Context: an optimization exercise on an open-source flow, tuned for small area. The choices shown serve that exercise and are no tape-out recipe.
RTL that was checked went through simulation tests only; none was proved equivalent to the original.
The series may have gaps, and a smaller design here may also do less where the tests do not look.
The RTL of runs 3 to 9 was laid out without a check of its function.

### flow/config.mk
export PLATFORM = sky130hd
export DESIGN_NAME = tpumac
export DESIGN_NICKNAME = tpumac
export VERILOG_FILES = /design/flow/design.v
export SDC_FILE = /design/flow/constraint.sdc
export NUM_CORES = 4
export LEC_CHECK = 0
export CAP_MARGIN = 20
export CORE_MARGIN = 2
export CORE_UTILIZATION = 40
export SLEW_MARGIN = 20
### flow/constraint.sdc
create_clock -name core_clock -period 5.2 [get_ports {clk}]
set_input_delay 1.0400 -clock core_clock [delete_from_list [all_inputs] [get_ports {clk}]]
set_output_delay 1.0400 -clock core_clock [all_outputs]
set_load 0.01 [all_outputs]
### flow/design.v
module tpumac
 #(parameter BITS_AB=8,
   parameter BITS_C=16)
  (
   input clk, rst_n, WrEn, en,
   input signed [BITS_AB-1:0] Ain,
   input signed [BITS_AB-1:0] Bin,
   input signed [BITS_C-1:0] Cin,
   output reg signed [BITS_AB-1:0] Aout,
   output reg signed [BITS_AB-1:0] Bout,
   output reg signed [BITS_C-1:0] Cout
  );
  reg signed [BITS_C-1:0] Mult;
  reg [BITS_C-1:0] Adder, CMux;
  assign Mult = Ain * Bin;
  assign Adder = Mult + Cout;
  assign CMux = WrEn ? Cin : Adder;
  always@(posedge clk, negedge rst_n) begin
	if (!rst_n) begin
		Aout <= '0;
		Bout <= '0;
		Cout <= '0;
	end
	else if (en) begin
		Aout <= Ain;
		Bout <= Bin;
		Cout <= CMux;
	end
  end
endmodule
### flow/run.sh
#!/bin/bash
# synth_recipe.tcl (not shown) runs the flow's synth.tcl, then flattens the netlist and writes it again
# the make line also repeats each setting of config.mk as NAME=value (left out here)
make -C /OpenROAD-flow-scripts/flow DESIGN_CONFIG=/design/flow/config.mk WORK_HOME=/design/flow/orfs CLKGATE_MAP_FILE= SYNTH_SCRIPT=/design/flow/synth_recipe.tcl finish
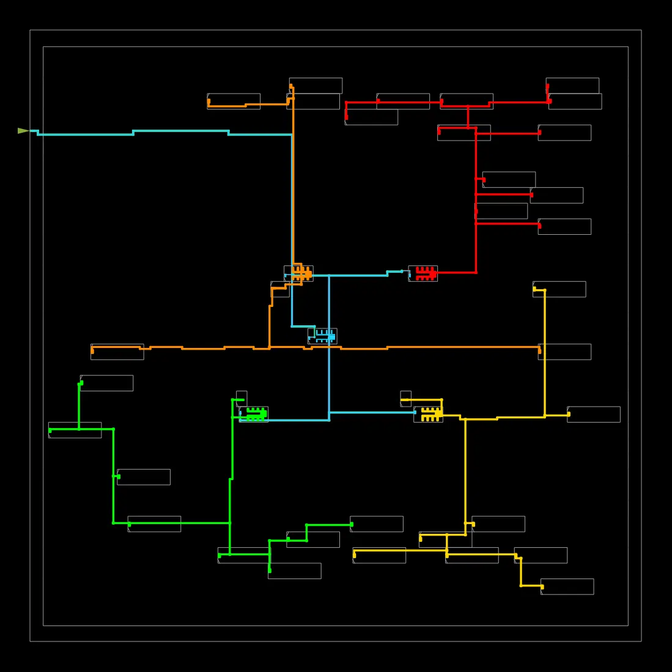
Fig. 1. Clock tree after CTS (run 1).
TritonCTS Sinks: 32
num sequential: 32
H-tree depth: 2

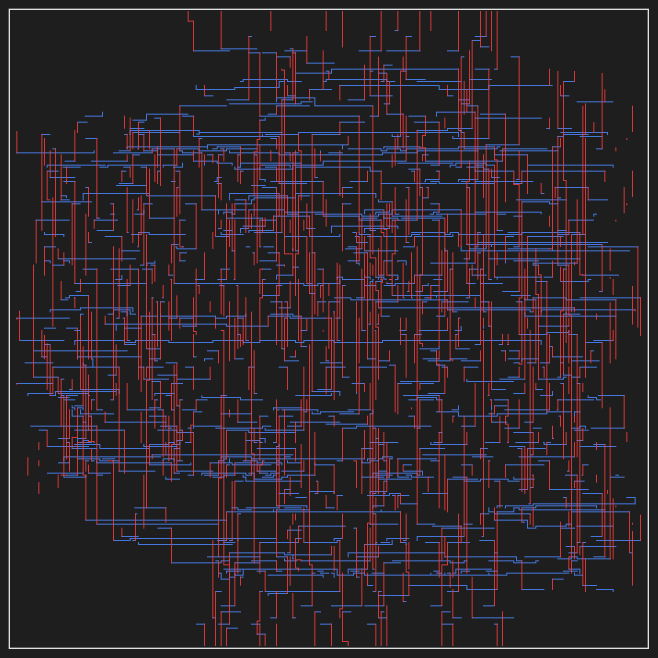
Fig. 2. Wiring by layer (run 1).
(6 px per um) Only two layers are drawn.
Red stands for met2, wire length 4730 um. Blue stands for met1, wire length 3880 um.

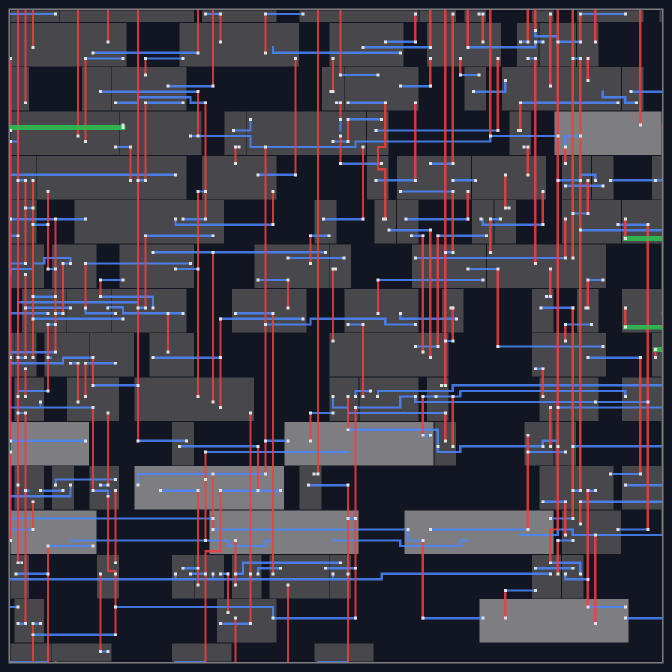
Fig. 3. Zoomed window (run 1).
Region (60, 7) to (100, 47) um. Cells in grey, sequential cells in the stronger grey; small squares are vias.
Red stands for met2. Blue stands for met1. Green stands for met3.
Sequential cells in the window: 8. 96 logic cells have their middle in the window. Netlist names of flops here include Cout (8). Most frequent: inv_1 (20), ha_1 (14).

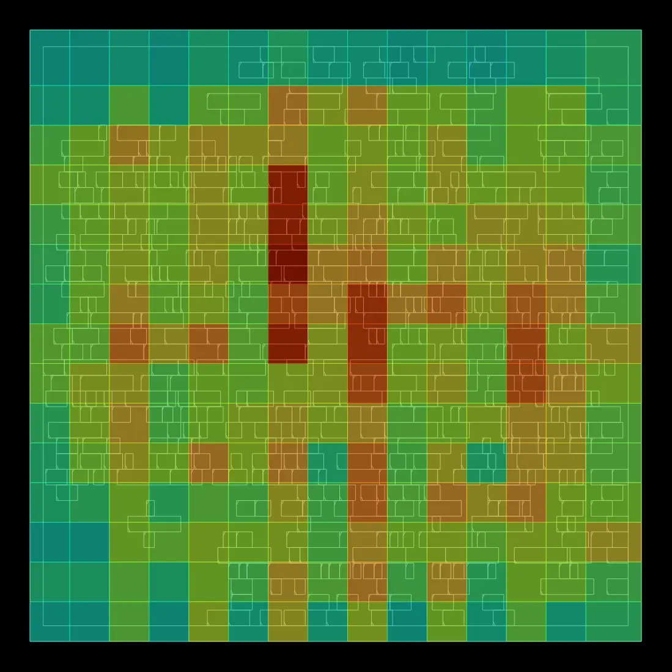
Fig. 4. Congestion heat map (run 1).
Total Routing Usage GR: 17.1%
met1 usage: 22.6%
Top Usage Layer GRT: met2
met3 usage: 2.64%

==> flow_summary.json, run 1 <==
{
  "outcome": "complete, no violations",
  "stdcell_area_um2": 5480,
  "num_antenna_cells": 0,
  "io_pins": 68,
  "synth-seq-cells": 32,
  "tightest_slew_ns": 1.01,
  "syn_inst": 406,
  "slew_headroom_pct": 32.7,
  "grt_pass1_vias": 3204,
  "grt_max_degree": 52,
  "cap_violations": 0,
  "syn-num-nets": 550,
  "wl_met3_um": 266,
  "core_um2": 10200,
  "hold_path_depth": 1,
  "ff2ff_setup_slack_ns": 0.79,
  "setup_tns_ns": 0,
  "synth_compound_area_share_pct": 6.58,
  "drc": 0,
  "slowest_delay_ns": 0.51,
  "syn_avg_cell_area_um2": 10.3,
  "rsz0062_at_grt": "no",
  "synth_top_family_by_area": "adder cells",
  "endpoint_kind": "flip-flop",
  "crit_type": "in2reg",
  "crit-reg2reg-capture": "Cout[14]",
  "netlist_area_um2": 4180,
  "path_delay_family": "adder cells",
  "dieHeight_um": 106,
  "die-area_um2": 11300,
  "synth_xor_area_share_pct": 3.98,
  "cts_buffers": 5,
  "gp_congestion": 0.791,
  "yosysWarningCount": 4,
  "synth_fa_ha_area_share_pct": 45.0,
  "largest_register_ffs": 16,
  "cp_max_fo": 7,
  "start_util_pct": 40.9,
  "slowest_stage": "fa_1",
  "dpl_cell_area_um2": 5350,
  "wl_met2_mm": 4.73,
  "drtAntennaViolNets": 0,
  "post_drt_via_cell_ratio": 4.71,
  "drt_iter0_drc": 62,
  "fp.dieW_um": 106,
  "dr.max_layer_used": "met4",
  "wl_mm": 8.94,
  "required_ns": 5.35,
  "worstHoldStart": "Aout[3]",
  "cts_hold_buffers": 0,
  "clock_skew_ns": 0.00945,
  "crit_chain": "dlygate4sd2_1 > buf_4 > and2_1 > fa_1 > inv_1 > fa_1 > inv_1 > fa_1 > inv_1 > fa_1 > inv_1 > ha_1 > ha_1 > a21o_1 > a21o_1 > a21oi_1 > a31oi_1 > xnor2_1 > o221ai_1",
  "vias": 3080,
  "path_depth": 19,
  "dpl.cell_count": 645,
  "wl_per_cell_um": 13.7,
  "worstSkewPairLatency_ns": 0.30,
  "crit_start": "Bin[6]",
  "clk_pin_slew_ns": 0.09,
  "reg.largest.list": "Cout x16, Aout x8, Bout x8",
  "top_register": "Cout",
  "syn_to_final_growth_pct": 30.9,
  "final_hold_viol_count": 0,
  "min_path_type": "reg2reg",
  "final_cell_mix": "74 x inv_1, 68 x fa_1, 50 x clkdlybuf4s50_1",
  "grt_pass1_wl_mm": 15.2
}
run 1: area by class of cell:
type	count	area, um2
fillers	947	4760
repair buffers	115	1010
flip-flops and latches	32	801
well taps	136	170
clock buffers	5	68.8
multi-input cells	288	3120
inverters	75	283
clock inverters	3	18.8
run 1: cell usage after synthesis (all sizes together):
| library cell | number |
|---|---|
| ha | 37 |
| o221ai | 2 |
| nand2 | 26 |
| nor2 | 21 |
| a211oi | 2 |
| xnor2 | 18 |
| inv | 74 |
| nand3 | 3 |
| nand3b | 1 |
| o211ai | 4 |
| clkinv | 1 |
| o21ai | 6 |
| a21o | 5 |
| and2 | 32 |
| or3 | 2 |
| buf | 4 |
| mux2 | 16 |
| fa | 71 |
| nor3 | 1 |
| nor4b | 1 |
| clkbuf | 7 |
| o21bai | 3 |
| and4b | 1 |
| dfrtp | 32 |
| a31oi | 2 |
| xor2 | 1 |
| o221a | 1 |
| mux2i | 8 |
| a21oi | 18 |
| nand2b | 4 |
| nand4 | 2 |
run 1: what timing repair did:
item                                    in CTS  in global routing
endpoints found under the setup margin       9                  7
hold endpoints to repair                     0                  0
setup buffers                                1                  0
gates resized for setup                     48                 15
pin swaps                                   11                  8
Fig. 5: run 1, register map, names as in the netlist
(4 px per um)
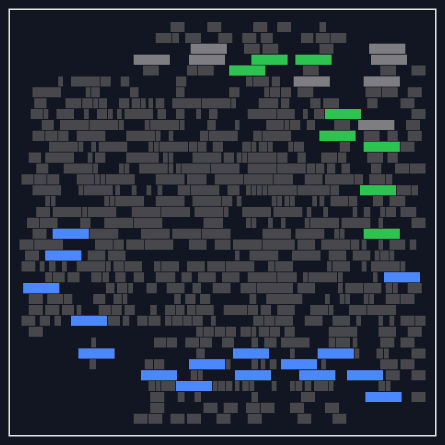

--- run 2 (diff from run 1) ---
--- a/flow/config.mk
+++ b/flow/config.mk
@@ -8,4 +8,5 @@
 export CAP_MARGIN = 20
 export CORE_MARGIN = 2
 export CORE_UTILIZATION = 40
+export GPL_TIMING_DRIVEN = 0
 export SLEW_MARGIN = 20
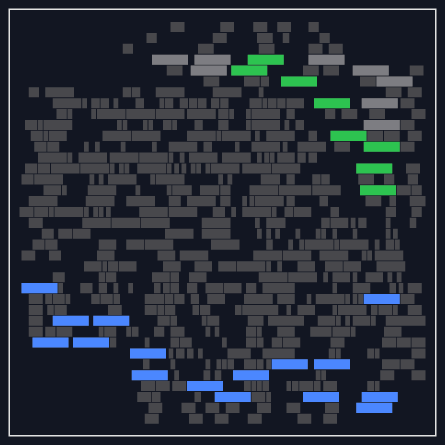
Fig. 6. Register map, names as in the netlist (run 2).
(4 px per um)
Green stands for Bout, placed flops 8, where north-east. Blue stands for Cout, placed flops 16.
Another 8 sequential cells are not coloured.

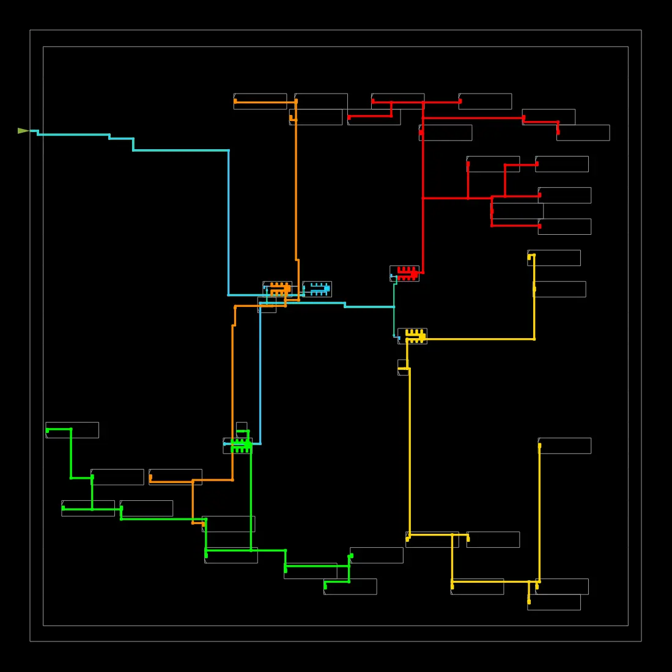
Fig. 7. Clock tree after CTS (run 2).
TritonCTS Buffers: 5
CTS root buffer: clkbuf_8

==> flow_summary.json, run 2 <==
{
  "core_um2": 10200,
  "gp_congestion": 0.832,
  "worstSkewPairLatency_ns": 0.29,
  "synth-seq-cells": 32,
  "clock_sinks": 32,
  "grt_pass1_wl_mm": 15.6,
  "setup_tns_ns": 0,
  "tightest_slew_ns": 0.669,
  "h-tree-depth": 2,
  "synthTopCellsByCount": "74 x inv_1, 71 x fa_1, 37 x ha_1, 32 x and2_1, 32 x dfrtp_1",
  "syn_to_final_growth_pct": 23.6,
  "ff_latch_area_um2": 801,
  "vias": 3004,
  "final_cell_mix": "74 x inv_1, 68 x fa_1, 50 x clkdlybuf4s50_1",
  "crit_start": "Ain[7]",
  "dr.max_layer_used": "met4",
  "cp_max_fo": 9,
  "num_antenna_cells": 0,
  "drt_iter0_drc": 78,
  "grt_usage_pct": 17.6,
  "wl_mm": 9.03,
  "min_path_type": "reg2reg",
  "reg.largest.list": "Cout x16, Aout x8, Bout x8",
  "drtAntennaViolNets": 0,
  "wl_met2_mm": 4.79,
  "wl_per_cell_um": 14.6,
  "dpl.cell_count": 606,
  "async_reset_ff_share_pct": 100,
  "drc": 0,
  "post_drt_via_cell_ratio": 4.86,
  "syn-num-nets": 550,
  "path_delay_family": "adder cells",
  "slowest_stage": "fa_1",
  "endpoint_kind": "flip-flop",
  "synth_edf_count": 0,
  "syn_inst": 406,
  "grt-busiest-layer": "met2",
  "dpl_cell_area_um2": 5020,
  "dieHeight_um": 106,
  "die-area_um2": 11300,
  "outcome": "complete, no violations",
  "cts_hold_buffers": 0,
  "wl_met3_um": 317,
  "grt_pass1_vias": 3222,
  "rsz0062_at_grt": "yes",
  "top_register": "Cout",
  "fp.dieW_um": 106,
  "met1_usage_pct": 22.7,
  "stdcell_area_um2": 5170,
  "nFillCells": 985,
  "start_util_pct": 40.9,
  "ff2ff_setup_slack_ns": 0.75,
  "slew_headroom_pct": 55.4,
  "slowest_delay_ns": 0.56,
  "multi_input_area_um2": 3120,
  "required_ns": 5.36,
  "cap_violations": 0,
  "crit_type": "in2reg",
  "clock_skew_ns": 0.00544,
  "yosysMostFrequentCell": "inv_1",
  "io_pins": 68,
  "final_hold_viol_count": 0
}
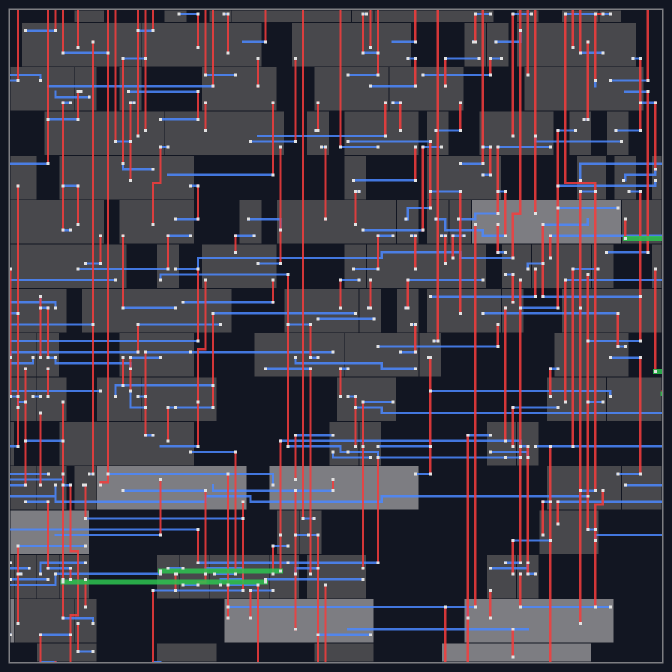
Fig. 8. Zoomed window (run 2).
Region (60, 7) to (100, 47) um. Cells in grey, sequential cells in the stronger grey; small squares are vias.
Red stands for met2. Green stands for met3. Blue stands for met1.
Most frequent: inv_1 (22), ha_1 (14), fa_1 (11). Netlist names of flops here include Cout (6). 96 logic cells have their middle in the window. Sequential cells in the window: 6.

[run 2: repair_timing]
action,4_1_cts,5_1_grt
resized for setup,49,46
cloned,0,0
setup buffers,1,3
pin swaps,4,12
endpoints found under the setup margin,9,7
[run 2: worst min path at each step]
stage               startpoint      end  slack [ns]  cells after the start
floorplan              Aout[0]  Aout[0]        0.55                      1
global placement       Aout[1]  Aout[1]        0.49                      1
detailed placement     Aout[3]  Aout[3]        0.50                      1
CTS                    Aout[3]  Aout[3]        0.51                      1
global route           Aout[3]  Aout[3]        0.53                      1
finish                 Aout[3]  Aout[3]        0.51                      1
[run 2: area by class of cell]
type | instances | area share, %
clock inverter | 3 | 0.363
sequential | 32 | 15.5
inverter | 75 | 5.54
multi-input combinational | 288 | 60.3
clock buffer | 5 | 1.33
buffer | 11 | 1.09
tap | 136 | 3.29
timing repair buffer | 68 | 12.6
[run 2: cells by family after synthesis]
kind of cell / after synthesis / share of synthesized area, %
fa+ha+maj: 108 / 45.0
simple gates: 94 / 11.3
buf+inv: 86 / 7.72
compound gates: 43 / 6.58
flops: 32 / 19.1
mux: 24 / 6.22
xor+xnor: 19 / 3.98
Fig. 9: run 2, wiring by layer
(6 px per um) Only two layers are drawn.
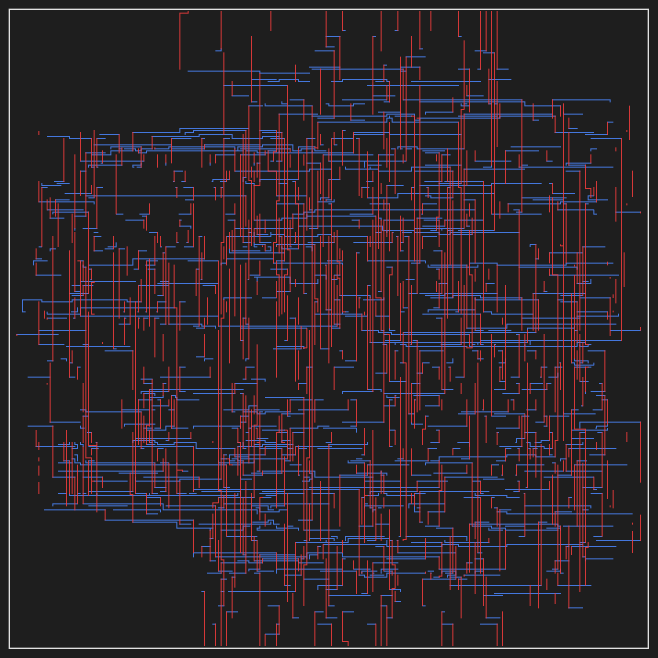

--- run 3 (changed files replaced; the others as in run 2) ---
==> flow/design.v <==
module tpumac
 #(parameter BITS_AB=8,
   parameter BITS_C=16)
  (
   input clk, rst_n, WrEn, en,
   input signed [BITS_AB-1:0] Ain,
   input signed [BITS_AB-1:0] Bin,
   input signed [BITS_C-1:0] Cin,
   output reg signed [BITS_AB-1:0] Aout,
   output reg signed [BITS_AB-1:0] Bout,
   output reg signed [BITS_C-1:0] Cout
  );
  wire acc = en & ~WrEn;           
  wire ld = en & WrEn;             
  wire [7:0] ag = Ain & {8{acc}};  
  wire [15:0] M = ld ? Cin : Cout;
  wire [15:0] X, Y, S;
  wire pp1;
  wire pp2;
  wire pp3;
  wire pp4;
  wire pp5;
  wire pp6;
  wire pp7;
  wire pp8;
  wire pp9;
  wire pp10;
  wire pp11;
  wire pp12;
  wire pp13;
  wire pp14;
  wire pp15;
  wire pp16;
  wire pp17;
  wire pp18;
  wire pp19;
  wire pp20;
  wire pp21;
  wire pp22;
  wire pp23;
  wire pp24;
  wire pp25;
  wire pp26;
  wire pp27;
  wire pp28;
  wire pp29;
  wire pp30;
  wire pp31;
  wire pp32;
  wire pp33;
  wire pp34;
  wire pp35;
  wire pp36;
  wire pp37;
  wire pp38;
  wire pp39;
  wire pp40;
  wire pp41;
  wire pp42;
  wire pp43;
  wire pp44;
  wire pp45;
  wire pp46;
  wire pp47;
  wire pp48;
  wire pp49;
  wire pp50;
  wire pp51;
  wire pp52;
  wire pp53;
  wire pp54;
  wire pp55;
  wire pp56;
  wire pp57;
  wire pp58;
  wire pp59;
  wire pp60;
  wire pp61;
  wire pp62;
  wire pp63;
  wire pp64;
  wire ci65;
  wire ci66;
  wire s67;
  wire c68;
  wire s69;
  wire c70;
  wire s71;
  wire c72;
  wire s73;
  wire c74;
  wire s75;
  wire c76;
  wire s77;
  wire c78;
  wire s79;
  wire c80;
  wire s81;
  wire c82;
  wire s83;
  wire c84;
  wire s85;
  wire c86;
  wire s87;
  wire c88;
  wire s89;
  wire c90;
  wire s91;
  wire c92;
  wire s93;
  wire c94;
  wire s95;
  wire c96;
  wire s97;
  wire c98;
  wire s99;
  wire c100;
  wire s101;
  wire c102;
  wire s103;
  wire c104;
  wire s105;
  wire c106;
  wire s107;
  wire c108;
  wire s109;
  wire c110;
  wire s111;
  wire c112;
  wire s113;
  wire c114;
  wire s115;
  wire c116;
  wire s117;
  wire c118;
  wire s119;
  wire c120;
  wire s121;
  wire c122;
  wire s123;
  wire c124;
  wire s125;
  wire c126;
  wire s127;
  wire c128;
  wire s129;
  wire c130;
  wire s131;
  wire c132;
  wire s133;
  wire c134;
  wire s135;
  wire c136;
  wire s137;
  wire c138;
  wire s139;
  wire c140;
  wire s141;
  wire c142;
  wire s143;
  wire c144;
  wire s145;
  wire c146;
  wire s147;
  wire c148;
  wire s149;
  wire c150;
  wire s151;
  wire c152;
  wire s153;
  wire c154;
  wire s155;
  wire c156;
  wire s157;
  wire c158;
  wire s159;
  wire c160;
  wire s161;
  wire c162;
  wire s163;
  wire c164;
  wire s165;
  wire c166;
  wire s167;
  wire c168;
  wire s169;
  wire c170;
  wire s171;
  wire c172;
  wire s173;
  wire c174;
  wire s175;
  wire c176;
  wire s177;
  wire c178;
  wire s179;
  wire c180;
  wire s181;
  wire c182;
  wire s183;
  wire c184;
  wire s185;
  wire c186;
  wire s187;
  wire c188;
  wire s189;
  wire c190;
  wire s191;
  wire c192;
  assign pp1 = ag[0] & Bin[0];
  assign pp2 = ag[0] & Bin[1];
  assign pp3 = ag[0] & Bin[2];
  assign pp4 = ag[0] & Bin[3];
  assign pp5 = ag[0] & Bin[4];
  assign pp6 = ag[0] & Bin[5];
  assign pp7 = ag[0] & Bin[6];
  assign pp8 = ~(ag[0] & Bin[7]);
  assign pp9 = ag[1] & Bin[0];
  assign pp10 = ag[1] & Bin[1];
  assign pp11 = ag[1] & Bin[2];
  assign pp12 = ag[1] & Bin[3];
  assign pp13 = ag[1] & Bin[4];
  assign pp14 = ag[1] & Bin[5];
  assign pp15 = ag[1] & Bin[6];
  assign pp16 = ~(ag[1] & Bin[7]);
  assign pp17 = ag[2] & Bin[0];
  assign pp18 = ag[2] & Bin[1];
  assign pp19 = ag[2] & Bin[2];
  assign pp20 = ag[2] & Bin[3];
  assign pp21 = ag[2] & Bin[4];
  assign pp22 = ag[2] & Bin[5];
  assign pp23 = ag[2] & Bin[6];
  assign pp24 = ~(ag[2] & Bin[7]);
  assign pp25 = ag[3] & Bin[0];
  assign pp26 = ag[3] & Bin[1];
  assign pp27 = ag[3] & Bin[2];
  assign pp28 = ag[3] & Bin[3];
  assign pp29 = ag[3] & Bin[4];
  assign pp30 = ag[3] & Bin[5];
  assign pp31 = ag[3] & Bin[6];
  assign pp32 = ~(ag[3] & Bin[7]);
  assign pp33 = ag[4] & Bin[0];
  assign pp34 = ag[4] & Bin[1];
  assign pp35 = ag[4] & Bin[2];
  assign pp36 = ag[4] & Bin[3];
  assign pp37 = ag[4] & Bin[4];
  assign pp38 = ag[4] & Bin[5];
  assign pp39 = ag[4] & Bin[6];
  assign pp40 = ~(ag[4] & Bin[7]);
  assign pp41 = ag[5] & Bin[0];
  assign pp42 = ag[5] & Bin[1];
  assign pp43 = ag[5] & Bin[2];
  assign pp44 = ag[5] & Bin[3];
  assign pp45 = ag[5] & Bin[4];
  assign pp46 = ag[5] & Bin[5];
  assign pp47 = ag[5] & Bin[6];
  assign pp48 = ~(ag[5] & Bin[7]);
  assign pp49 = ag[6] & Bin[0];
  assign pp50 = ag[6] & Bin[1];
  assign pp51 = ag[6] & Bin[2];
  assign pp52 = ag[6] & Bin[3];
  assign pp53 = ag[6] & Bin[4];
  assign pp54 = ag[6] & Bin[5];
  assign pp55 = ag[6] & Bin[6];
  assign pp56 = ~(ag[6] & Bin[7]);
  assign pp57 = ~(ag[7] & Bin[0]);
  assign pp58 = ~(ag[7] & Bin[1]);
  assign pp59 = ~(ag[7] & Bin[2]);
  assign pp60 = ~(ag[7] & Bin[3]);
  assign pp61 = ~(ag[7] & Bin[4]);
  assign pp62 = ~(ag[7] & Bin[5]);
  assign pp63 = ~(ag[7] & Bin[6]);
  assign pp64 = ag[7] & Bin[7];
  assign ci65 = ~pp16;
  assign ci66 = ~M[15];
  assign s67 = pp6 ^ pp13;
  assign c68 = pp6 & pp13;
  assign s69 = pp7 ^ pp14 ^ pp21;
  assign c70 = (pp7 & pp14) | (pp7 & pp21) | (pp14 & pp21);
  assign s71 = pp28 ^ pp35;
  assign c72 = pp28 & pp35;
  assign s73 = pp8 ^ pp15 ^ pp22;
  assign c74 = (pp8 & pp15) | (pp8 & pp22) | (pp15 & pp22);
  assign s75 = pp29 ^ pp36 ^ pp43;
  assign c76 = (pp29 & pp36) | (pp29 & pp43) | (pp36 & pp43);
  assign s77 = pp50 ^ pp57;
  assign c78 = pp50 & pp57;
  assign s79 = pp23 ^ pp30 ^ pp37;
  assign c80 = (pp23 & pp30) | (pp23 & pp37) | (pp30 & pp37);
  assign s81 = pp44 ^ pp51 ^ pp58;
  assign c82 = (pp44 & pp51) | (pp44 & pp58) | (pp51 & pp58);
  assign s83 = ci65 ^ M[8];
  assign c84 = ci65 & M[8];
  assign s85 = pp24 ^ pp31 ^ pp38;
  assign c86 = (pp24 & pp31) | (pp24 & pp38) | (pp31 & pp38);
  assign s87 = pp45 ^ pp52 ^ pp59;
  assign c88 = (pp45 & pp52) | (pp45 & pp59) | (pp52 & pp59);
  assign s89 = pp16 ^ M[9];
  assign c90 = pp16 & M[9];
  assign s91 = pp32 ^ pp39 ^ pp46;
  assign c92 = (pp32 & pp39) | (pp32 & pp46) | (pp39 & pp46);
  assign s93 = pp53 ^ pp60;
  assign c94 = pp53 & pp60;
  assign s95 = pp40 ^ pp47;
  assign c96 = pp40 & pp47;
  assign s97 = pp4 ^ pp11;
  assign c98 = pp4 & pp11;
  assign s99 = pp5 ^ pp12 ^ pp19;
  assign c100 = (pp5 & pp12) | (pp5 & pp19) | (pp12 & pp19);
  assign s101 = pp26 ^ pp33;
  assign c102 = pp26 & pp33;
  assign s103 = pp20 ^ pp27 ^ pp34;
  assign c104 = (pp20 & pp27) | (pp20 & pp34) | (pp27 & pp34);
  assign s105 = pp41 ^ M[5] ^ s67;
  assign c106 = (pp41 & M[5]) | (pp41 & s67) | (M[5] & s67);
  assign s107 = pp42 ^ pp49 ^ M[6];
  assign c108 = (pp42 & pp49) | (pp42 & M[6]) | (pp49 & M[6]);
  assign s109 = c68 ^ s71 ^ s69;
  assign c110 = (c68 & s71) | (c68 & s69) | (s71 & s69);
  assign s111 = M[7] ^ c72 ^ s77;
  assign c112 = (M[7] & c72) | (M[7] & s77) | (c72 & s77);
  assign s113 = c70 ^ s73 ^ s75;
  assign c114 = (c70 & s73) | (c70 & s75) | (s73 & s75);
  assign s115 = c78 ^ c74 ^ c76;
  assign c116 = (c78 & c74) | (c78 & c76) | (c74 & c76);
  assign s117 = s83 ^ s79 ^ s81;
  assign c118 = (s83 & s79) | (s83 & s81) | (s79 & s81);
  assign s119 = c84 ^ c80 ^ c82;
  assign c120 = (c84 & c80) | (c84 & c82) | (c80 & c82);
  assign s121 = s89 ^ s85 ^ s87;
  assign c122 = (s89 & s85) | (s89 & s87) | (s85 & s87);
  assign s123 = M[10] ^ s93 ^ c90;
  assign c124 = (M[10] & s93) | (M[10] & c90) | (s93 & c90);
  assign s125 = c86 ^ c88 ^ s91;
  assign c126 = (c86 & c88) | (c86 & s91) | (c88 & s91);
  assign s127 = pp54 ^ pp61 ^ M[11];
  assign c128 = (pp54 & pp61) | (pp54 & M[11]) | (pp61 & M[11]);
  assign s129 = c94 ^ s95 ^ c92;
  assign c130 = (c94 & s95) | (c94 & c92) | (s95 & c92);
  assign s131 = pp48 ^ pp55 ^ pp62;
  assign c132 = (pp48 & pp55) | (pp48 & pp62) | (pp55 & pp62);
  assign s133 = M[12] ^ c96;
  assign c134 = M[12] & c96;
  assign s135 = pp56 ^ pp63;
  assign c136 = pp56 & pp63;
  assign s137 = pp3 ^ pp10;
  assign c138 = pp3 & pp10;
  assign s139 = pp18 ^ pp25 ^ M[3];
  assign c140 = (pp18 & pp25) | (pp18 & M[3]) | (pp25 & M[3]);
  assign s141 = M[4] ^ c98 ^ s101;
  assign c142 = (M[4] & c98) | (M[4] & s101) | (c98 & s101);
  assign s143 = c102 ^ c100 ^ s103;
  assign c144 = (c102 & c100) | (c102 & s103) | (c100 & s103);
  assign s145 = c104 ^ s107 ^ c106;
  assign c146 = (c104 & s107) | (c104 & c106) | (s107 & c106);
  assign s147 = c108 ^ s111 ^ c110;
  assign c148 = (c108 & s111) | (c108 & c110) | (s111 & c110);
  assign s149 = c112 ^ s115 ^ c114;
  assign c150 = (c112 & s115) | (c112 & c114) | (s115 & c114);
  assign s151 = c116 ^ s119 ^ c118;
  assign c152 = (c116 & s119) | (c116 & c118) | (s119 & c118);
  assign s153 = c120 ^ s123 ^ c122;
  assign c154 = (c120 & s123) | (c120 & c122) | (s123 & c122);
  assign s155 = s127 ^ c124 ^ s129;
  assign c156 = (s127 & c124) | (s127 & s129) | (c124 & s129);
  assign s157 = s131 ^ s133 ^ c128;
  assign c158 = (s131 & s133) | (s131 & c128) | (s133 & c128);
  assign s159 = M[13] ^ s135 ^ c132;
  assign c160 = (M[13] & s135) | (M[13] & c132) | (s135 & c132);
  assign s161 = pp64 ^ M[14];
  assign c162 = pp64 & M[14];
  assign s163 = pp2 ^ pp9;
  assign c164 = pp2 & pp9;
  assign s165 = pp17 ^ M[2] ^ s137;
  assign c166 = (pp17 & M[2]) | (pp17 & s137) | (M[2] & s137);
  assign s167 = c138 ^ s97 ^ s139;
  assign c168 = (c138 & s97) | (c138 & s139) | (s97 & s139);
  assign s169 = s99 ^ c140 ^ s141;
  assign c170 = (s99 & c140) | (s99 & s141) | (c140 & s141);
  assign s171 = c142 ^ s105 ^ s143;
  assign c172 = (c142 & s105) | (c142 & s143) | (s105 & s143);
  assign s173 = c144 ^ s109 ^ s145;
  assign c174 = (c144 & s109) | (c144 & s145) | (s109 & s145);
  assign s175 = s113 ^ c146 ^ s147;
  assign c176 = (s113 & c146) | (s113 & s147) | (c146 & s147);
  assign s177 = s117 ^ c148 ^ s149;
  assign c178 = (s117 & c148) | (s117 & s149) | (c148 & s149);
  assign s179 = s121 ^ c150 ^ s151;
  assign c180 = (s121 & c150) | (s121 & s151) | (c150 & s151);
  assign s181 = s125 ^ c152 ^ s153;
  assign c182 = (s125 & c152) | (s125 & s153) | (c152 & s153);
  assign s183 = c126 ^ c154 ^ s155;
  assign c184 = (c126 & c154) | (c126 & s155) | (c154 & s155);
  assign s185 = c130 ^ s157 ^ c156;
  assign c186 = (c130 & s157) | (c130 & c156) | (s157 & c156);
  assign s187 = c134 ^ s159 ^ c158;
  assign c188 = (c134 & s159) | (c134 & c158) | (s159 & c158);
  assign s189 = c136 ^ s161 ^ c160;
  assign c190 = (c136 & s161) | (c136 & c160) | (s161 & c160);
  assign s191 = ci66 ^ c162;
  assign X = {s191, s189, s187, s185, c182, c180, c178, c176, c174, c172, c170, c168, c166, c164, M[1], pp1};
  assign Y = {c190, c188, c186, c184, s183, s181, s179, s177, s175, s173, s171, s169, s167, s165, s163, M[0]};
  assign S = X + Y;
  always @(posedge clk, negedge rst_n) begin
    if (!rst_n) begin
      Aout <= '0;
      Bout <= '0;
      Cout <= '0;
    end else begin
      if (en) begin
        Aout <= Ain;
        Bout <= Bin;
      end
      Cout <= S;
    end
  end
endmodule
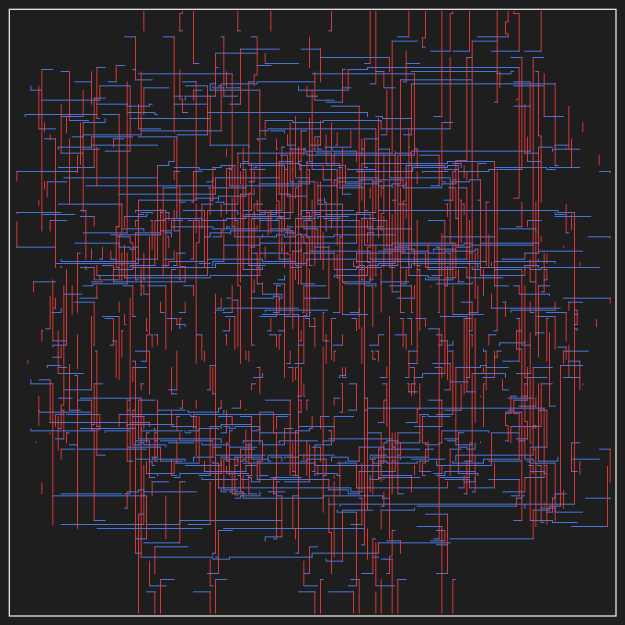
Fig. 10. Wiring by layer (run 3).
(6 px per um) Only two layers are drawn.
Red stands for met2, wire length 4670 um. Blue stands for met1, wire length 3620 um.

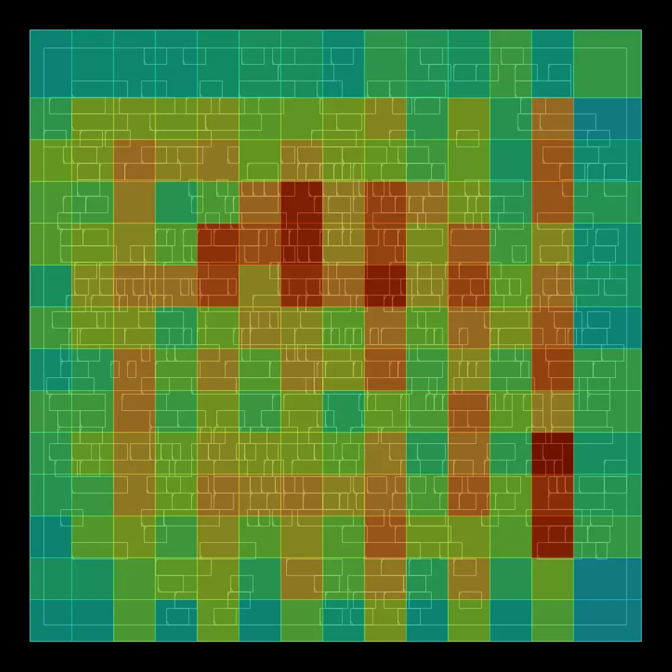
Fig. 11. Congestion heat map (run 3).
grt met2 use: 30.8%
Final Util: 52.1%
met3 usage: 3.40%
met1 usage: 24.8%
Total Routing Usage GR: 18.6%

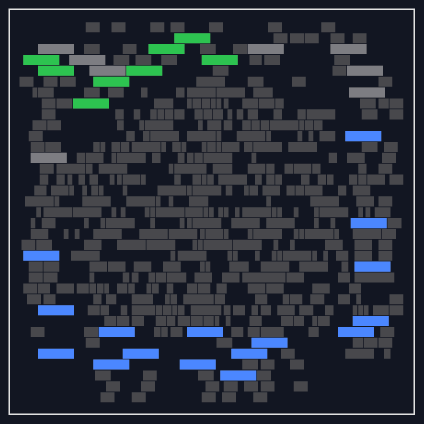
Fig. 12. Register map, names as in the netlist (run 3).
(4 px per um)
Blue stands for Cout, placed flops 16. Green stands for Bout, placed flops 8.
Another 8 sequential cells are not coloured.
Seq/total area: 16.8%
register area: 801 um2

==> flow_summary.json, run 3 <==
{
  "clk_pin_slew_ns": 0.08,
  "final_cell_mix": "80 x inv_1, 62 x clkdlybuf4s50_1, 48 x fa_1",
  "h-tree-depth": 2,
  "required_ns": 5.36,
  "outcome": "complete, no violations",
  "yosysWarningCount": 1,
  "grt_max_degree": 20,
  "holdPathEnd": "Bout[1]",
  "clock_sinks": 32,
  "fp.dieW_um": 101,
  "path_depth": 16,
  "ff2ff_setup_slack_ns": 1.45,
  "syn_inst": 372,
  "syn_avg_cell_area_um2": 10.1,
  "stdcell_area_um2": 4770,
  "grt_pass1_vias": 2920,
  "synthTopCellsByCount": "80 x inv_1, 49 x fa_1, 42 x and3_1, 32 x dfrtp_1, 29 x ha_1",
  "async_reset_ff_share_pct": 100,
  "syn-num-nets": 486,
  "post_drt_via_cell_ratio": 5.31,
  "crit_start": "Ain[2]",
  "multi_input_area_um2": 2630,
  "syn_to_final_growth_pct": 27.1,
  "dpl_cell_area_um2": 4580,
  "die-area_um2": 10200,
  "start_util_pct": 41.0,
  "cts_resized": 12,
  "cts_buffers": 5,
  "yosysMostFrequentCell": "inv_1",
  "top_register": "Cout",
  "reg.largest.list": "Cout x16, Aout x8, Bout x8",
  "drt_iter0_drc": 181,
  "crit_chain": "clkdlybuf4s50_1 > nand3_1 > fa_2 > fa_1 > inv_1 > fa_1 > inv_1 > fa_1 > inv_1 > ha_1 > buf_4 > a21oi_2 > o21ai_1 > a311oi_2 > o41ai_2 > xor2_1",
  "worstSkewPairLatency_ns": 0.29,
  "netlist_area_um2": 3750,
  "crit_type": "in2reg",
  "slowest_delay_ns": 0.68,
  "num_antenna_cells": 0,
  "crit-reg2reg-capture": "Cout[15]",
  "wl_mm": 9.13,
  "drtAntennaViolNets": 0,
  "tightest_slew_ns": 0.458,
  "io_pins": 68,
  "largest_register_ffs": 16,
  "dieHeight_um": 101,
  "synth-seq-cells": 32,
  "core_um2": 9150,
  "clockRootBuffer": "clkbuf_8",
  "hold_path_depth": 1,
  "dpl.cell_count": 549,
  "nFillCells": 855,
  "gp_congestion": 0.813,
  "clock_skew_ns": 0.00352
}
[run 3: changes by cell type after synthesis, moves of 5 or more]
| cell | before | now |
|---|---|---|
| and3_1 | 0 | 42 |
| mux2_2 | 16 | 25 |
| buf_2 | 0 | 6 |
| nand2_1 | 26 | 11 |
| a21o_2 | 0 | 5 |
| a21oi_1 | 17 | 9 |
| xor2_1 | 1 | 7 |
| inv_1 | 74 | 80 |
| ha_1 | 37 | 29 |
| and2_1 | 32 | 0 |
| nand3_1 | 3 | 20 |
| xnor2_1 | 18 | 8 |
| nor2_1 | 21 | 3 |
| fa_1 | 71 | 49 |
[run 3: cell families (layout without fill, tap and decap cells)]
kind of cell,after synthesis,in the layout,share of synthesized area (%)
buffers and inverters,95,170,10.0
AND/OR/NAND/NOR,83,83,12.3
adder cells (fa/ha/maj),78,78,35.8
AO/OA/AOI/OAI,37,37,7.66
multiplexers,32,32,9.36
flip-flops,32,32,21.3
XOR/XNOR,15,15,3.50
[run 3: area by class of cell]
cell class	count	area share, %
buffer	15	2.26
clock buffer	5	1.44
clock inverter	3	0.892
inverter	80	6.29
multi-input combinational	245	55.1
sequential	32	16.8
tap	111	2.91
timing repair buffer	67	14.3
Fig. 13: run 3, zoomed window
Region (56, 5) to (96, 45) um. Cells in grey, sequential cells in the stronger grey; small squares are vias.
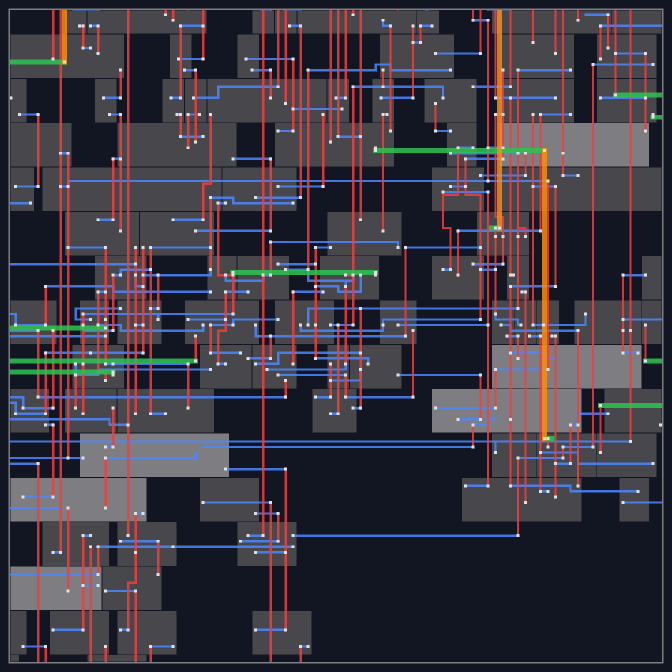

--- run 4: outline of the changes from run 3 ---
flow/design.v: 417 -> 346 lines; modules unchanged: 0
  tpumac: edited, 417 -> 346 lines
==> module tpumac as of run 4 <==
module tpumac
 #(parameter BITS_AB=8,
   parameter BITS_C=16)
  (
   input clk, rst_n, WrEn, en,
   input signed [BITS_AB-1:0] Ain,
   input signed [BITS_AB-1:0] Bin,
   input signed [BITS_C-1:0] Cin,
   output reg signed [BITS_AB-1:0] Aout,
   output reg signed [BITS_AB-1:0] Bout,
   output reg signed [BITS_C-1:0] Cout
  );
  wire ld0, ag1, ag2, ag3, ag4, ag5, ag6, ag7, ag8, bg9, bg10, bg11, bg12, bg13, bg14, bg15;
  wire bg16, mn17, mn18, mn19, mn20, mn21, mn22, mn23, mn24, mn25, mn26, mn27, mn28, mn29, mn30, mn31;
  wire mn32, pp33, pp34, pp35, pp36, pp37, pp38, pp39, pp40, pp41, pp42, pp43, pp44, pp45, pp46, pp47;
  wire pp48, pp49, pp50, pp51, pp52, pp53, pp54, pp55, pp56, pp57, pp58, pp59, pp60, pp61, pp62, pp63;
  wire pp64, pp65, pp66, pp67, pp68, pp69, pp70, pp71, pp72, pp73, pp74, pp75, pp76, pp77, pp78, pp79;
  wire pp80, pp81, pp82, pp83, pp84, pp85, pp86, pp87, pp88, pp89, pp90, pp91, pp92, pp93, pp94, pp95;
  wire pp96, pp97, s98, hc99, f100, f101, s102, hc103, f104, f105, f106, f107, s108, hc109, f110, f111;
  wire f112, f113, f114, f115, s116, hc117, f118, f119, f120, f121, f122, f123, f124, f125, s126, hc127;
  wire f128, f129, f130, f131, f132, f133, f134, f135, f136, f137, f138, f139, f140, f141, f142, f143;
  wire f144, f145, f146, f147, hs148, hc149, f150, f151, f152, f153, f154, f155, f156, f157, f158, f159;
  wire f160, f161, f162, f163, f164, f165, f166, f167, f168, f169, f170, f171, f172, f173, f174, f175;
  wire hs176, hc177, f178, f179, f180, f181, f182, f183, f184, f185, f186, f187, f188, f189, hs190, hc191;
  wire f192, f193, f194, f195, f196, f197, f198, f199, f200, f201, hs202, hc203, f204, f205, f206, f207;
  wire f208, f209, f210, f211, hs212, hc213, f214, f215, f216, f217, f218, f219, hs220, hc221, f222, f223;
  wire f224, f225, hs226, hc227, f228, f229, f230, f231, f232, f233, g234, t235, p236, g237, t238, p239;
  wire i240, g241, t242, p243, g244, t245, p246, g247, t248, p249, g250, t251, p252, g253, t254, p255;
  wire g256, t257, p258, i259, i260, G261, T262, G263, T264, G265, T266, i267, G268, T269, G270, i271;
  wire G272, i273, G274, i275, T276, G277, T278, i279, G280, T281, G282, i283, G284, G285, G286, i287;
  wire G288, G289, G290, s291, s292, s293, s294, s295, s296, s297, s298, s299, s300;
  assign ld0 = en & WrEn;
  assign ag1 = Ain[0] & en;
  assign ag2 = Ain[1] & en;
  assign ag3 = Ain[2] & en;
  assign ag4 = Ain[3] & en;
  assign ag5 = Ain[4] & en;
  assign ag6 = Ain[5] & en;
  assign ag7 = Ain[6] & en;
  assign ag8 = Ain[7] & en;
  assign bg9 = ~WrEn & Bin[0];
  assign bg10 = ~WrEn & Bin[1];
  assign bg11 = ~WrEn & Bin[2];
  assign bg12 = ~WrEn & Bin[3];
  assign bg13 = ~WrEn & Bin[4];
  assign bg14 = ~WrEn & Bin[5];
  assign bg15 = ~WrEn & Bin[6];
  assign bg16 = ~WrEn & Bin[7];
  assign mn17 = ~(ld0 ? Cin[0] : Cout[0]);
  assign mn18 = ~(ld0 ? Cin[1] : Cout[1]);
  assign mn19 = ~(ld0 ? Cin[2] : Cout[2]);
  assign mn20 = ~(ld0 ? Cin[3] : Cout[3]);
  assign mn21 = ~(ld0 ? Cin[4] : Cout[4]);
  assign mn22 = ~(ld0 ? Cin[5] : Cout[5]);
  assign mn23 = ~(ld0 ? Cin[6] : Cout[6]);
  assign mn24 = ~(ld0 ? Cin[7] : Cout[7]);
  assign mn25 = ~(ld0 ? Cin[8] : Cout[8]);
  assign mn26 = ~(ld0 ? Cin[9] : Cout[9]);
  assign mn27 = ~(ld0 ? Cin[10] : Cout[10]);
  assign mn28 = ~(ld0 ? Cin[11] : Cout[11]);
  assign mn29 = ~(ld0 ? Cin[12] : Cout[12]);
  assign mn30 = ~(ld0 ? Cin[13] : Cout[13]);
  assign mn31 = ~(ld0 ? Cin[14] : Cout[14]);
  assign mn32 = ~(ld0 ? Cin[15] : Cout[15]);
  assign pp33 = ~(ag1 & bg9);
  assign pp34 = ~(ag1 & bg10);
  assign pp35 = ~(ag1 & bg11);
  assign pp36 = ~(ag1 & bg12);
  assign pp37 = ~(ag1 & bg13);
  assign pp38 = ~(ag1 & bg14);
  assign pp39 = ~(ag1 & bg15);
  assign pp40 = ag1 & bg16;
  assign pp41 = ~(ag2 & bg9);
  assign pp42 = ~(ag2 & bg10);
  assign pp43 = ~(ag2 & bg11);
  assign pp44 = ~(ag2 & bg12);
  assign pp45 = ~(ag2 & bg13);
  assign pp46 = ~(ag2 & bg14);
  assign pp47 = ~(ag2 & bg15);
  assign pp48 = ag2 & bg16;
  assign pp49 = ~(ag3 & bg9);
  assign pp50 = ~(ag3 & bg10);
  assign pp51 = ~(ag3 & bg11);
  assign pp52 = ~(ag3 & bg12);
  assign pp53 = ~(ag3 & bg13);
  assign pp54 = ~(ag3 & bg14);
  assign pp55 = ~(ag3 & bg15);
  assign pp56 = ag3 & bg16;
  assign pp57 = ~(ag4 & bg9);
  assign pp58 = ~(ag4 & bg10);
  assign pp59 = ~(ag4 & bg11);
  assign pp60 = ~(ag4 & bg12);
  assign pp61 = ~(ag4 & bg13);
  assign pp62 = ~(ag4 & bg14);
  assign pp63 = ~(ag4 & bg15);
  assign pp64 = ag4 & bg16;
  assign pp65 = ~(ag5 & bg9);
  assign pp66 = ~(ag5 & bg10);
  assign pp67 = ~(ag5 & bg11);
  assign pp68 = ~(ag5 & bg12);
  assign pp69 = ~(ag5 & bg13);
  assign pp70 = ~(ag5 & bg14);
  assign pp71 = ~(ag5 & bg15);
  assign pp72 = ag5 & bg16;
  assign pp73 = ~(ag6 & bg9);
  assign pp74 = ~(ag6 & bg10);
  assign pp75 = ~(ag6 & bg11);
  assign pp76 = ~(ag6 & bg12);
  assign pp77 = ~(ag6 & bg13);
  assign pp78 = ~(ag6 & bg14);
  assign pp79 = ~(ag6 & bg15);
  assign pp80 = ag6 & bg16;
  assign pp81 = ~(ag7 & bg9);
  assign pp82 = ~(ag7 & bg10);
  assign pp83 = ~(ag7 & bg11);
  assign pp84 = ~(ag7 & bg12);
  assign pp85 = ~(ag7 & bg13);
  assign pp86 = ~(ag7 & bg14);
  assign pp87 = ~(ag7 & bg15);
  assign pp88 = ag7 & bg16;
  assign pp89 = ag8 & bg9;
  assign pp90 = ag8 & bg11;
  assign pp91 = ag8 & bg12;
  assign pp92 = ag8 & bg13;
  assign pp93 = ag8 & bg14;
  assign pp94 = ag8 & bg15;
  assign pp95 = ~(ag8 & bg16);
  assign pp96 = ~(ag8 & bg10);
  assign pp97 = ag8 & bg10;
  assign s98 = pp33 ^ mn17;
  assign hc99 = pp33 | mn17;
  assign f100 = pp34 ^ pp41 ^ mn18;
  assign f101 = (pp34 & pp41) | (pp34 & mn18) | (pp41 & mn18);
  assign s102 = hc99 ^ f100;
  assign hc103 = hc99 | f100;
  assign f104 = pp35 ^ pp42 ^ pp49;
  assign f105 = (pp35 & pp42) | (pp35 & pp49) | (pp42 & pp49);
  assign f106 = mn19 ^ f104 ^ f101;
  assign f107 = (mn19 & f104) | (mn19 & f101) | (f104 & f101);
  assign s108 = hc103 ^ f106;
  assign hc109 = hc103 | f106;
  assign f110 = pp36 ^ pp43 ^ pp50;
  assign f111 = (pp36 & pp43) | (pp36 & pp50) | (pp43 & pp50);
  assign f112 = pp57 ^ mn20 ^ f105;
  assign f113 = (pp57 & mn20) | (pp57 & f105) | (mn20 & f105);
  assign f114 = f110 ^ f112 ^ f107;
  assign f115 = (f110 & f112) | (f110 & f107) | (f112 & f107);
  assign s116 = hc109 ^ f114;
  assign hc117 = hc109 | f114;
  assign f118 = pp37 ^ pp44 ^ pp51;
  assign f119 = (pp37 & pp44) | (pp37 & pp51) | (pp44 & pp51);
  assign f120 = pp58 ^ pp65 ^ mn21;
  assign f121 = (pp58 & pp65) | (pp58 & mn21) | (pp65 & mn21);
  assign f122 = f111 ^ f118 ^ f120;
  assign f123 = (f111 & f118) | (f111 & f120) | (f118 & f120);
  assign f124 = f113 ^ f122 ^ f115;
  assign f125 = (f113 & f122) | (f113 & f115) | (f122 & f115);
  assign s126 = hc117 ^ f124;
  assign hc127 = hc117 | f124;
  assign f128 = pp38 ^ pp45 ^ pp52;
  assign f129 = (pp38 & pp45) | (pp38 & pp52) | (pp45 & pp52);
  assign f130 = pp59 ^ pp66 ^ pp73;
  assign f131 = (pp59 & pp66) | (pp59 & pp73) | (pp66 & pp73);
  assign f132 = mn22 ^ f119 ^ f128;
  assign f133 = (mn22 & f119) | (mn22 & f128) | (f119 & f128);
  assign f134 = f130 ^ f121 ^ f132;
  assign f135 = (f130 & f121) | (f130 & f132) | (f121 & f132);
  assign f136 = f123 ^ f134 ^ f125;
  assign f137 = (f123 & f134) | (f123 & f125) | (f134 & f125);
  assign f138 = pp39 ^ pp46 ^ pp53;
  assign f139 = (pp39 & pp46) | (pp39 & pp53) | (pp46 & pp53);
  assign f140 = pp60 ^ pp67 ^ pp74;
  assign f141 = (pp60 & pp67) | (pp60 & pp74) | (pp67 & pp74);
  assign f142 = pp81 ^ mn23 ^ f129;
  assign f143 = (pp81 & mn23) | (pp81 & f129) | (mn23 & f129);
  assign f144 = f131 ^ f138 ^ f140;
  assign f145 = (f131 & f138) | (f131 & f140) | (f138 & f140);
  assign f146 = f142 ^ f133 ^ f144;
  assign f147 = (f142 & f133) | (f142 & f144) | (f133 & f144);
  assign hs148 = ~(f135 ^ f146);
  assign hc149 = f135 | f146;
  assign f150 = pp47 ^ pp54 ^ pp61;
  assign f151 = (pp47 & pp54) | (pp47 & pp61) | (pp54 & pp61);
  assign f152 = pp68 ^ pp75 ^ pp82;
  assign f153 = (pp68 & pp75) | (pp68 & pp82) | (pp75 & pp82);
  assign f154 = mn24 ^ pp40 ^ pp89;
  assign f155 = (mn24 & pp40) | (mn24 & pp89) | (pp40 & pp89);
  assign f156 = f139 ^ f141 ^ f150;
  assign f157 = (f139 & f141) | (f139 & f150) | (f141 & f150);
  assign f158 = f152 ^ f154 ^ f143;
  assign f159 = (f152 & f154) | (f152 & f143) | (f154 & f143);
  assign f160 = f145 ^ f156 ^ f158;
  assign f161 = (f145 & f156) | (f145 & f158) | (f156 & f158);
  assign f162 = f147 ^ hc149 ^ f160;
  assign f163 = (f147 & hc149) | (f147 & f160) | (hc149 & f160);
  assign f164 = pp55 ^ pp62 ^ pp69;
  assign f165 = (pp55 & pp62) | (pp55 & pp69) | (pp62 & pp69);
  assign f166 = pp76 ^ pp83 ^ pp96;
  assign f167 = (pp76 & pp83) | (pp76 & pp96) | (pp83 & pp96);
  assign f168 = mn25 ^ pp48 ^ f151;
  assign f169 = (mn25 & pp48) | (mn25 & f151) | (pp48 & f151);
  assign f170 = f153 ^ f164 ^ f166;
  assign f171 = (f153 & f164) | (f153 & f166) | (f164 & f166);
  assign f172 = f155 ^ f168 ^ f157;
  assign f173 = (f155 & f168) | (f155 & f157) | (f168 & f157);
  assign f174 = f170 ^ f159 ^ f172;
  assign f175 = (f170 & f159) | (f170 & f172) | (f159 & f172);
  assign hs176 = ~(f161 ^ f174);
  assign hc177 = f161 | f174;
  assign f178 = pp63 ^ pp70 ^ pp77;
  assign f179 = (pp63 & pp70) | (pp63 & pp77) | (pp70 & pp77);
  assign f180 = pp84 ^ mn26 ^ pp56;
  assign f181 = (pp84 & mn26) | (pp84 & pp56) | (mn26 & pp56);
  assign f182 = pp90 ^ pp97 ^ f165;
  assign f183 = (pp90 & pp97) | (pp90 & f165) | (pp97 & f165);
  assign f184 = f167 ^ f178 ^ f180;
  assign f185 = (f167 & f178) | (f167 & f180) | (f178 & f180);
  assign f186 = f169 ^ f182 ^ f171;
  assign f187 = (f169 & f182) | (f169 & f171) | (f182 & f171);
  assign f188 = f184 ^ f173 ^ f186;
  assign f189 = (f184 & f173) | (f184 & f186) | (f173 & f186);
  assign hs190 = ~(f175 ^ f188);
  assign hc191 = f175 | f188;
  assign f192 = pp71 ^ pp78 ^ pp85;
  assign f193 = (pp71 & pp78) | (pp71 & pp85) | (pp78 & pp85);
  assign f194 = mn27 ^ pp64 ^ pp91;
  assign f195 = (mn27 & pp64) | (mn27 & pp91) | (pp64 & pp91);
  assign f196 = f179 ^ f192 ^ f181;
  assign f197 = (f179 & f192) | (f179 & f181) | (f192 & f181);
  assign f198 = f194 ^ f183 ^ f185;
  assign f199 = (f194 & f183) | (f194 & f185) | (f183 & f185);
  assign f200 = f196 ^ f187 ^ f198;
  assign f201 = (f196 & f187) | (f196 & f198) | (f187 & f198);
  assign hs202 = ~(f189 ^ f200);
  assign hc203 = f189 | f200;
  assign f204 = pp79 ^ pp86 ^ mn28;
  assign f205 = (pp79 & pp86) | (pp79 & mn28) | (pp86 & mn28);
  assign f206 = pp72 ^ pp92 ^ f193;
  assign f207 = (pp72 & pp92) | (pp72 & f193) | (pp92 & f193);
  assign f208 = f195 ^ f204 ^ f206;
  assign f209 = (f195 & f204) | (f195 & f206) | (f204 & f206);
  assign f210 = f197 ^ f208 ^ f199;
  assign f211 = (f197 & f208) | (f197 & f199) | (f208 & f199);
  assign hs212 = ~(f201 ^ f210);
  assign hc213 = f201 | f210;
  assign f214 = pp87 ^ mn29 ^ pp80;
  assign f215 = (pp87 & mn29) | (pp87 & pp80) | (mn29 & pp80);
  assign f216 = pp93 ^ f205 ^ f214;
  assign f217 = (pp93 & f205) | (pp93 & f214) | (f205 & f214);
  assign f218 = f207 ^ f216 ^ f209;
  assign f219 = (f207 & f216) | (f207 & f209) | (f216 & f209);
  assign hs220 = ~(f218 ^ f211);
  assign hc221 = f218 | f211;
  assign f222 = mn30 ^ pp88 ^ pp94;
  assign f223 = (mn30 & pp88) | (mn30 & pp94) | (pp88 & pp94);
  assign f224 = f215 ^ f222 ^ f217;
  assign f225 = (f215 & f222) | (f215 & f217) | (f222 & f217);
  assign hs226 = ~(f224 ^ f219);
  assign hc227 = f224 | f219;
  assign f228 = pp95 ^ mn31 ^ f223;
  assign f229 = (pp95 & mn31) | (pp95 & f223) | (mn31 & f223);
  assign f230 = f228 ^ f225 ^ hc227;
  assign f231 = (f228 & f225) | (f228 & hc227) | (f225 & hc227);
  assign f232 = mn32 ^ f229 ^ f231;
  assign f233 = (mn32 & f229) | (mn32 & f231) | (f229 & f231);
  assign g234 = ~(hc127 | f136);
  assign t235 = ~(hc127 & f136);
  assign p236 = hc127 ^ f136;
  assign g237 = ~(hs148 | f137);
  assign t238 = ~(hs148 & f137);
  assign p239 = hs148 ^ f137;
  assign i240 = ~f162;
  assign g241 = ~(hs176 | f163);
  assign t242 = ~(hs176 & f163);
  assign p243 = hs176 ^ f163;
  assign g244 = ~(hc177 | hs190);
  assign t245 = ~(hc177 & hs190);
  assign p246 = hc177 ^ hs190;
  assign g247 = ~(hc191 | hs202);
  assign t248 = ~(hc191 & hs202);
  assign p249 = hc191 ^ hs202;
  assign g250 = ~(hs212 | hc203);
  assign t251 = ~(hs212 & hc203);
  assign p252 = hs212 ^ hc203;
  assign g253 = ~(hs220 | hc213);
  assign t254 = ~(hs220 & hc213);
  assign p255 = hs220 ^ hc213;
  assign g256 = ~(hs226 | hc221);
  assign t257 = ~(hs226 & hc221);
  assign p258 = hs226 ^ hc221;
  assign i259 = ~f230;
  assign i260 = ~f232;
  assign G261 = ~((t238 & g234) | g237);
  assign T262 = ~(t242 & i240);
  assign G263 = ~((t248 & g244) | g247);
  assign T264 = ~(t248 & t245);
  assign G265 = ~((t254 & g250) | g253);
  assign T266 = ~(t254 & t251);
  assign i267 = ~g256;
  assign G268 = ~(f230 | i267);
  assign T269 = ~(i259 & t257);
  assign G270 = ~(f162 | G261);
  assign i271 = ~g241;
  assign G272 = ~((T262 | G261) & i271);
  assign i273 = ~G263;
  assign G274 = ~((t251 & i273) | g250);
  assign i275 = ~T264;
  assign T276 = ~(t251 & i275);
  assign G277 = ~((T266 | G263) & G265);
  assign T278 = ~(T266 | T264);
  assign i279 = ~G268;
  assign G280 = ~(f232 | i279);
  assign T281 = ~(f232 | T269);
  assign G282 = ~((t245 & G272) | g244);
  assign i283 = ~G272;
  assign G284 = ~((T264 | i283) & G263);
  assign G285 = ~((T276 | i283) & G274);
  assign G286 = ~((T278 & G272) | G277);
  assign i287 = ~G286;
  assign G288 = ~((t257 & i287) | g256);
  assign G289 = ~((T269 | G286) & i279);
  assign G290 = ~((T281 & i287) | G280);
  assign s291 = p239 ^ g234;
  assign s292 = ~(i240 ^ G261);
  assign s293 = p243 ^ G270;
  assign s294 = p246 ^ G272;
  assign s295 = ~(p249 ^ G282);
  assign s296 = p252 ^ G284;
  assign s297 = p255 ^ G285;
  assign s298 = ~(p258 ^ G286);
  assign s299 = ~(i259 ^ G288);
  assign s300 = ~(i260 ^ G289);
  always @(posedge clk, negedge rst_n) begin
    if (!rst_n) begin
      Aout <= '0;
      Bout <= '0;
      Cout <= '0;
    end else begin
      if (en) begin
        Aout <= Ain;
        Bout <= Bin;
      end
      Cout <= {s300, s299, s298, s297, s296, s295, s294, s293, s292, s291, p236, s126, s116, s108, s102, s98};
    end
  end
endmodule
new, not shown: flow/flow/run.sh
new, not shown: flow/flow/netlist.v
new, not shown: flow/flow/swap.py
new, not shown: flow/standard.sh
removed: flow/run.sh
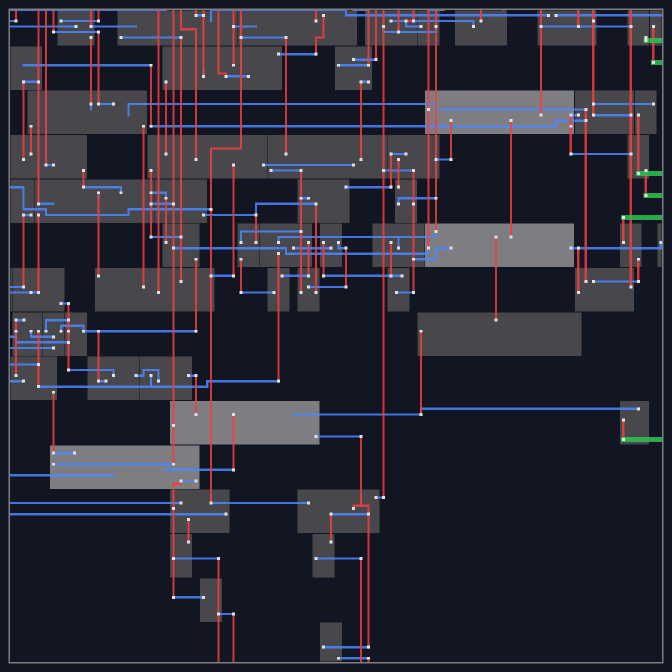
Fig. 14. Zoomed window (run 4).
Region (50, 3) to (90, 43) um. Cells in grey, sequential cells in the stronger grey; small squares are vias.
Blue stands for met1. Green stands for met3. Red stands for met2.
53 logic cells have their middle in the window. Netlist names of flops here include Cout (4). Sequential cells in the window: 4. Most frequent: buf_1 (9), fa_1 (9), xor2_1 (6).

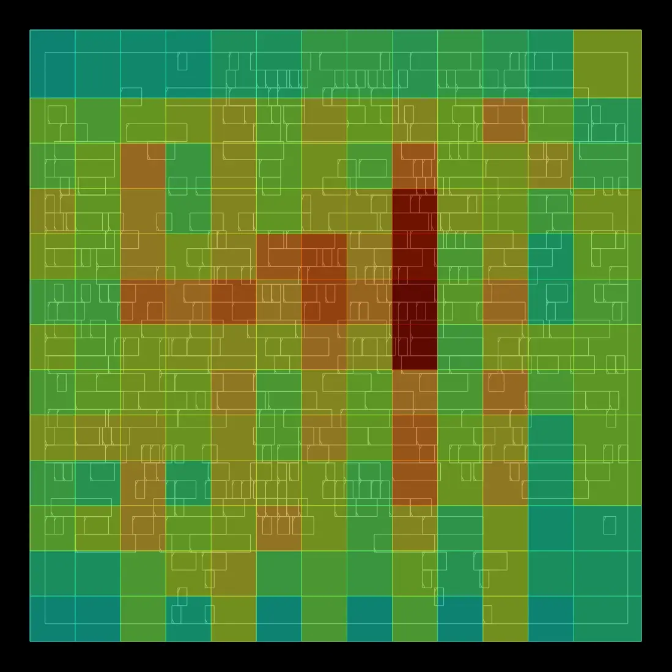
Fig. 15. Congestion heat map (run 4).
grt met2 use: 30.6%
Final Util: 49.1%
met3 usage: 2.42%
met1 usage: 22.3%

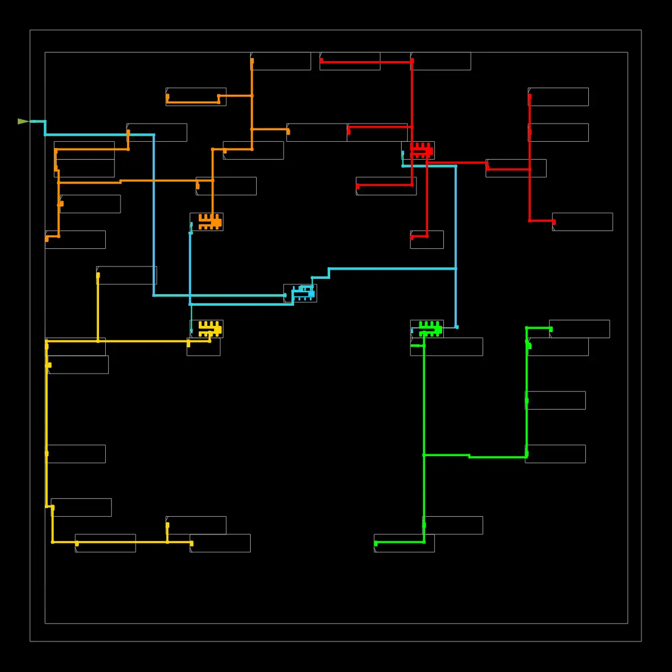
Fig. 16. Clock tree after CTS (run 4).

==> flow_summary.json, run 4 <==
{
  "slew_violations": 0,
  "min_path_type": "reg2reg",
  "dpl.cell_count": 459,
  "crit_chain": "buf_4 > and2_4 > mux2i_2 > fa_1 > fa_1 > fa_1 > fa_1 > xnor2_1 > nand2_1 > a21oi_1 > o21ai_0 > a21oi_2 > inv_1 > a21oi_1 > xnor2_1",
  "fp.dieW_um": 93.2,
  "clk_pin_slew_ns": 0.07,
  "outcome": "complete, no violations",
  "multi_input_cells": 247,
  "io_pins": 68,
  "cap_violations": 0,
  "tightest_slew_ns": 0.424,
  "cts_hold_buffers": 0,
  "dpl_cell_area_um2": 3590,
  "stdcell_area_um2": 3790,
  "start_util_pct": 41.1,
  "post_drt_via_cell_ratio": 4.80,
  "endpoint_kind": "flip-flop",
  "crit_type": "in2reg",
  "grt-busiest-layer": "met2",
  "slew_headroom_pct": 71.7,
  "reg.largest.list": "Cout x16, Aout x8, Bout x8",
  "final_hold_viol_count": 0,
  "top_register": "Cout",
  "crit_buf_inv": 2,
  "grt_usage_pct": 17.2,
  "yosysWarningCount": 1,
  "sh_seq_area_pct": 21.1,
  "syn-num-nets": 381,
  "syn_avg_cell_area_um2": 11.0,
  "multi_input_area_share_pct": 62.4,
  "dieHeight_um": 93.2,
  "wl_per_cell_um": 14.5,
  "core_um2": 7730,
  "dr.max_layer_used": "met4",
  "drt_iter0_drc": 117,
  "grt_pass1_vias": 2393,
  "wl_met3_um": 260,
  "clock_sinks": 32,
  "multi_input_area_um2": 2370,
  "syn_to_final_growth_pct": 19.3,
  "largest_register_ffs": 16,
  "h-tree-depth": 2,
  "die-area_um2": 8680,
  "setup_tns_ns": 0,
  "grt_pass1_wl_mm": 11.4,
  "rsz0062_at_grt": "no",
  "drc": 0,
  "vias": 2264,
  "gp_congestion": 0.816,
  "ff_latch_area_um2": 801,
  "grt_max_degree": 26,
  "nFillCells": 747,
  "cp_max_fo": 25,
  "required_ns": 5.41,
  "cts_buffers": 5,
  "cpMostUsedCell": "fa_1",
  "netlist_area_um2": 3180,
  "largest_class": "multi-input combinational cells",
  "wl_mm": 6.84,
  "wl_met2_mm": 3.52,
  "syn_inst": 289,
  "clockRootBuffer": "clkbuf_8",
  "nClkBuffers": 7,
  "worstSkewPairLatency_ns": 0.30,
  "n_tap_cell": 102,
  "slowest_delay_ns": 0.52,
  "drtAntennaViolNets": 0,
  "slowest_stage": "fa_1",
  "num_antenna_cells": 0,
  "clock_skew_ns": 0.00533,
  "buffers": 73,
  "path_delay_family": "adder cells",
  "clk_share_pct": 3.33
}
run 4: final timing paths:
path	from	to	slack, ns	depth (start not counted)
setup / recovery	en	Cout[14]	0.30	15
hold / removal	Bout[1]	Bout[1]	0.49	1
setup reg to reg	Cout[9]	Cout[14]	1.28	13
hold reg to reg	Bout[1]	Bout[1]	0.49	1
max in group asynchronous	rst_n	Bout[2]	4.10	2
min in group asynchronous	rst_n	Cout[12]	0.68	1
run 4: worst register-to-register path, stage by stage (launching register included):
cell     delay [ns]
dfrtp_1        0.39
mux2i_2        0.26
fa_1           0.50
fa_1           0.40
fa_1           0.52
fa_1           0.45
xnor2_1        0.27
nand2_1        0.11
a21oi_1        0.22
o21ai_0        0.14
a21oi_2        0.19
inv_1          0.06
a21oi_1        0.18
xnor2_1        0.15
run 4: timing repair:
item,in CTS,in global routing
pin swaps,1,0
endpoints found under the setup margin,11,4
buffers inserted,5,0
resized for setup,12,7
Fig. 17: run 4, wiring by layer
(6 px per um) Only two layers are drawn.
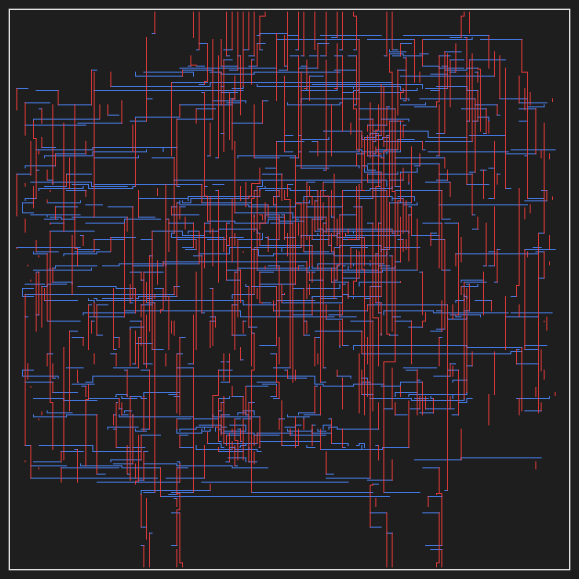

--- run 5 (diff from run 4) ---
--- a/flow/flow/netlist.v
+++ b/flow/flow/netlist.v
@@ -26,7 +26,7 @@
   wire g256, t257, p258, i259, i260, G261, T262, G263, T264, G265, T266, i267, G268, T269, G270, i271;
   wire G272, i273, G274, i275, T276, G277, T278, i279, G280, T281, G282, i283, G284, G285, G286, i287;
   wire G288, G289, G290, s291, s292, s293, s294, s295, s296, s297, s298, s299, s300;
-  sky130_fd_sc_hd__and2_1 u0 (.A(en), .B(WrEn), .X(ld0));
+  sky130_fd_sc_hd__and2_4 u0 (.A(en), .B(WrEn), .X(ld0));
   sky130_fd_sc_hd__and2_1 u1 (.A(Ain[0]), .B(en), .X(ag1));
   sky130_fd_sc_hd__and2_1 u2 (.A(Ain[1]), .B(en), .X(ag2));
   sky130_fd_sc_hd__and2_1 u3 (.A(Ain[2]), .B(en), .X(ag3));
@@ -271,68 +271,72 @@
   sky130_fd_sc_hd__xnor2_1 u242 (.A(p258), .B(G286), .Y(s298));
   sky130_fd_sc_hd__xnor2_1 u243 (.A(i259), .B(G288), .Y(s299));
   sky130_fd_sc_hd__xnor2_1 u244 (.A(i260), .B(G289), .Y(s300));
+  wire rst_b;
+  sky130_fd_sc_hd__buf_2 urst (.A(rst_n), .X(rst_b));
+  wire en_b;
+  sky130_fd_sc_hd__buf_2 uen (.A(en), .X(en_b));
   wire d_Aout_0;
-  sky130_fd_sc_hd__mux2_1 u245 (.A0(Aout[0]), .A1(Ain[0]), .S(en), .X(d_Aout_0));
-  sky130_fd_sc_hd__dfrtp_1 \Aout[0]$_DFFE_PN0P_  (.CLK(clk), .D(d_Aout_0), .Q(Aout[0]), .RESET_B(rst_n));
+  sky130_fd_sc_hd__mux2_1 u245 (.A0(Aout[0]), .A1(Ain[0]), .S(en_b), .X(d_Aout_0));
+  sky130_fd_sc_hd__dfrtp_1 \Aout[0]$_DFFE_PN0P_  (.CLK(clk), .D(d_Aout_0), .Q(Aout[0]), .RESET_B(rst_b));
   wire d_Aout_1;
-  sky130_fd_sc_hd__mux2_1 u246 (.A0(Aout[1]), .A1(Ain[1]), .S(en), .X(d_Aout_1));
-  sky130_fd_sc_hd__dfrtp_1 \Aout[1]$_DFFE_PN0P_  (.CLK(clk), .D(d_Aout_1), .Q(Aout[1]), .RESET_B(rst_n));
+  sky130_fd_sc_hd__mux2_1 u246 (.A0(Aout[1]), .A1(Ain[1]), .S(en_b), .X(d_Aout_1));
+  sky130_fd_sc_hd__dfrtp_1 \Aout[1]$_DFFE_PN0P_  (.CLK(clk), .D(d_Aout_1), .Q(Aout[1]), .RESET_B(rst_b));
   wire d_Aout_2;
-  sky130_fd_sc_hd__mux2_1 u247 (.A0(Aout[2]), .A1(Ain[2]), .S(en), .X(d_Aout_2));
-  sky130_fd_sc_hd__dfrtp_1 \Aout[2]$_DFFE_PN0P_  (.CLK(clk), .D(d_Aout_2), .Q(Aout[2]), .RESET_B(rst_n));
+  sky130_fd_sc_hd__mux2_1 u247 (.A0(Aout[2]), .A1(Ain[2]), .S(en_b), .X(d_Aout_2));
+  sky130_fd_sc_hd__dfrtp_1 \Aout[2]$_DFFE_PN0P_  (.CLK(clk), .D(d_Aout_2), .Q(Aout[2]), .RESET_B(rst_b));
   wire d_Aout_3;
-  sky130_fd_sc_hd__mux2_1 u248 (.A0(Aout[3]), .A1(Ain[3]), .S(en), .X(d_Aout_3));
-  sky130_fd_sc_hd__dfrtp_1 \Aout[3]$_DFFE_PN0P_  (.CLK(clk), .D(d_Aout_3), .Q(Aout[3]), .RESET_B(rst_n));
+  sky130_fd_sc_hd__mux2_1 u248 (.A0(Aout[3]), .A1(Ain[3]), .S(en_b), .X(d_Aout_3));
+  sky130_fd_sc_hd__dfrtp_1 \Aout[3]$_DFFE_PN0P_  (.CLK(clk), .D(d_Aout_3), .Q(Aout[3]), .RESET_B(rst_b));
   wire d_Aout_4;
-  sky130_fd_sc_hd__mux2_1 u249 (.A0(Aout[4]), .A1(Ain[4]), .S(en), .X(d_Aout_4));
-  sky130_fd_sc_hd__dfrtp_1 \Aout[4]$_DFFE_PN0P_  (.CLK(clk), .D(d_Aout_4), .Q(Aout[4]), .RESET_B(rst_n));
+  sky130_fd_sc_hd__mux2_1 u249 (.A0(Aout[4]), .A1(Ain[4]), .S(en_b), .X(d_Aout_4));
+  sky130_fd_sc_hd__dfrtp_1 \Aout[4]$_DFFE_PN0P_  (.CLK(clk), .D(d_Aout_4), .Q(Aout[4]), .RESET_B(rst_b));
   wire d_Aout_5;
-  sky130_fd_sc_hd__mux2_1 u250 (.A0(Aout[5]), .A1(Ain[5]), .S(en), .X(d_Aout_5));
-  sky130_fd_sc_hd__dfrtp_1 \Aout[5]$_DFFE_PN0P_  (.CLK(clk), .D(d_Aout_5), .Q(Aout[5]), .RESET_B(rst_n));
+  sky130_fd_sc_hd__mux2_1 u250 (.A0(Aout[5]), .A1(Ain[5]), .S(en_b), .X(d_Aout_5));
+  sky130_fd_sc_hd__dfrtp_1 \Aout[5]$_DFFE_PN0P_  (.CLK(clk), .D(d_Aout_5), .Q(Aout[5]), .RESET_B(rst_b));
   wire d_Aout_6;
-  sky130_fd_sc_hd__mux2_1 u251 (.A0(Aout[6]), .A1(Ain[6]), .S(en), .X(d_Aout_6));
-  sky130_fd_sc_hd__dfrtp_1 \Aout[6]$_DFFE_PN0P_  (.CLK(clk), .D(d_Aout_6), .Q(Aout[6]), .RESET_B(rst_n));
+  sky130_fd_sc_hd__mux2_1 u251 (.A0(Aout[6]), .A1(Ain[6]), .S(en_b), .X(d_Aout_6));
+  sky130_fd_sc_hd__dfrtp_1 \Aout[6]$_DFFE_PN0P_  (.CLK(clk), .D(d_Aout_6), .Q(Aout[6]), .RESET_B(rst_b));
   wire d_Aout_7;
-  sky130_fd_sc_hd__mux2_1 u252 (.A0(Aout[7]), .A1(Ain[7]), .S(en), .X(d_Aout_7));
-  sky130_fd_sc_hd__dfrtp_1 \Aout[7]$_DFFE_PN0P_  (.CLK(clk), .D(d_Aout_7), .Q(Aout[7]), .RESET_B(rst_n));
+  sky130_fd_sc_hd__mux2_1 u252 (.A0(Aout[7]), .A1(Ain[7]), .S(en_b), .X(d_Aout_7));
+  sky130_fd_sc_hd__dfrtp_1 \Aout[7]$_DFFE_PN0P_  (.CLK(clk), .D(d_Aout_7), .Q(Aout[7]), .RESET_B(rst_b));
   wire d_Bout_0;
-  sky130_fd_sc_hd__mux2_1 u253 (.A0(Bout[0]), .A1(Bin[0]), .S(en), .X(d_Bout_0));
-  sky130_fd_sc_hd__dfrtp_1 \Bout[0]$_DFFE_PN0P_  (.CLK(clk), .D(d_Bout_0), .Q(Bout[0]), .RESET_B(rst_n));
+  sky130_fd_sc_hd__mux2_1 u253 (.A0(Bout[0]), .A1(Bin[0]), .S(en_b), .X(d_Bout_0));
+  sky130_fd_sc_hd__dfrtp_1 \Bout[0]$_DFFE_PN0P_  (.CLK(clk), .D(d_Bout_0), .Q(Bout[0]), .RESET_B(rst_b));
   wire d_Bout_1;
-  sky130_fd_sc_hd__mux2_1 u254 (.A0(Bout[1]), .A1(Bin[1]), .S(en), .X(d_Bout_1));
-  sky130_fd_sc_hd__dfrtp_1 \Bout[1]$_DFFE_PN0P_  (.CLK(clk), .D(d_Bout_1), .Q(Bout[1]), .RESET_B(rst_n));
+  sky130_fd_sc_hd__mux2_1 u254 (.A0(Bout[1]), .A1(Bin[1]), .S(en_b), .X(d_Bout_1));
+  sky130_fd_sc_hd__dfrtp_1 \Bout[1]$_DFFE_PN0P_  (.CLK(clk), .D(d_Bout_1), .Q(Bout[1]), .RESET_B(rst_b));
   wire d_Bout_2;
-  sky130_fd_sc_hd__mux2_1 u255 (.A0(Bout[2]), .A1(Bin[2]), .S(en), .X(d_Bout_2));
-  sky130_fd_sc_hd__dfrtp_1 \Bout[2]$_DFFE_PN0P_  (.CLK(clk), .D(d_Bout_2), .Q(Bout[2]), .RESET_B(rst_n));
+  sky130_fd_sc_hd__mux2_1 u255 (.A0(Bout[2]), .A1(Bin[2]), .S(en_b), .X(d_Bout_2));
+  sky130_fd_sc_hd__dfrtp_1 \Bout[2]$_DFFE_PN0P_  (.CLK(clk), .D(d_Bout_2), .Q(Bout[2]), .RESET_B(rst_b));
   wire d_Bout_3;
-  sky130_fd_sc_hd__mux2_1 u256 (.A0(Bout[3]), .A1(Bin[3]), .S(en), .X(d_Bout_3));
-  sky130_fd_sc_hd__dfrtp_1 \Bout[3]$_DFFE_PN0P_  (.CLK(clk), .D(d_Bout_3), .Q(Bout[3]), .RESET_B(rst_n));
+  sky130_fd_sc_hd__mux2_1 u256 (.A0(Bout[3]), .A1(Bin[3]), .S(en_b), .X(d_Bout_3));
+  sky130_fd_sc_hd__dfrtp_1 \Bout[3]$_DFFE_PN0P_  (.CLK(clk), .D(d_Bout_3), .Q(Bout[3]), .RESET_B(rst_b));
   wire d_Bout_4;
-  sky130_fd_sc_hd__mux2_1 u257 (.A0(Bout[4]), .A1(Bin[4]), .S(en), .X(d_Bout_4));
-  sky130_fd_sc_hd__dfrtp_1 \Bout[4]$_DFFE_PN0P_  (.CLK(clk), .D(d_Bout_4), .Q(Bout[4]), .RESET_B(rst_n));
+  sky130_fd_sc_hd__mux2_1 u257 (.A0(Bout[4]), .A1(Bin[4]), .S(en_b), .X(d_Bout_4));
+  sky130_fd_sc_hd__dfrtp_1 \Bout[4]$_DFFE_PN0P_  (.CLK(clk), .D(d_Bout_4), .Q(Bout[4]), .RESET_B(rst_b));
   wire d_Bout_5;
-  sky130_fd_sc_hd__mux2_1 u258 (.A0(Bout[5]), .A1(Bin[5]), .S(en), .X(d_Bout_5));
-  sky130_fd_sc_hd__dfrtp_1 \Bout[5]$_DFFE_PN0P_  (.CLK(clk), .D(d_Bout_5), .Q(Bout[5]), .RESET_B(rst_n));
+  sky130_fd_sc_hd__mux2_1 u258 (.A0(Bout[5]), .A1(Bin[5]), .S(en_b), .X(d_Bout_5));
+  sky130_fd_sc_hd__dfrtp_1 \Bout[5]$_DFFE_PN0P_  (.CLK(clk), .D(d_Bout_5), .Q(Bout[5]), .RESET_B(rst_b));
   wire d_Bout_6;
-  sky130_fd_sc_hd__mux2_1 u259 (.A0(Bout[6]), .A1(Bin[6]), .S(en), .X(d_Bout_6));
-  sky130_fd_sc_hd__dfrtp_1 \Bout[6]$_DFFE_PN0P_  (.CLK(clk), .D(d_Bout_6), .Q(Bout[6]), .RESET_B(rst_n));
+  sky130_fd_sc_hd__mux2_1 u259 (.A0(Bout[6]), .A1(Bin[6]), .S(en_b), .X(d_Bout_6));
+  sky130_fd_sc_hd__dfrtp_1 \Bout[6]$_DFFE_PN0P_  (.CLK(clk), .D(d_Bout_6), .Q(Bout[6]), .RESET_B(rst_b));
   wire d_Bout_7;
-  sky130_fd_sc_hd__mux2_1 u260 (.A0(Bout[7]), .A1(Bin[7]), .S(en), .X(d_Bout_7));
-  sky130_fd_sc_hd__dfrtp_1 \Bout[7]$_DFFE_PN0P_  (.CLK(clk), .D(d_Bout_7), .Q(Bout[7]), .RESET_B(rst_n));
-  sky130_fd_sc_hd__dfrtp_1 \Cout[0]$_DFF_PN0_  (.CLK(clk), .D(s98), .Q(Cout[0]), .RESET_B(rst_n));
-  sky130_fd_sc_hd__dfrtp_1 \Cout[1]$_DFF_PN0_  (.CLK(clk), .D(s102), .Q(Cout[1]), .RESET_B(rst_n));
-  sky130_fd_sc_hd__dfrtp_1 \Cout[2]$_DFF_PN0_  (.CLK(clk), .D(s108), .Q(Cout[2]), .RESET_B(rst_n));
-  sky130_fd_sc_hd__dfrtp_1 \Cout[3]$_DFF_PN0_  (.CLK(clk), .D(s116), .Q(Cout[3]), .RESET_B(rst_n));
-  sky130_fd_sc_hd__dfrtp_1 \Cout[4]$_DFF_PN0_  (.CLK(clk), .D(s126), .Q(Cout[4]), .RESET_B(rst_n));
-  sky130_fd_sc_hd__dfrtp_1 \Cout[5]$_DFF_PN0_  (.CLK(clk), .D(p236), .Q(Cout[5]), .RESET_B(rst_n));
-  sky130_fd_sc_hd__dfrtp_1 \Cout[6]$_DFF_PN0_  (.CLK(clk), .D(s291), .Q(Cout[6]), .RESET_B(rst_n));
-  sky130_fd_sc_hd__dfrtp_1 \Cout[7]$_DFF_PN0_  (.CLK(clk), .D(s292), .Q(Cout[7]), .RESET_B(rst_n));
-  sky130_fd_sc_hd__dfrtp_1 \Cout[8]$_DFF_PN0_  (.CLK(clk), .D(s293), .Q(Cout[8]), .RESET_B(rst_n));
-  sky130_fd_sc_hd__dfrtp_1 \Cout[9]$_DFF_PN0_  (.CLK(clk), .D(s294), .Q(Cout[9]), .RESET_B(rst_n));
-  sky130_fd_sc_hd__dfrtp_1 \Cout[10]$_DFF_PN0_  (.CLK(clk), .D(s295), .Q(Cout[10]), .RESET_B(rst_n));
-  sky130_fd_sc_hd__dfrtp_1 \Cout[11]$_DFF_PN0_  (.CLK(clk), .D(s296), .Q(Cout[11]), .RESET_B(rst_n));
-  sky130_fd_sc_hd__dfrtp_1 \Cout[12]$_DFF_PN0_  (.CLK(clk), .D(s297), .Q(Cout[12]), .RESET_B(rst_n));
-  sky130_fd_sc_hd__dfrtp_1 \Cout[13]$_DFF_PN0_  (.CLK(clk), .D(s298), .Q(Cout[13]), .RESET_B(rst_n));
-  sky130_fd_sc_hd__dfrtp_1 \Cout[14]$_DFF_PN0_  (.CLK(clk), .D(s299), .Q(Cout[14]), .RESET_B(rst_n));
-  sky130_fd_sc_hd__dfrtp_1 \Cout[15]$_DFF_PN0_  (.CLK(clk), .D(s300), .Q(Cout[15]), .RESET_B(rst_n));
+  sky130_fd_sc_hd__mux2_1 u260 (.A0(Bout[7]), .A1(Bin[7]), .S(en_b), .X(d_Bout_7));
+  sky130_fd_sc_hd__dfrtp_1 \Bout[7]$_DFFE_PN0P_  (.CLK(clk), .D(d_Bout_7), .Q(Bout[7]), .RESET_B(rst_b));
+  sky130_fd_sc_hd__dfrtp_1 \Cout[0]$_DFF_PN0_  (.CLK(clk), .D(s98), .Q(Cout[0]), .RESET_B(rst_b));
+  sky130_fd_sc_hd__dfrtp_1 \Cout[1]$_DFF_PN0_  (.CLK(clk), .D(s102), .Q(Cout[1]), .RESET_B(rst_b));
+  sky130_fd_sc_hd__dfrtp_1 \Cout[2]$_DFF_PN0_  (.CLK(clk), .D(s108), .Q(Cout[2]), .RESET_B(rst_b));
+  sky130_fd_sc_hd__dfrtp_1 \Cout[3]$_DFF_PN0_  (.CLK(clk), .D(s116), .Q(Cout[3]), .RESET_B(rst_b));
+  sky130_fd_sc_hd__dfrtp_1 \Cout[4]$_DFF_PN0_  (.CLK(clk), .D(s126), .Q(Cout[4]), .RESET_B(rst_b));
+  sky130_fd_sc_hd__dfrtp_1 \Cout[5]$_DFF_PN0_  (.CLK(clk), .D(p236), .Q(Cout[5]), .RESET_B(rst_b));
+  sky130_fd_sc_hd__dfrtp_1 \Cout[6]$_DFF_PN0_  (.CLK(clk), .D(s291), .Q(Cout[6]), .RESET_B(rst_b));
+  sky130_fd_sc_hd__dfrtp_1 \Cout[7]$_DFF_PN0_  (.CLK(clk), .D(s292), .Q(Cout[7]), .RESET_B(rst_b));
+  sky130_fd_sc_hd__dfrtp_1 \Cout[8]$_DFF_PN0_  (.CLK(clk), .D(s293), .Q(Cout[8]), .RESET_B(rst_b));
+  sky130_fd_sc_hd__dfrtp_1 \Cout[9]$_DFF_PN0_  (.CLK(clk), .D(s294), .Q(Cout[9]), .RESET_B(rst_b));
+  sky130_fd_sc_hd__dfrtp_1 \Cout[10]$_DFF_PN0_  (.CLK(clk), .D(s295), .Q(Cout[10]), .RESET_B(rst_b));
+  sky130_fd_sc_hd__dfrtp_1 \Cout[11]$_DFF_PN0_  (.CLK(clk), .D(s296), .Q(Cout[11]), .RESET_B(rst_b));
+  sky130_fd_sc_hd__dfrtp_1 \Cout[12]$_DFF_PN0_  (.CLK(clk), .D(s297), .Q(Cout[12]), .RESET_B(rst_b));
+  sky130_fd_sc_hd__dfrtp_1 \Cout[13]$_DFF_PN0_  (.CLK(clk), .D(s298), .Q(Cout[13]), .RESET_B(rst_b));
+  sky130_fd_sc_hd__dfrtp_1 \Cout[14]$_DFF_PN0_  (.CLK(clk), .D(s299), .Q(Cout[14]), .RESET_B(rst_b));
+  sky130_fd_sc_hd__dfrtp_1 \Cout[15]$_DFF_PN0_  (.CLK(clk), .D(s300), .Q(Cout[15]), .RESET_B(rst_b));
 endmodule
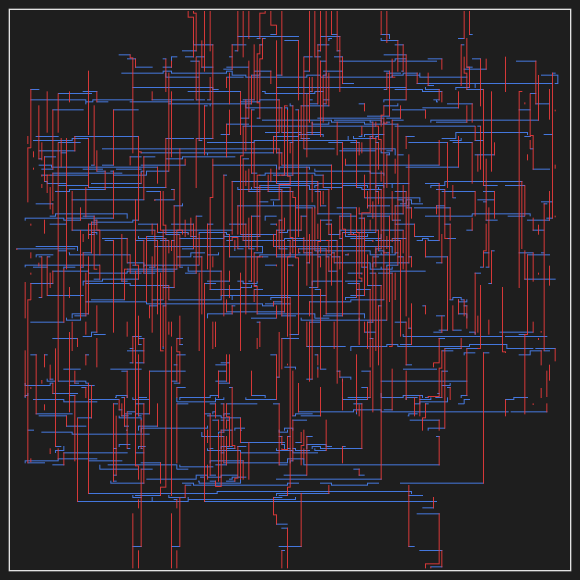
Fig. 18. Wiring by layer (run 5).
(6 px per um) Only two layers are drawn.
Red stands for met2, wire length 3600 um. Blue stands for met1, wire length 2890 um.

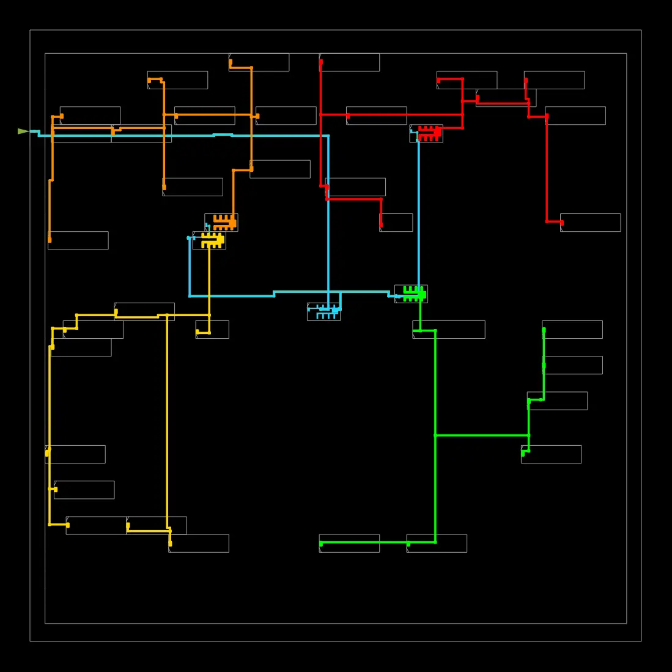
Fig. 19. Clock tree after CTS (run 5).

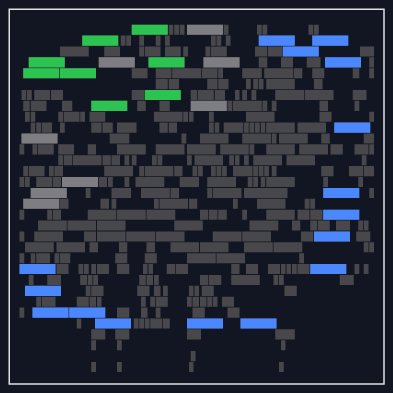
Fig. 20. Register map, names as in the netlist (run 5).
(4 px per um)
Green stands for Bout, placed flops 8. Blue stands for Cout, placed flops 16, where spread over the die.
Final Util: 48.6%

==> flow_summary.json, run 5 <==
{
  "multi_input_cells": 247,
  "r2r_cells": 13,
  "sh_seq_area_pct": 21.3,
  "die-area_um2": 8710,
  "syn_inst": 291,
  "clock_skew_ns": 0.00927,
  "syn_to_final_growth_pct": 17.6,
  "slowest_delay_ns": 0.53,
  "slowest_stage": "fa_1",
  "clk_pin_slew_ns": 0.08,
  "buffers": 72,
  "post_drt_via_cell_ratio": 4.84,
  "cts_buffers": 5,
  "clk_share_pct": 3.37,
  "tightest_slew_ns": 0.756,
  "grt_pass1_vias": 2426,
  "ff_latch_area_um2": 801,
  "multi_input_area_share_pct": 62.9,
  "dpl_cell_area_um2": 3570,
  "top_register": "Cout",
  "netlist_area_um2": 3190,
  "bufAreaShareNonClock_pct": 8.03,
  "nClkBuffers": 7,
  "outcome": "complete, no violations",
  "hold_path_depth": 1,
  "final_cell_mix": "65 x buf_1, 63 x nand2_1, 56 x fa_1",
  "clockRootBuffer": "clkbuf_8",
  "dpl.cell_count": 459,
  "syn-num-nets": 383,
  "rsz0062_at_grt": "no",
  "n_tap_cell": 102,
  "grt_usage_pct": 17.2,
  "slew_violations": 0,
  "crit_start": "WrEn",
  "crit_buf_inv": 2,
  "cpMostUsedCell": "fa_1",
  "h-tree-depth": 2,
  "rr_startpoint": "Cout[9]",
  "grt_max_degree": 33,
  "min_path_type": "reg2reg",
  "path_delay_family": "adder cells"
}
-- run 5: how the worst min path moves through the flow --
stage / startpoint / to / slack, ns
floorplan: Aout[0] / Aout[0] / 0.53
global placement: Bout[0] / Bout[0] / 0.47
detailed placement: Bout[2] / Bout[2] / 0.47
CTS: Bout[2] / Bout[2] / 0.49
global route: Aout[3] / Aout[3] / 0.51
finish: Bout[0] / Bout[0] / 0.49
-- run 5: per-layer routing --
metal	vias to the layer above	track usage (%)	wire length [um]
met2	54	29.8	3600
met5	-	0	0
met1	1151	21.8	2890
met4	0	4.90	104
li1	1066	-	-
met3	10	3.46	286
-- run 5: repair_timing --
| item | 4_1_cts | 5_1_grt |
|---|---|---|
| endpoints found under the setup margin | 2 | 4 |
| resized for setup | 1 | 9 |
| pin swaps | 1 | 0 |
| setup buffers | 4 | 0 |
Fig. 21: run 5, congestion heat map
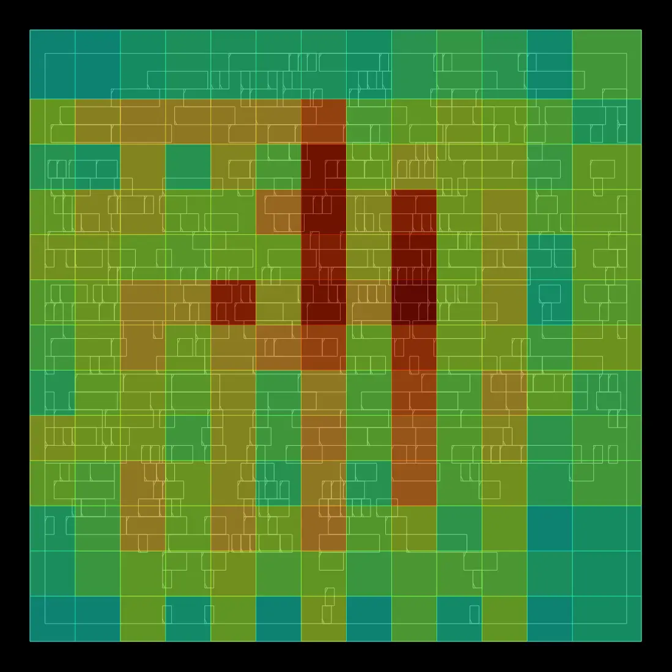

--- run 6 (diff from run 5) ---
--- a/flow/flow/run.sh
+++ b/flow/flow/run.sh
@@ -9,4 +9,5 @@
 python3 flow/swap.py "$R/1_2_yosys.v" flow/netlist.v > run_swap.log 2>&1
 rm -f "$R/1_synth.odb" "$R/1_synth.sdc"
 export BUFFER_PORTS_ARGS="-buffer_cell sky130_fd_sc_hd__buf_1"
+export CTS_ARGS="-sink_clustering_enable -repair_clock_nets -dont_use_dummy_load -sink_clustering_size 32 -sink_clustering_max_diameter 200 -buf_list {sky130_fd_sc_hd__clkbuf_4 sky130_fd_sc_hd__clkbuf_8}"
 bash standard.sh finish > run_finish.log 2>&1
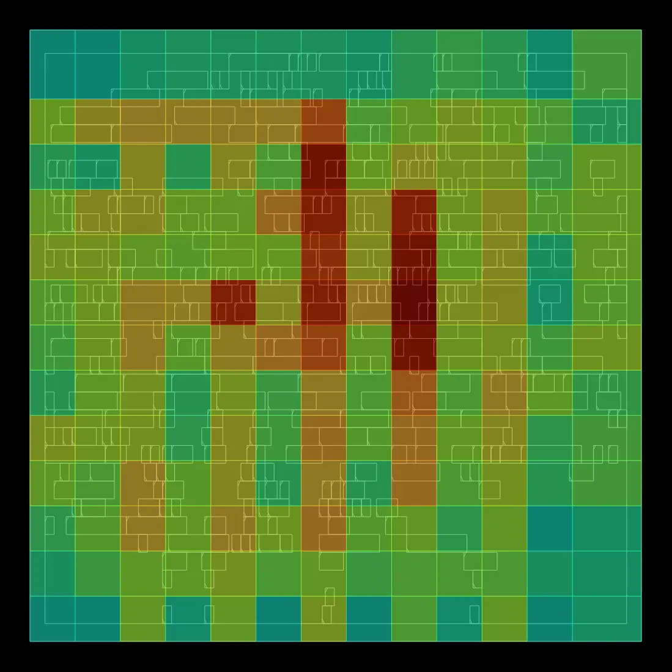
Fig. 22. Congestion heat map (run 6).
Final Util: 47.8%
met1 usage: 21.8%
grt met2 use: 29.0%
met3 usage: 3.63%
Total Routing Usage GR: 17.0%

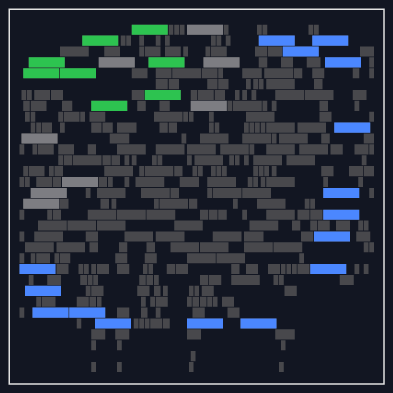
Fig. 23. Register map, names as in the netlist (run 6).
(4 px per um)
Blue stands for Cout, placed flops 16, where spread over the die. Green stands for Bout, placed flops 8.
Another 8 sequential cells are not coloured.
Seq/total area: 21.7%

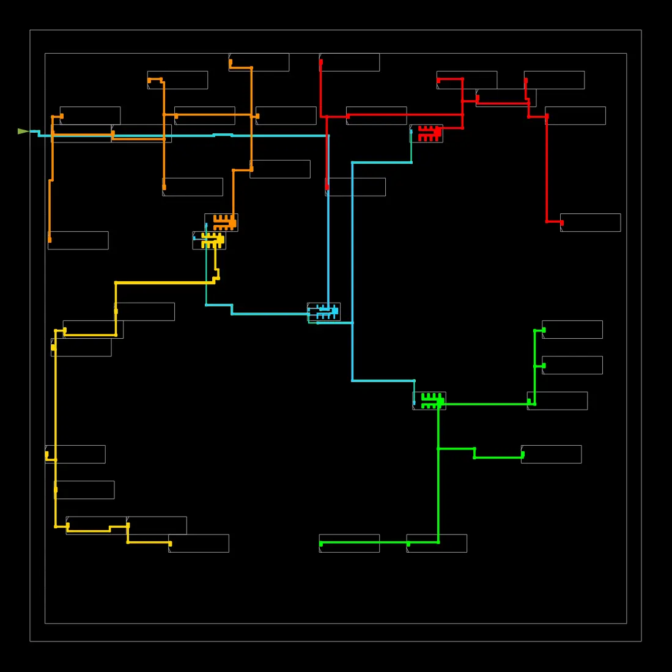
Fig. 24. Clock tree after CTS (run 6).

==> flow_summary.json, run 6 <==
{
  "outcome": "complete, no violations",
  "nFillCells": 735,
  "slowest_stage": "fa_1",
  "required_ns": 5.41,
  "core_um2": 7730,
  "fp.dieW_um": 93.3,
  "wl_per_cell_um": 14.6,
  "vias": 2272,
  "io_pins": 68,
  "top_register": "Cout",
  "crit-reg2reg-capture": "Cout[14]",
  "clock_skew_ns": 0.00988,
  "clk_pin_slew_ns": 0.07,
  "n_tap_cell": 102,
  "dpl_cell_area_um2": 3570,
  "multi_input_cells": 247,
  "slew_violations": 0,
  "nClkBuffers": 5,
  "crit_type": "in2reg",
  "crit_start": "WrEn",
  "r2r_cells": 13,
  "gp_congestion": 0.840,
  "start_util_pct": 41.3,
  "cpMostUsedCell": "fa_1",
  "stdcell_area_um2": 3700,
  "num_antenna_cells": 0,
  "ff2ff_setup_slack_ns": 1.33,
  "tightest_slew_ns": 0.764,
  "post_drt_via_cell_ratio": 4.85,
  "crit_buf_inv": 2,
  "ff_latch_area_um2": 801,
  "multi_input_area_um2": 2360,
  "clockRootBuffer": "clkbuf_8",
  "wl_mm": 6.81,
  "cts_hold_buffers": 0,
  "rr_startpoint": "Cout[9]"
}
==> run 6: metal layers <==
layer  wire length (um)  share of wire, %  up-vias  GRT usage, %
met2               3500                51       63          29.0
li1                   -                 -     1063             -
met1               2890                42     1139          21.8
met5                  0                 0        -             0
met3                342               5.0        7          3.63
met4                 82               1.2        0          5.15
==> run 6: worst min-delay path by stage <==
stage | from | to | slack, ns | cells past startpoint
after floorplan | Aout[0] | Aout[0] | 0.53 | 1
after global placement | Bout[0] | Bout[0] | 0.47 | 1
after detailed placement | Bout[2] | Bout[2] | 0.47 | 1
after CTS | Bout[2] | Bout[2] | 0.49 | 1
after global routing | Aout[3] | Aout[3] | 0.51 | 1
final | Bout[0] | Bout[0] | 0.49 | 1
==> run 6: repair_timing <==
action	CTS	global route
gates cloned	0	0
resized for setup	1	9
setup buffers	4	0
pin swaps	1	0
hold endpoints to repair	0	0
setup endpoints to repair	2	4
Fig. 25: run 6, zoomed window
Region (50, 3) to (90, 43) um. Cells in grey, sequential cells in the stronger grey; small squares are vias.
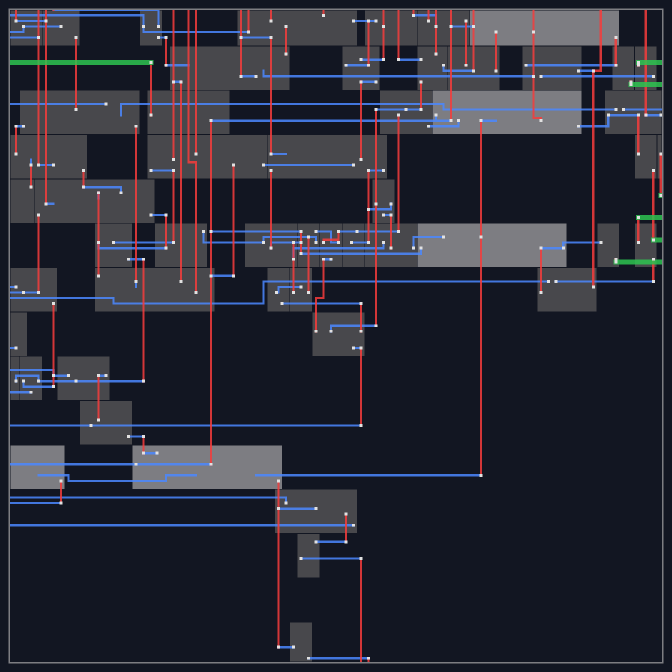

## Run 7: large edit since run 6, in outline
flow/design.v: 346 -> 306 lines; modules unchanged: 0
  tpumac: edited, 346 -> 306 lines
changed, not shown: flow/flow/run.sh
changed, not shown: flow/flow/netlist.v
--- a/flow/config.mk
+++ b/flow/config.mk
@@ -8,5 +8,5 @@
 export CAP_MARGIN = 20
 export CORE_MARGIN = 2
-export CORE_UTILIZATION = 40
+export CORE_UTILIZATION = 75
 export GPL_TIMING_DRIVEN = 0
 export SLEW_MARGIN = 20
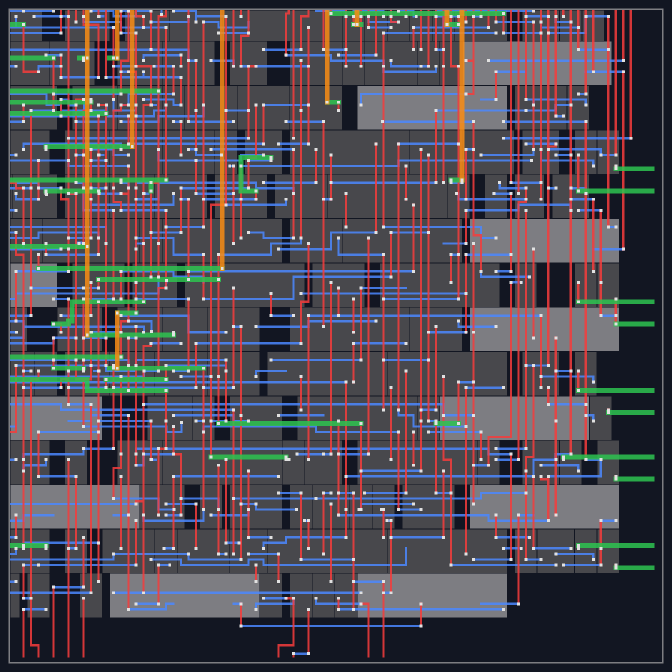
Fig. 26. Zoomed window (run 7).
Region (27, 0) to (67, 40) um. Cells in grey, sequential cells in the stronger grey; small squares are vias.
Blue stands for met1. Green stands for met3. Orange stands for met4. Red stands for met2.
139 logic cells have their middle in the window. Netlist names of flops here include Cout (8), Aout (2). Sequential cells in the window: 10. Most frequent: xor2_1 (26), buf_1 (21), a22oi_1 (19).

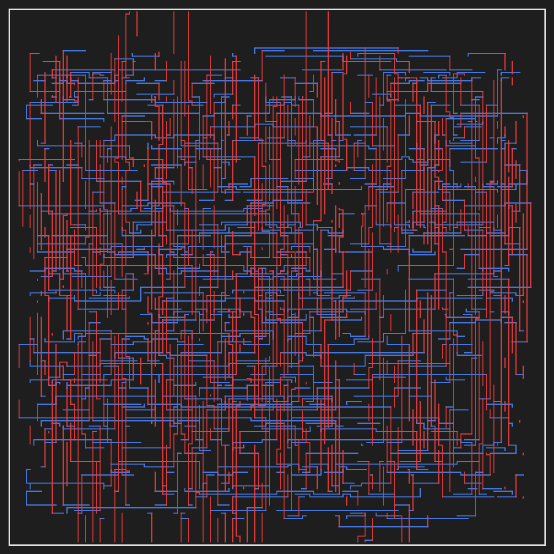
Fig. 27. Wiring by layer (run 7).
(8 px per um) Only two layers are drawn.
Red stands for met2, wire length 3930 um. Blue stands for met1, wire length 2810 um.
routed wire length per instance: 19.2 um
vias: 2618
Post-Route WL: 7.66 mm
Total Routing Usage GR: 38.7%

==> flow_summary.json, run 7 <==
{
  "required_ns": 5.41,
  "holdPathEnd": "Aout[3]",
  "yosysWarningCount": 1,
  "drtAntennaViolNets": 0,
  "syn-num-nets": 350,
  "fin_util_pct": 89.2,
  "tightest_slew_ns": 0.751,
  "top_register": "Cout",
  "cap_violations": 0,
  "cp_max_fo": 13,
  "final_cell_mix": "63 x buf_1, 52 x xor2_1, 34 x fa_1",
  "fp.dieW_um": 66.8,
  "dieHeight_um": 66.8,
  "outcome": "complete, no violations",
  "clk_pin_slew_ns": 0.12,
  "nFillCells": 183,
  "netlist_area_um2": 2960,
  "die-area_um2": 4460,
  "core_um2": 3720,
  "clock_sinks": 32,
  "h-tree-depth": 2,
  "grt_pass1_vias": 2635,
  "r2r_cells": 12,
  "crit_type": "in2reg",
  "slew_headroom_pct": 49.9,
  "drt_iter0_drc": 242,
  "grt_max_degree": 33,
  "dpl_cell_area_um2": 3270,
  "largest_register_ffs": 16,
  "cts_buffers": 5,
  "io_pins": 68,
  "syn_inst": 280,
  "rsz0062_at_grt": "no",
  "stdcell_area_um2": 3310,
  "drc": 0,
  "clock_skew_ns": 0.00777,
  "cpMostUsedCell": "xor2_1",
  "reg.largest.list": "Cout x16, Aout x8, Bout x8",
  "syn_avg_cell_area_um2": 10.6,
  "cts_hold_buffers": 0,
  "setup_tns_ns": 0,
  "gp_congestion": 0.931,
  "ff2ff_setup_slack_ns": 1.51,
  "min_path_type": "reg2reg",
  "rr_startpoint": "Cout[4]",
  "grt_pass1_wl_mm": 12.5,
  "endpoint_kind": "flip-flop",
  "crit_buf_inv": 2,
  "crit_chain": "clkdlybuf4s15_2 > xor2_1 > and2_2 > nand2_1 > xor2_1 > fa_1 > fa_1 > fa_1 > xor2_1 > nand2_1 > o21ai_1 > a21oi_1 > inv_1 > a21oi_1 > xor2_1",
  "slowest_delay_ns": 0.56,
  "ff_latch_area_um2": 801,
  "postCtsSetupRepairBufs": 0,
  "start_util_pct": 79.6,
  "post_drt_via_cell_ratio": 6.56,
  "worstSkewPairLatency_ns": 0.33,
  "crit-reg2reg-capture": "Cout[13]",
  "syn_to_final_growth_pct": 12.1,
  "hold_path_depth": 1,
  "worstHoldStart": "Aout[3]",
  "slew_violations": 0,
  "num_antenna_cells": 0
}
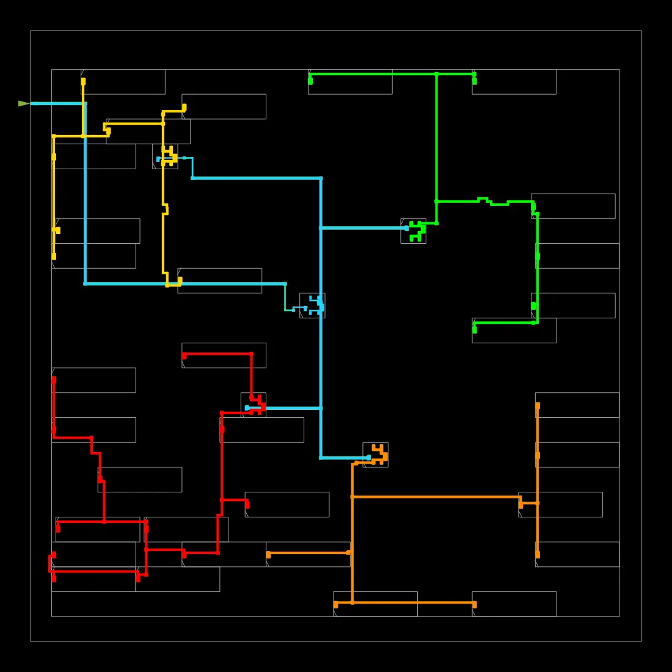
Fig. 28. Clock tree after CTS (run 7).
CTS root buffer: clkbuf_4

run 7: how the worst max path moves through the flow:
stage	cells after the start	from	end
floorplan	15	WrEn	Cout[13]
global placement	15	Bin[5]	Cout[13]
detailed placement	15	Bin[5]	Cout[13]
CTS	15	Bin[3]	Cout[13]
global route	15	Bin[7]	Cout[14]
finish	15	Bin[5]	Cout[13]
run 7: final cells by class:
| type | count | area share [%] |
|---|---|---|
| Buffer | 2 | 0.302 |
| Clock buffer | 5 | 1.13 |
| Inverter | 22 | 2.49 |
| Multi-Input combinational cell | 224 | 62.3 |
| Sequential cell | 32 | 24.2 |
| Tap cell | 48 | 1.81 |
| Timing Repair Buffer | 66 | 7.78 |
run 7: metal layers:
metal	up-vias	global-route usage, %	part of all wire, %
li1	1116	-	-
met1	1288	45.6	37
met2	168	68.0	51
met3	46	8.45	7.7
met4	0	16.6	4.3
met5	-	0	0
run 7: timing repair:
action,in CTS,in global routing
endpoints found under the hold margin,0,0
setup endpoints to repair,3,5
gates resized for setup,2,5
pin swaps,0,0
Fig. 29: run 7, placement density heat map
(6 px per um) The die is cut into 7 by 7 equal tiles; white is low, dark blue is high, 0 to 100% covered.
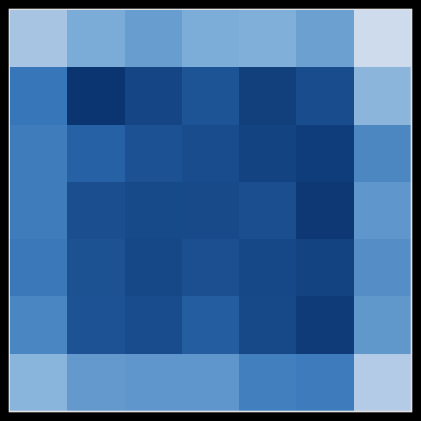

--- run 8 (diff from run 7) ---
--- a/flow/flow/run.sh
+++ b/flow/flow/run.sh
@@ -9,5 +9,5 @@
 python3 flow/swap.py "$R/1_2_yosys.v" flow/netlist.v > run_swap.log 2>&1
 rm -f "$R/1_synth.odb" "$R/1_synth.sdc"
 export BUFFER_PORTS_ARGS="-buffer_cell sky130_fd_sc_hd__buf_1"
-export CTS_ARGS="-sink_clustering_enable -repair_clock_nets -dont_use_dummy_load -root_buf sky130_fd_sc_hd__clkbuf_4 -buf_list {sky130_fd_sc_hd__clkbuf_4}"
+export CTS_ARGS="-sink_clustering_enable -repair_clock_nets -dont_use_dummy_load -root_buf sky130_fd_sc_hd__clkbuf_8 -buf_list {sky130_fd_sc_hd__clkbuf_8}"
 bash standard.sh finish > run_finish.log 2>&1
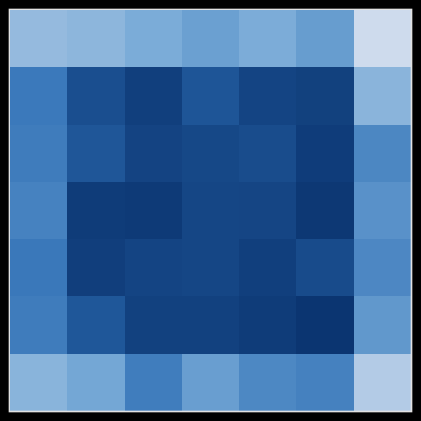
Fig. 30. Placement density heat map (run 8).
(6 px per um) The die is cut into 7 by 7 equal tiles; white is low, dark blue is high, 0 to 100% covered.
The mean over all tiles is 74%. 51% of the tiles are over 75% full. The densest ninth of the die: centre.
Initial Utilization: 79.6%
CORE AREA: 3720 um2

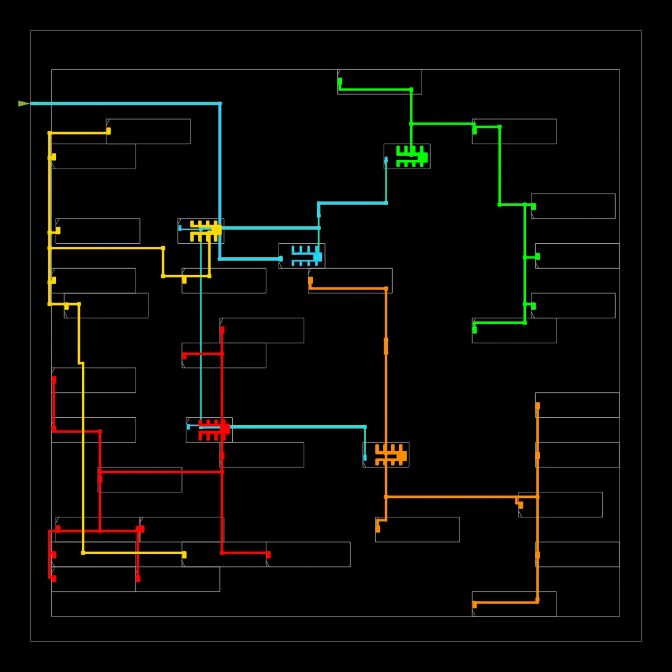
Fig. 31. Clock tree after CTS (run 8).
CTS root buffer: clkbuf_8

==> flow_summary.json, run 8 <==
{
  "drtAntennaViolNets": 0,
  "worstPathArrival_ns": 5.26,
  "finalNonFillerCells": 399,
  "io_pins": 68,
  "cap_violations": 0,
  "cts.path.max_buffers": 2,
  "grt-busiest-layer": "met2",
  "required_ns": 5.36,
  "stdcell_area_um2": 3370,
  "wl_per_cell_um": 22.6,
  "fin_util_pct": 90.6,
  "met1_usage_pct": 47.5,
  "h-tree-depth": 2,
  "cpMostUsedCell": "xor2_1",
  "syn_avg_cell_area_um2": 10.6,
  "wl_mm": 9.02,
  "nNetsFinal": 423,
  "wl_met2_mm": 4.52,
  "ff2ff_setup_slack_ns": 1.58,
  "slowest_stage": "fa_1",
  "grt_max_degree": 33,
  "reg.largest.list": "Cout x16, Aout x8, Bout x8",
  "wl_met3_um": 901,
  "crit_type": "in2reg",
  "die-area_um2": 4460,
  "drt_iter0_drc": 349,
  "top_register": "Cout",
  "whs_ns": 0.510,
  "rows": 22,
  "post_drt_via_cell_ratio": 6.97,
  "clock_skew_ns": 0.00882,
  "setup_ws_ns": 0.0987,
  "gp_congestion": 0.931,
  "netlist_area_um2": 2960,
  "tightest_slew_ns": 0.776,
  "fin_crit_ns": 5.10,
  "dpl.cell_count": 394,
  "num_antenna_cells": 0,
  "syn-num-nets": 350,
  "max_freq_mhz": 196,
  "grt.met3_usage_pct": 9.97,
  "outcome": "complete, no violations",
  "endpoint_kind": "flip-flop",
  "final_common_cell": "buf_1",
  "dr.max_layer_used": "met4",
  "detailed_place_hpwl_mm": 5.65,
  "grt_util_met2_pct": 71.3,
  "drc": 0,
  "dieHeight_um": 66.8,
  "vias": 2781,
  "met1_length_mm": 2.95,
  "fp.dieW_um": 66.8,
  "syn_to_final_growth_pct": 13.8,
  "grt_usage_pct": 41.1,
  "cts_buffers": 5,
  "portBuffers": 66,
  "crit_buf_inv": 2,
  "min_path_type": "reg2reg",
  "post-route-period-util_pct": 98.1,
  "slew_headroom_pct": 48.3,
  "worstSkewPairLatency_ns": 0.28,
  "syn_inst": 280,
  "crit_chain": "clkdlybuf4s18_2 > xor2_1 > and2_2 > nand2_1 > xor2_1 > fa_1 > fa_1 > fa_1 > xor2_1 > nand2_1 > o21ai_2 > a21oi_1 > inv_1 > a21oi_1 > xor2_1",
  "drive_above_1_share_pct": 5.41,
  "clock_sinks": 32,
  "postCtsSetupRepairBufs": 0,
  "setup_viol": 0,
  "slowest_delay_ns": 0.56,
  "largest_register_ffs": 16,
  "cp_max_fo": 13,
  "setup_tns_ns": 0,
  "grt-ovfl-total": 0,
  "dr.pass1.iters": 6,
  "clk_pin_slew_ns": 0.08,
  "cts_hold_buffers": 0,
  "grt_pass1_wl_mm": 13.1,
  "final_cell_mix": "62 x buf_1, 51 x xor2_1, 34 x fa_1",
  "grt_pass1_vias": 2805,
  "place_ws_ns": -0.416,
  "worst_setup_path_start_kind": "input pin",
  "cts_tree": "built",
  "yosysWarningCount": 1,
  "dpl_cell_area_um2": 3270,
  "path_delay_family": "adder cells",
  "slew_violations": 0,
  "final_hold_viol_count": 0,
  "antenna_found_initial": 0
}
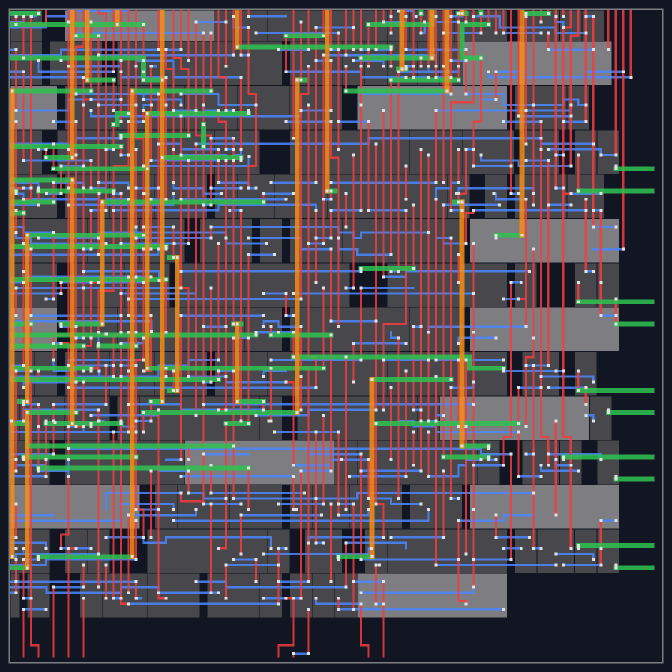
Fig. 32. Zoomed window (run 8).
Region (27, 0) to (67, 40) um. Cells in grey, sequential cells in the stronger grey; small squares are vias.
Orange stands for met4. Blue stands for met1. Red stands for met2. Green stands for met3.
Most frequent: xor2_1 (27), buf_1 (21). Netlist names of flops here include Cout (8), Aout (2). Sequential cells in the window: 10. 136 logic cells have their middle in the window.

==> run 8: final cells by class <==
| type | count | area (um2) |
|---|---|---|
| repair buffers | 66 | 258 |
| flip-flops and latches | 32 | 801 |
| plain buffers | 2 | 10.0 |
| clock buffers | 5 | 68.8 |
| well taps | 48 | 60.1 |
| multi-input cells | 224 | 2090 |
| fillers | 155 | 349 |
| inverters | 22 | 82.6 |
==> run 8: path summary, 6_finish.rpt <==
| kind | from | end | depth (start not counted) |
|---|---|---|---|
| worst max register to register | Cout[6] | Cout[13] | 11 |
| min in group asynchronous | rst_n | Bout[4] | 1 |
| worst min-delay path | Bout[4] | Bout[4] | 1 |
| worst min register to register | Bout[4] | Bout[4] | 1 |
| max in group asynchronous | rst_n | Cout[11] | 1 |
| worst max-delay path | Bin[5] | Cout[13] | 15 |
==> run 8: repair_timing <==
| item | in CTS | in global routing |
|---|---|---|
| setup endpoints to repair | 3 | 5 |
| pin swaps | 0 | 0 |
| gates resized for setup | 2 | 11 |
Fig. 33: run 8, register map, names as in the netlist
(8 px per um)
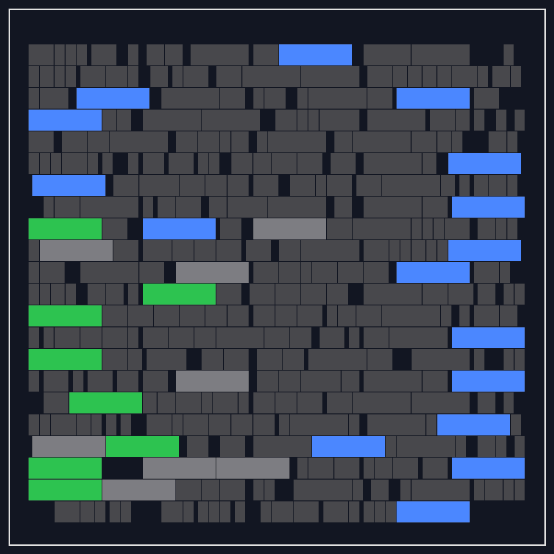

==> run 9: too many edits to list; what changed since run 8 <==
flow/design.v: 306 -> 306 lines; modules unchanged: 0
  tpumac: edited, 306 -> 306 lines
changed, not shown: flow/flow/run.sh
changed, not shown: flow/flow/netlist.v
--- a/flow/config.mk
+++ b/flow/config.mk
@@ -8,5 +8,5 @@
 export CAP_MARGIN = 20
 export CORE_MARGIN = 2
-export CORE_UTILIZATION = 75
+export CORE_UTILIZATION = 80
 export GPL_TIMING_DRIVEN = 0
 export SLEW_MARGIN = 20
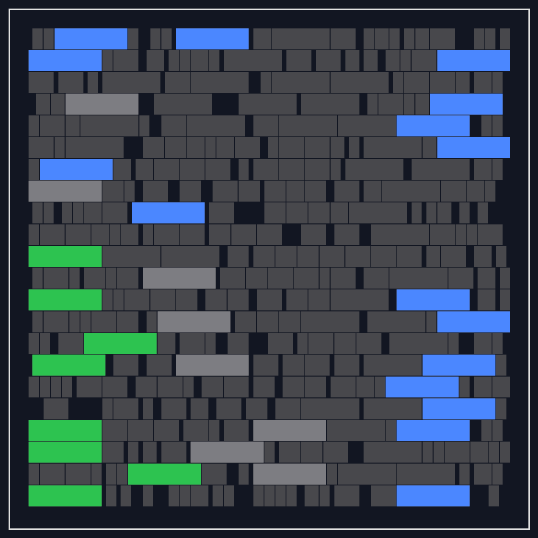
Fig. 34. Register map, names as in the netlist (run 9).
(8 px per um)
Blue stands for Cout, placed flops 16, where spread over the die. Green stands for Bout, placed flops 8.
Seq/total area: 24.2%
Final Util: 91.6%

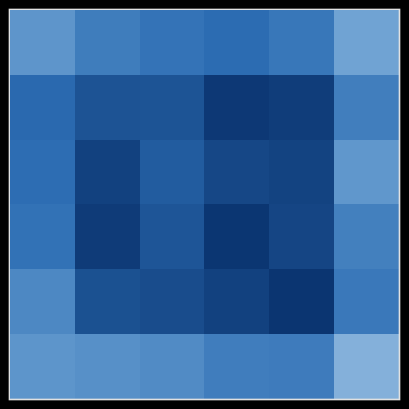
Fig. 35. Placement density heat map (run 9).
(6 px per um) The die is cut into 6 by 6 equal tiles; white is low, dark blue is high, 0 to 100% covered.
The mean over all tiles is 77%. The fullest tile reaches 98%. 53% of the tiles are over 75% full.

==> flow_summary.json, run 9 <==
{
  "h-tree-depth": 2,
  "reg.largest.list": "Cout x16, Aout x8, Bout x8",
  "io_pins": 68,
  "final_hold_viol_count": 0,
  "postCtsSetupRepairBufs": 0,
  "portBuffers": 66,
  "fin_crit_ns": 4.91,
  "dr.max_layer_used": "met4",
  "seq_cells": 32,
  "crit_chain": "buf_1 > and2b_1 > and2_1 > nand2_1 > xnor2_1 > fa_1 > fa_1 > fa_1 > xor2_1 > nand2_1 > o21ai_1 > a21oi_1 > inv_1 > a21oi_1 > xor2_1",
  "syn-num-nets": 350,
  "antenna_found_initial": 0,
  "nNetsFinal": 423,
  "worstSkewPairLatency_ns": 0.33,
  "clk_pin_slew_ns": 0.09,
  "buffers": 68,
  "grt_pass1_vias": 2599,
  "wl_met3_um": 718,
  "drc": 0,
  "top_register": "Cout",
  "max_freq_mhz": 204,
  "wl_mm": 7.45,
  "slowest_delay_ns": 0.56,
  "clock_sinks": 32,
  "cp_max_fo": 9,
  "setup_viol": 0,
  "yosysWarningCount": 1,
  "min_path_type": "reg2reg",
  "met1_length_mm": 2.56,
  "fp.dieW_um": 64.8,
  "setup_tns_ns": 0,
  "grt_pass1_wl_mm": 12.2,
  "setup_ws_ns": 0.291,
  "grt-busiest-layer": "met2",
  "multi_input_area_um2": 2060,
  "cpMostUsedCell": "fa_1",
  "drive_above_1_share_pct": 3.70,
  "nClkBuffers": 5,
  "tightest_slew_ns": 0.736,
  "clk_share_pct": 1.14,
  "slew_headroom_pct": 51.0,
  "post-route-period-util_pct": 94.4,
  "required_ns": 5.41,
  "cts_tree": "built",
  "rows": 22,
  "multi_input_area_share_pct": 62.5,
  "met1_usage_pct": 44.8,
  "final_cell_mix": "66 x buf_1, 47 x xnor2_1, 34 x fa_1",
  "num_antenna_cells": 0,
  "grt_max_degree": 33,
  "drt_iter0_drc": 185,
  "largest_class": "multi-input combinational cells",
  "start_util_pct": 82.0,
  "outcome": "complete, no violations",
  "worstPathArrival_ns": 5.12,
  "n_tap_cell": 48,
  "bufAreaShareNonClock_pct": 7.80,
  "clock_skew_ns": 0.00621,
  "cts.path.max_buffers": 2,
  "wl_met2_mm": 3.94,
  "multi_input_cells": 224,
  "n_all_inverters": 22,
  "cts_buffers": 5,
  "place_ws_ns": 0.0463,
  "netlist_area_um2": 2960,
  "cap_violations": 0,
  "dieHeight_um": 64.8,
  "cts_resized": 0,
  "crit_type": "in2reg",
  "stdcell_area_um2": 3300,
  "core_um2": 3610,
  "dpl_cell_area_um2": 3270,
  "post_drt_via_cell_ratio": 6.34,
  "slowest_stage": "fa_1",
  "clockRootBuffer": "clkbuf_4",
  "ff_latch_area_um2": 801,
  "drtAntennaViolNets": 0,
  "largest_register_ffs": 16,
  "cts_hold_buffers": 0,
  "crit_start": "en",
  "die-area_um2": 4200,
  "worstHoldStart": "Aout[4]"
}
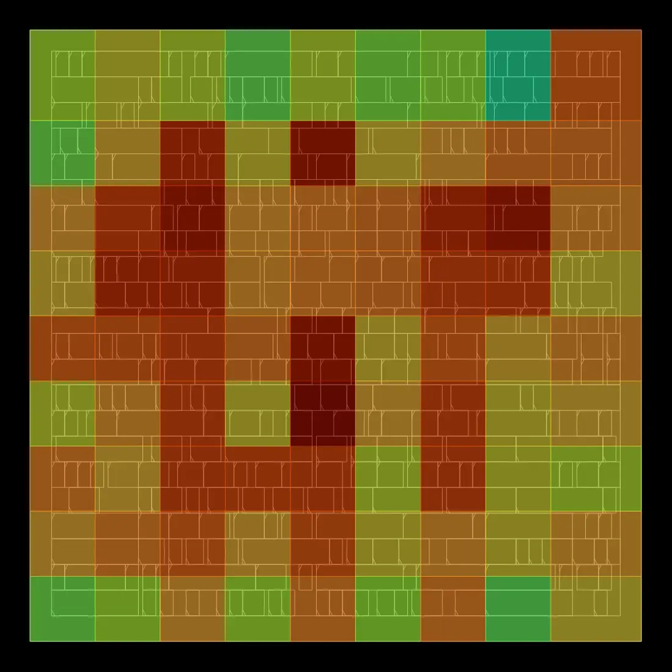
Fig. 36. Congestion heat map (run 9).
Total Routing Usage GR: 39.6%
grt met2 use: 70.9%

-- run 9: worst paths after layout --
path	cells after the start	endpoint	slack, ns
worst max register to register	12	Cout[13]	1.52
max in group asynchronous	1	Cout[11]	3.96
min in group asynchronous	1	Aout[2]	0.75
worst max-delay path	15	Cout[13]	0.29
worst min register to register	1	Aout[4]	0.50
worst min-delay path	1	Aout[4]	0.50
-- run 9: critical path, delay by kind of cell --
kind                     cells  cell delay, ns
adder cells (fa/ha/maj)      3            1.49
AND/OR/NAND/NOR              4            0.88
XOR/XNOR                     3            0.70
AO/OA/AOI/OAI                3            0.68
buffers and inverters        2            0.33
-- run 9: stage by stage --
stage	hold WS, ns	util (%)
2_1_floorplan	0.537	-
3_3_place_gp	0.479	90.6
3_5_place_dp	0.486	90.6
4_1_cts	0.506	91.6
5_1_grt	0.527	91.6
6_report	0.504	91.6

afterwards: timing with drivers on the ports:
In the flow no input, the clock included, has a driving cell. The finished layouts below were timed again as built, in two steps.
Step 1 sets driving cells, clkbuf_16 on the clock port and buf_2 on the other inputs (assumed; they add their load-dependent delay and slew).
Step 2 times the ports against the registers' clock, not the clock port: input delays grow and output delays shrink by t, the midpoint of the rising clock arrivals with the driver on.
Three values: ideal ports, drivers, drivers and shift; two values: the first two.
run | shift t [ns] | slack for setup (ns) | worst register clock-pin slew, ns
run 1 | 0.325 | 0.162 / 0.174 / -0.151 | 0.09 / 0.09
run 2 | 0.321 | 0.171 / 0.180 / -0.141 | 0.08 / 0.08
run 3 | 0.321 | 0.146 / 0.152 / -0.169 | 0.08 / 0.08
run 4 | 0.321 | 0.302 / 0.305 / -0.015 | 0.07 / 0.07
run 5 | 0.320 | 0.356 / 0.367 / 0.047 | 0.08 / 0.08
run 6 | 0.314 | 0.346 / 0.358 / 0.044 | 0.07 / 0.07
run 7 | 0.360 | 0.182 / 0.179 / -0.181 | 0.12 / 0.12
run 8 | 0.307 | 0.099 / 0.091 / -0.216 | 0.08 / 0.08
run 9 | 0.355 | 0.291 / 0.293 / -0.062 | 0.10 / 0.10
Met with ideal ports but missed after step 2: setup timing in 7 of these runs. For run 7, which loses most, drivers alone change the setup slack by -0.003 ns; drivers and shift together by -0.363 ns.
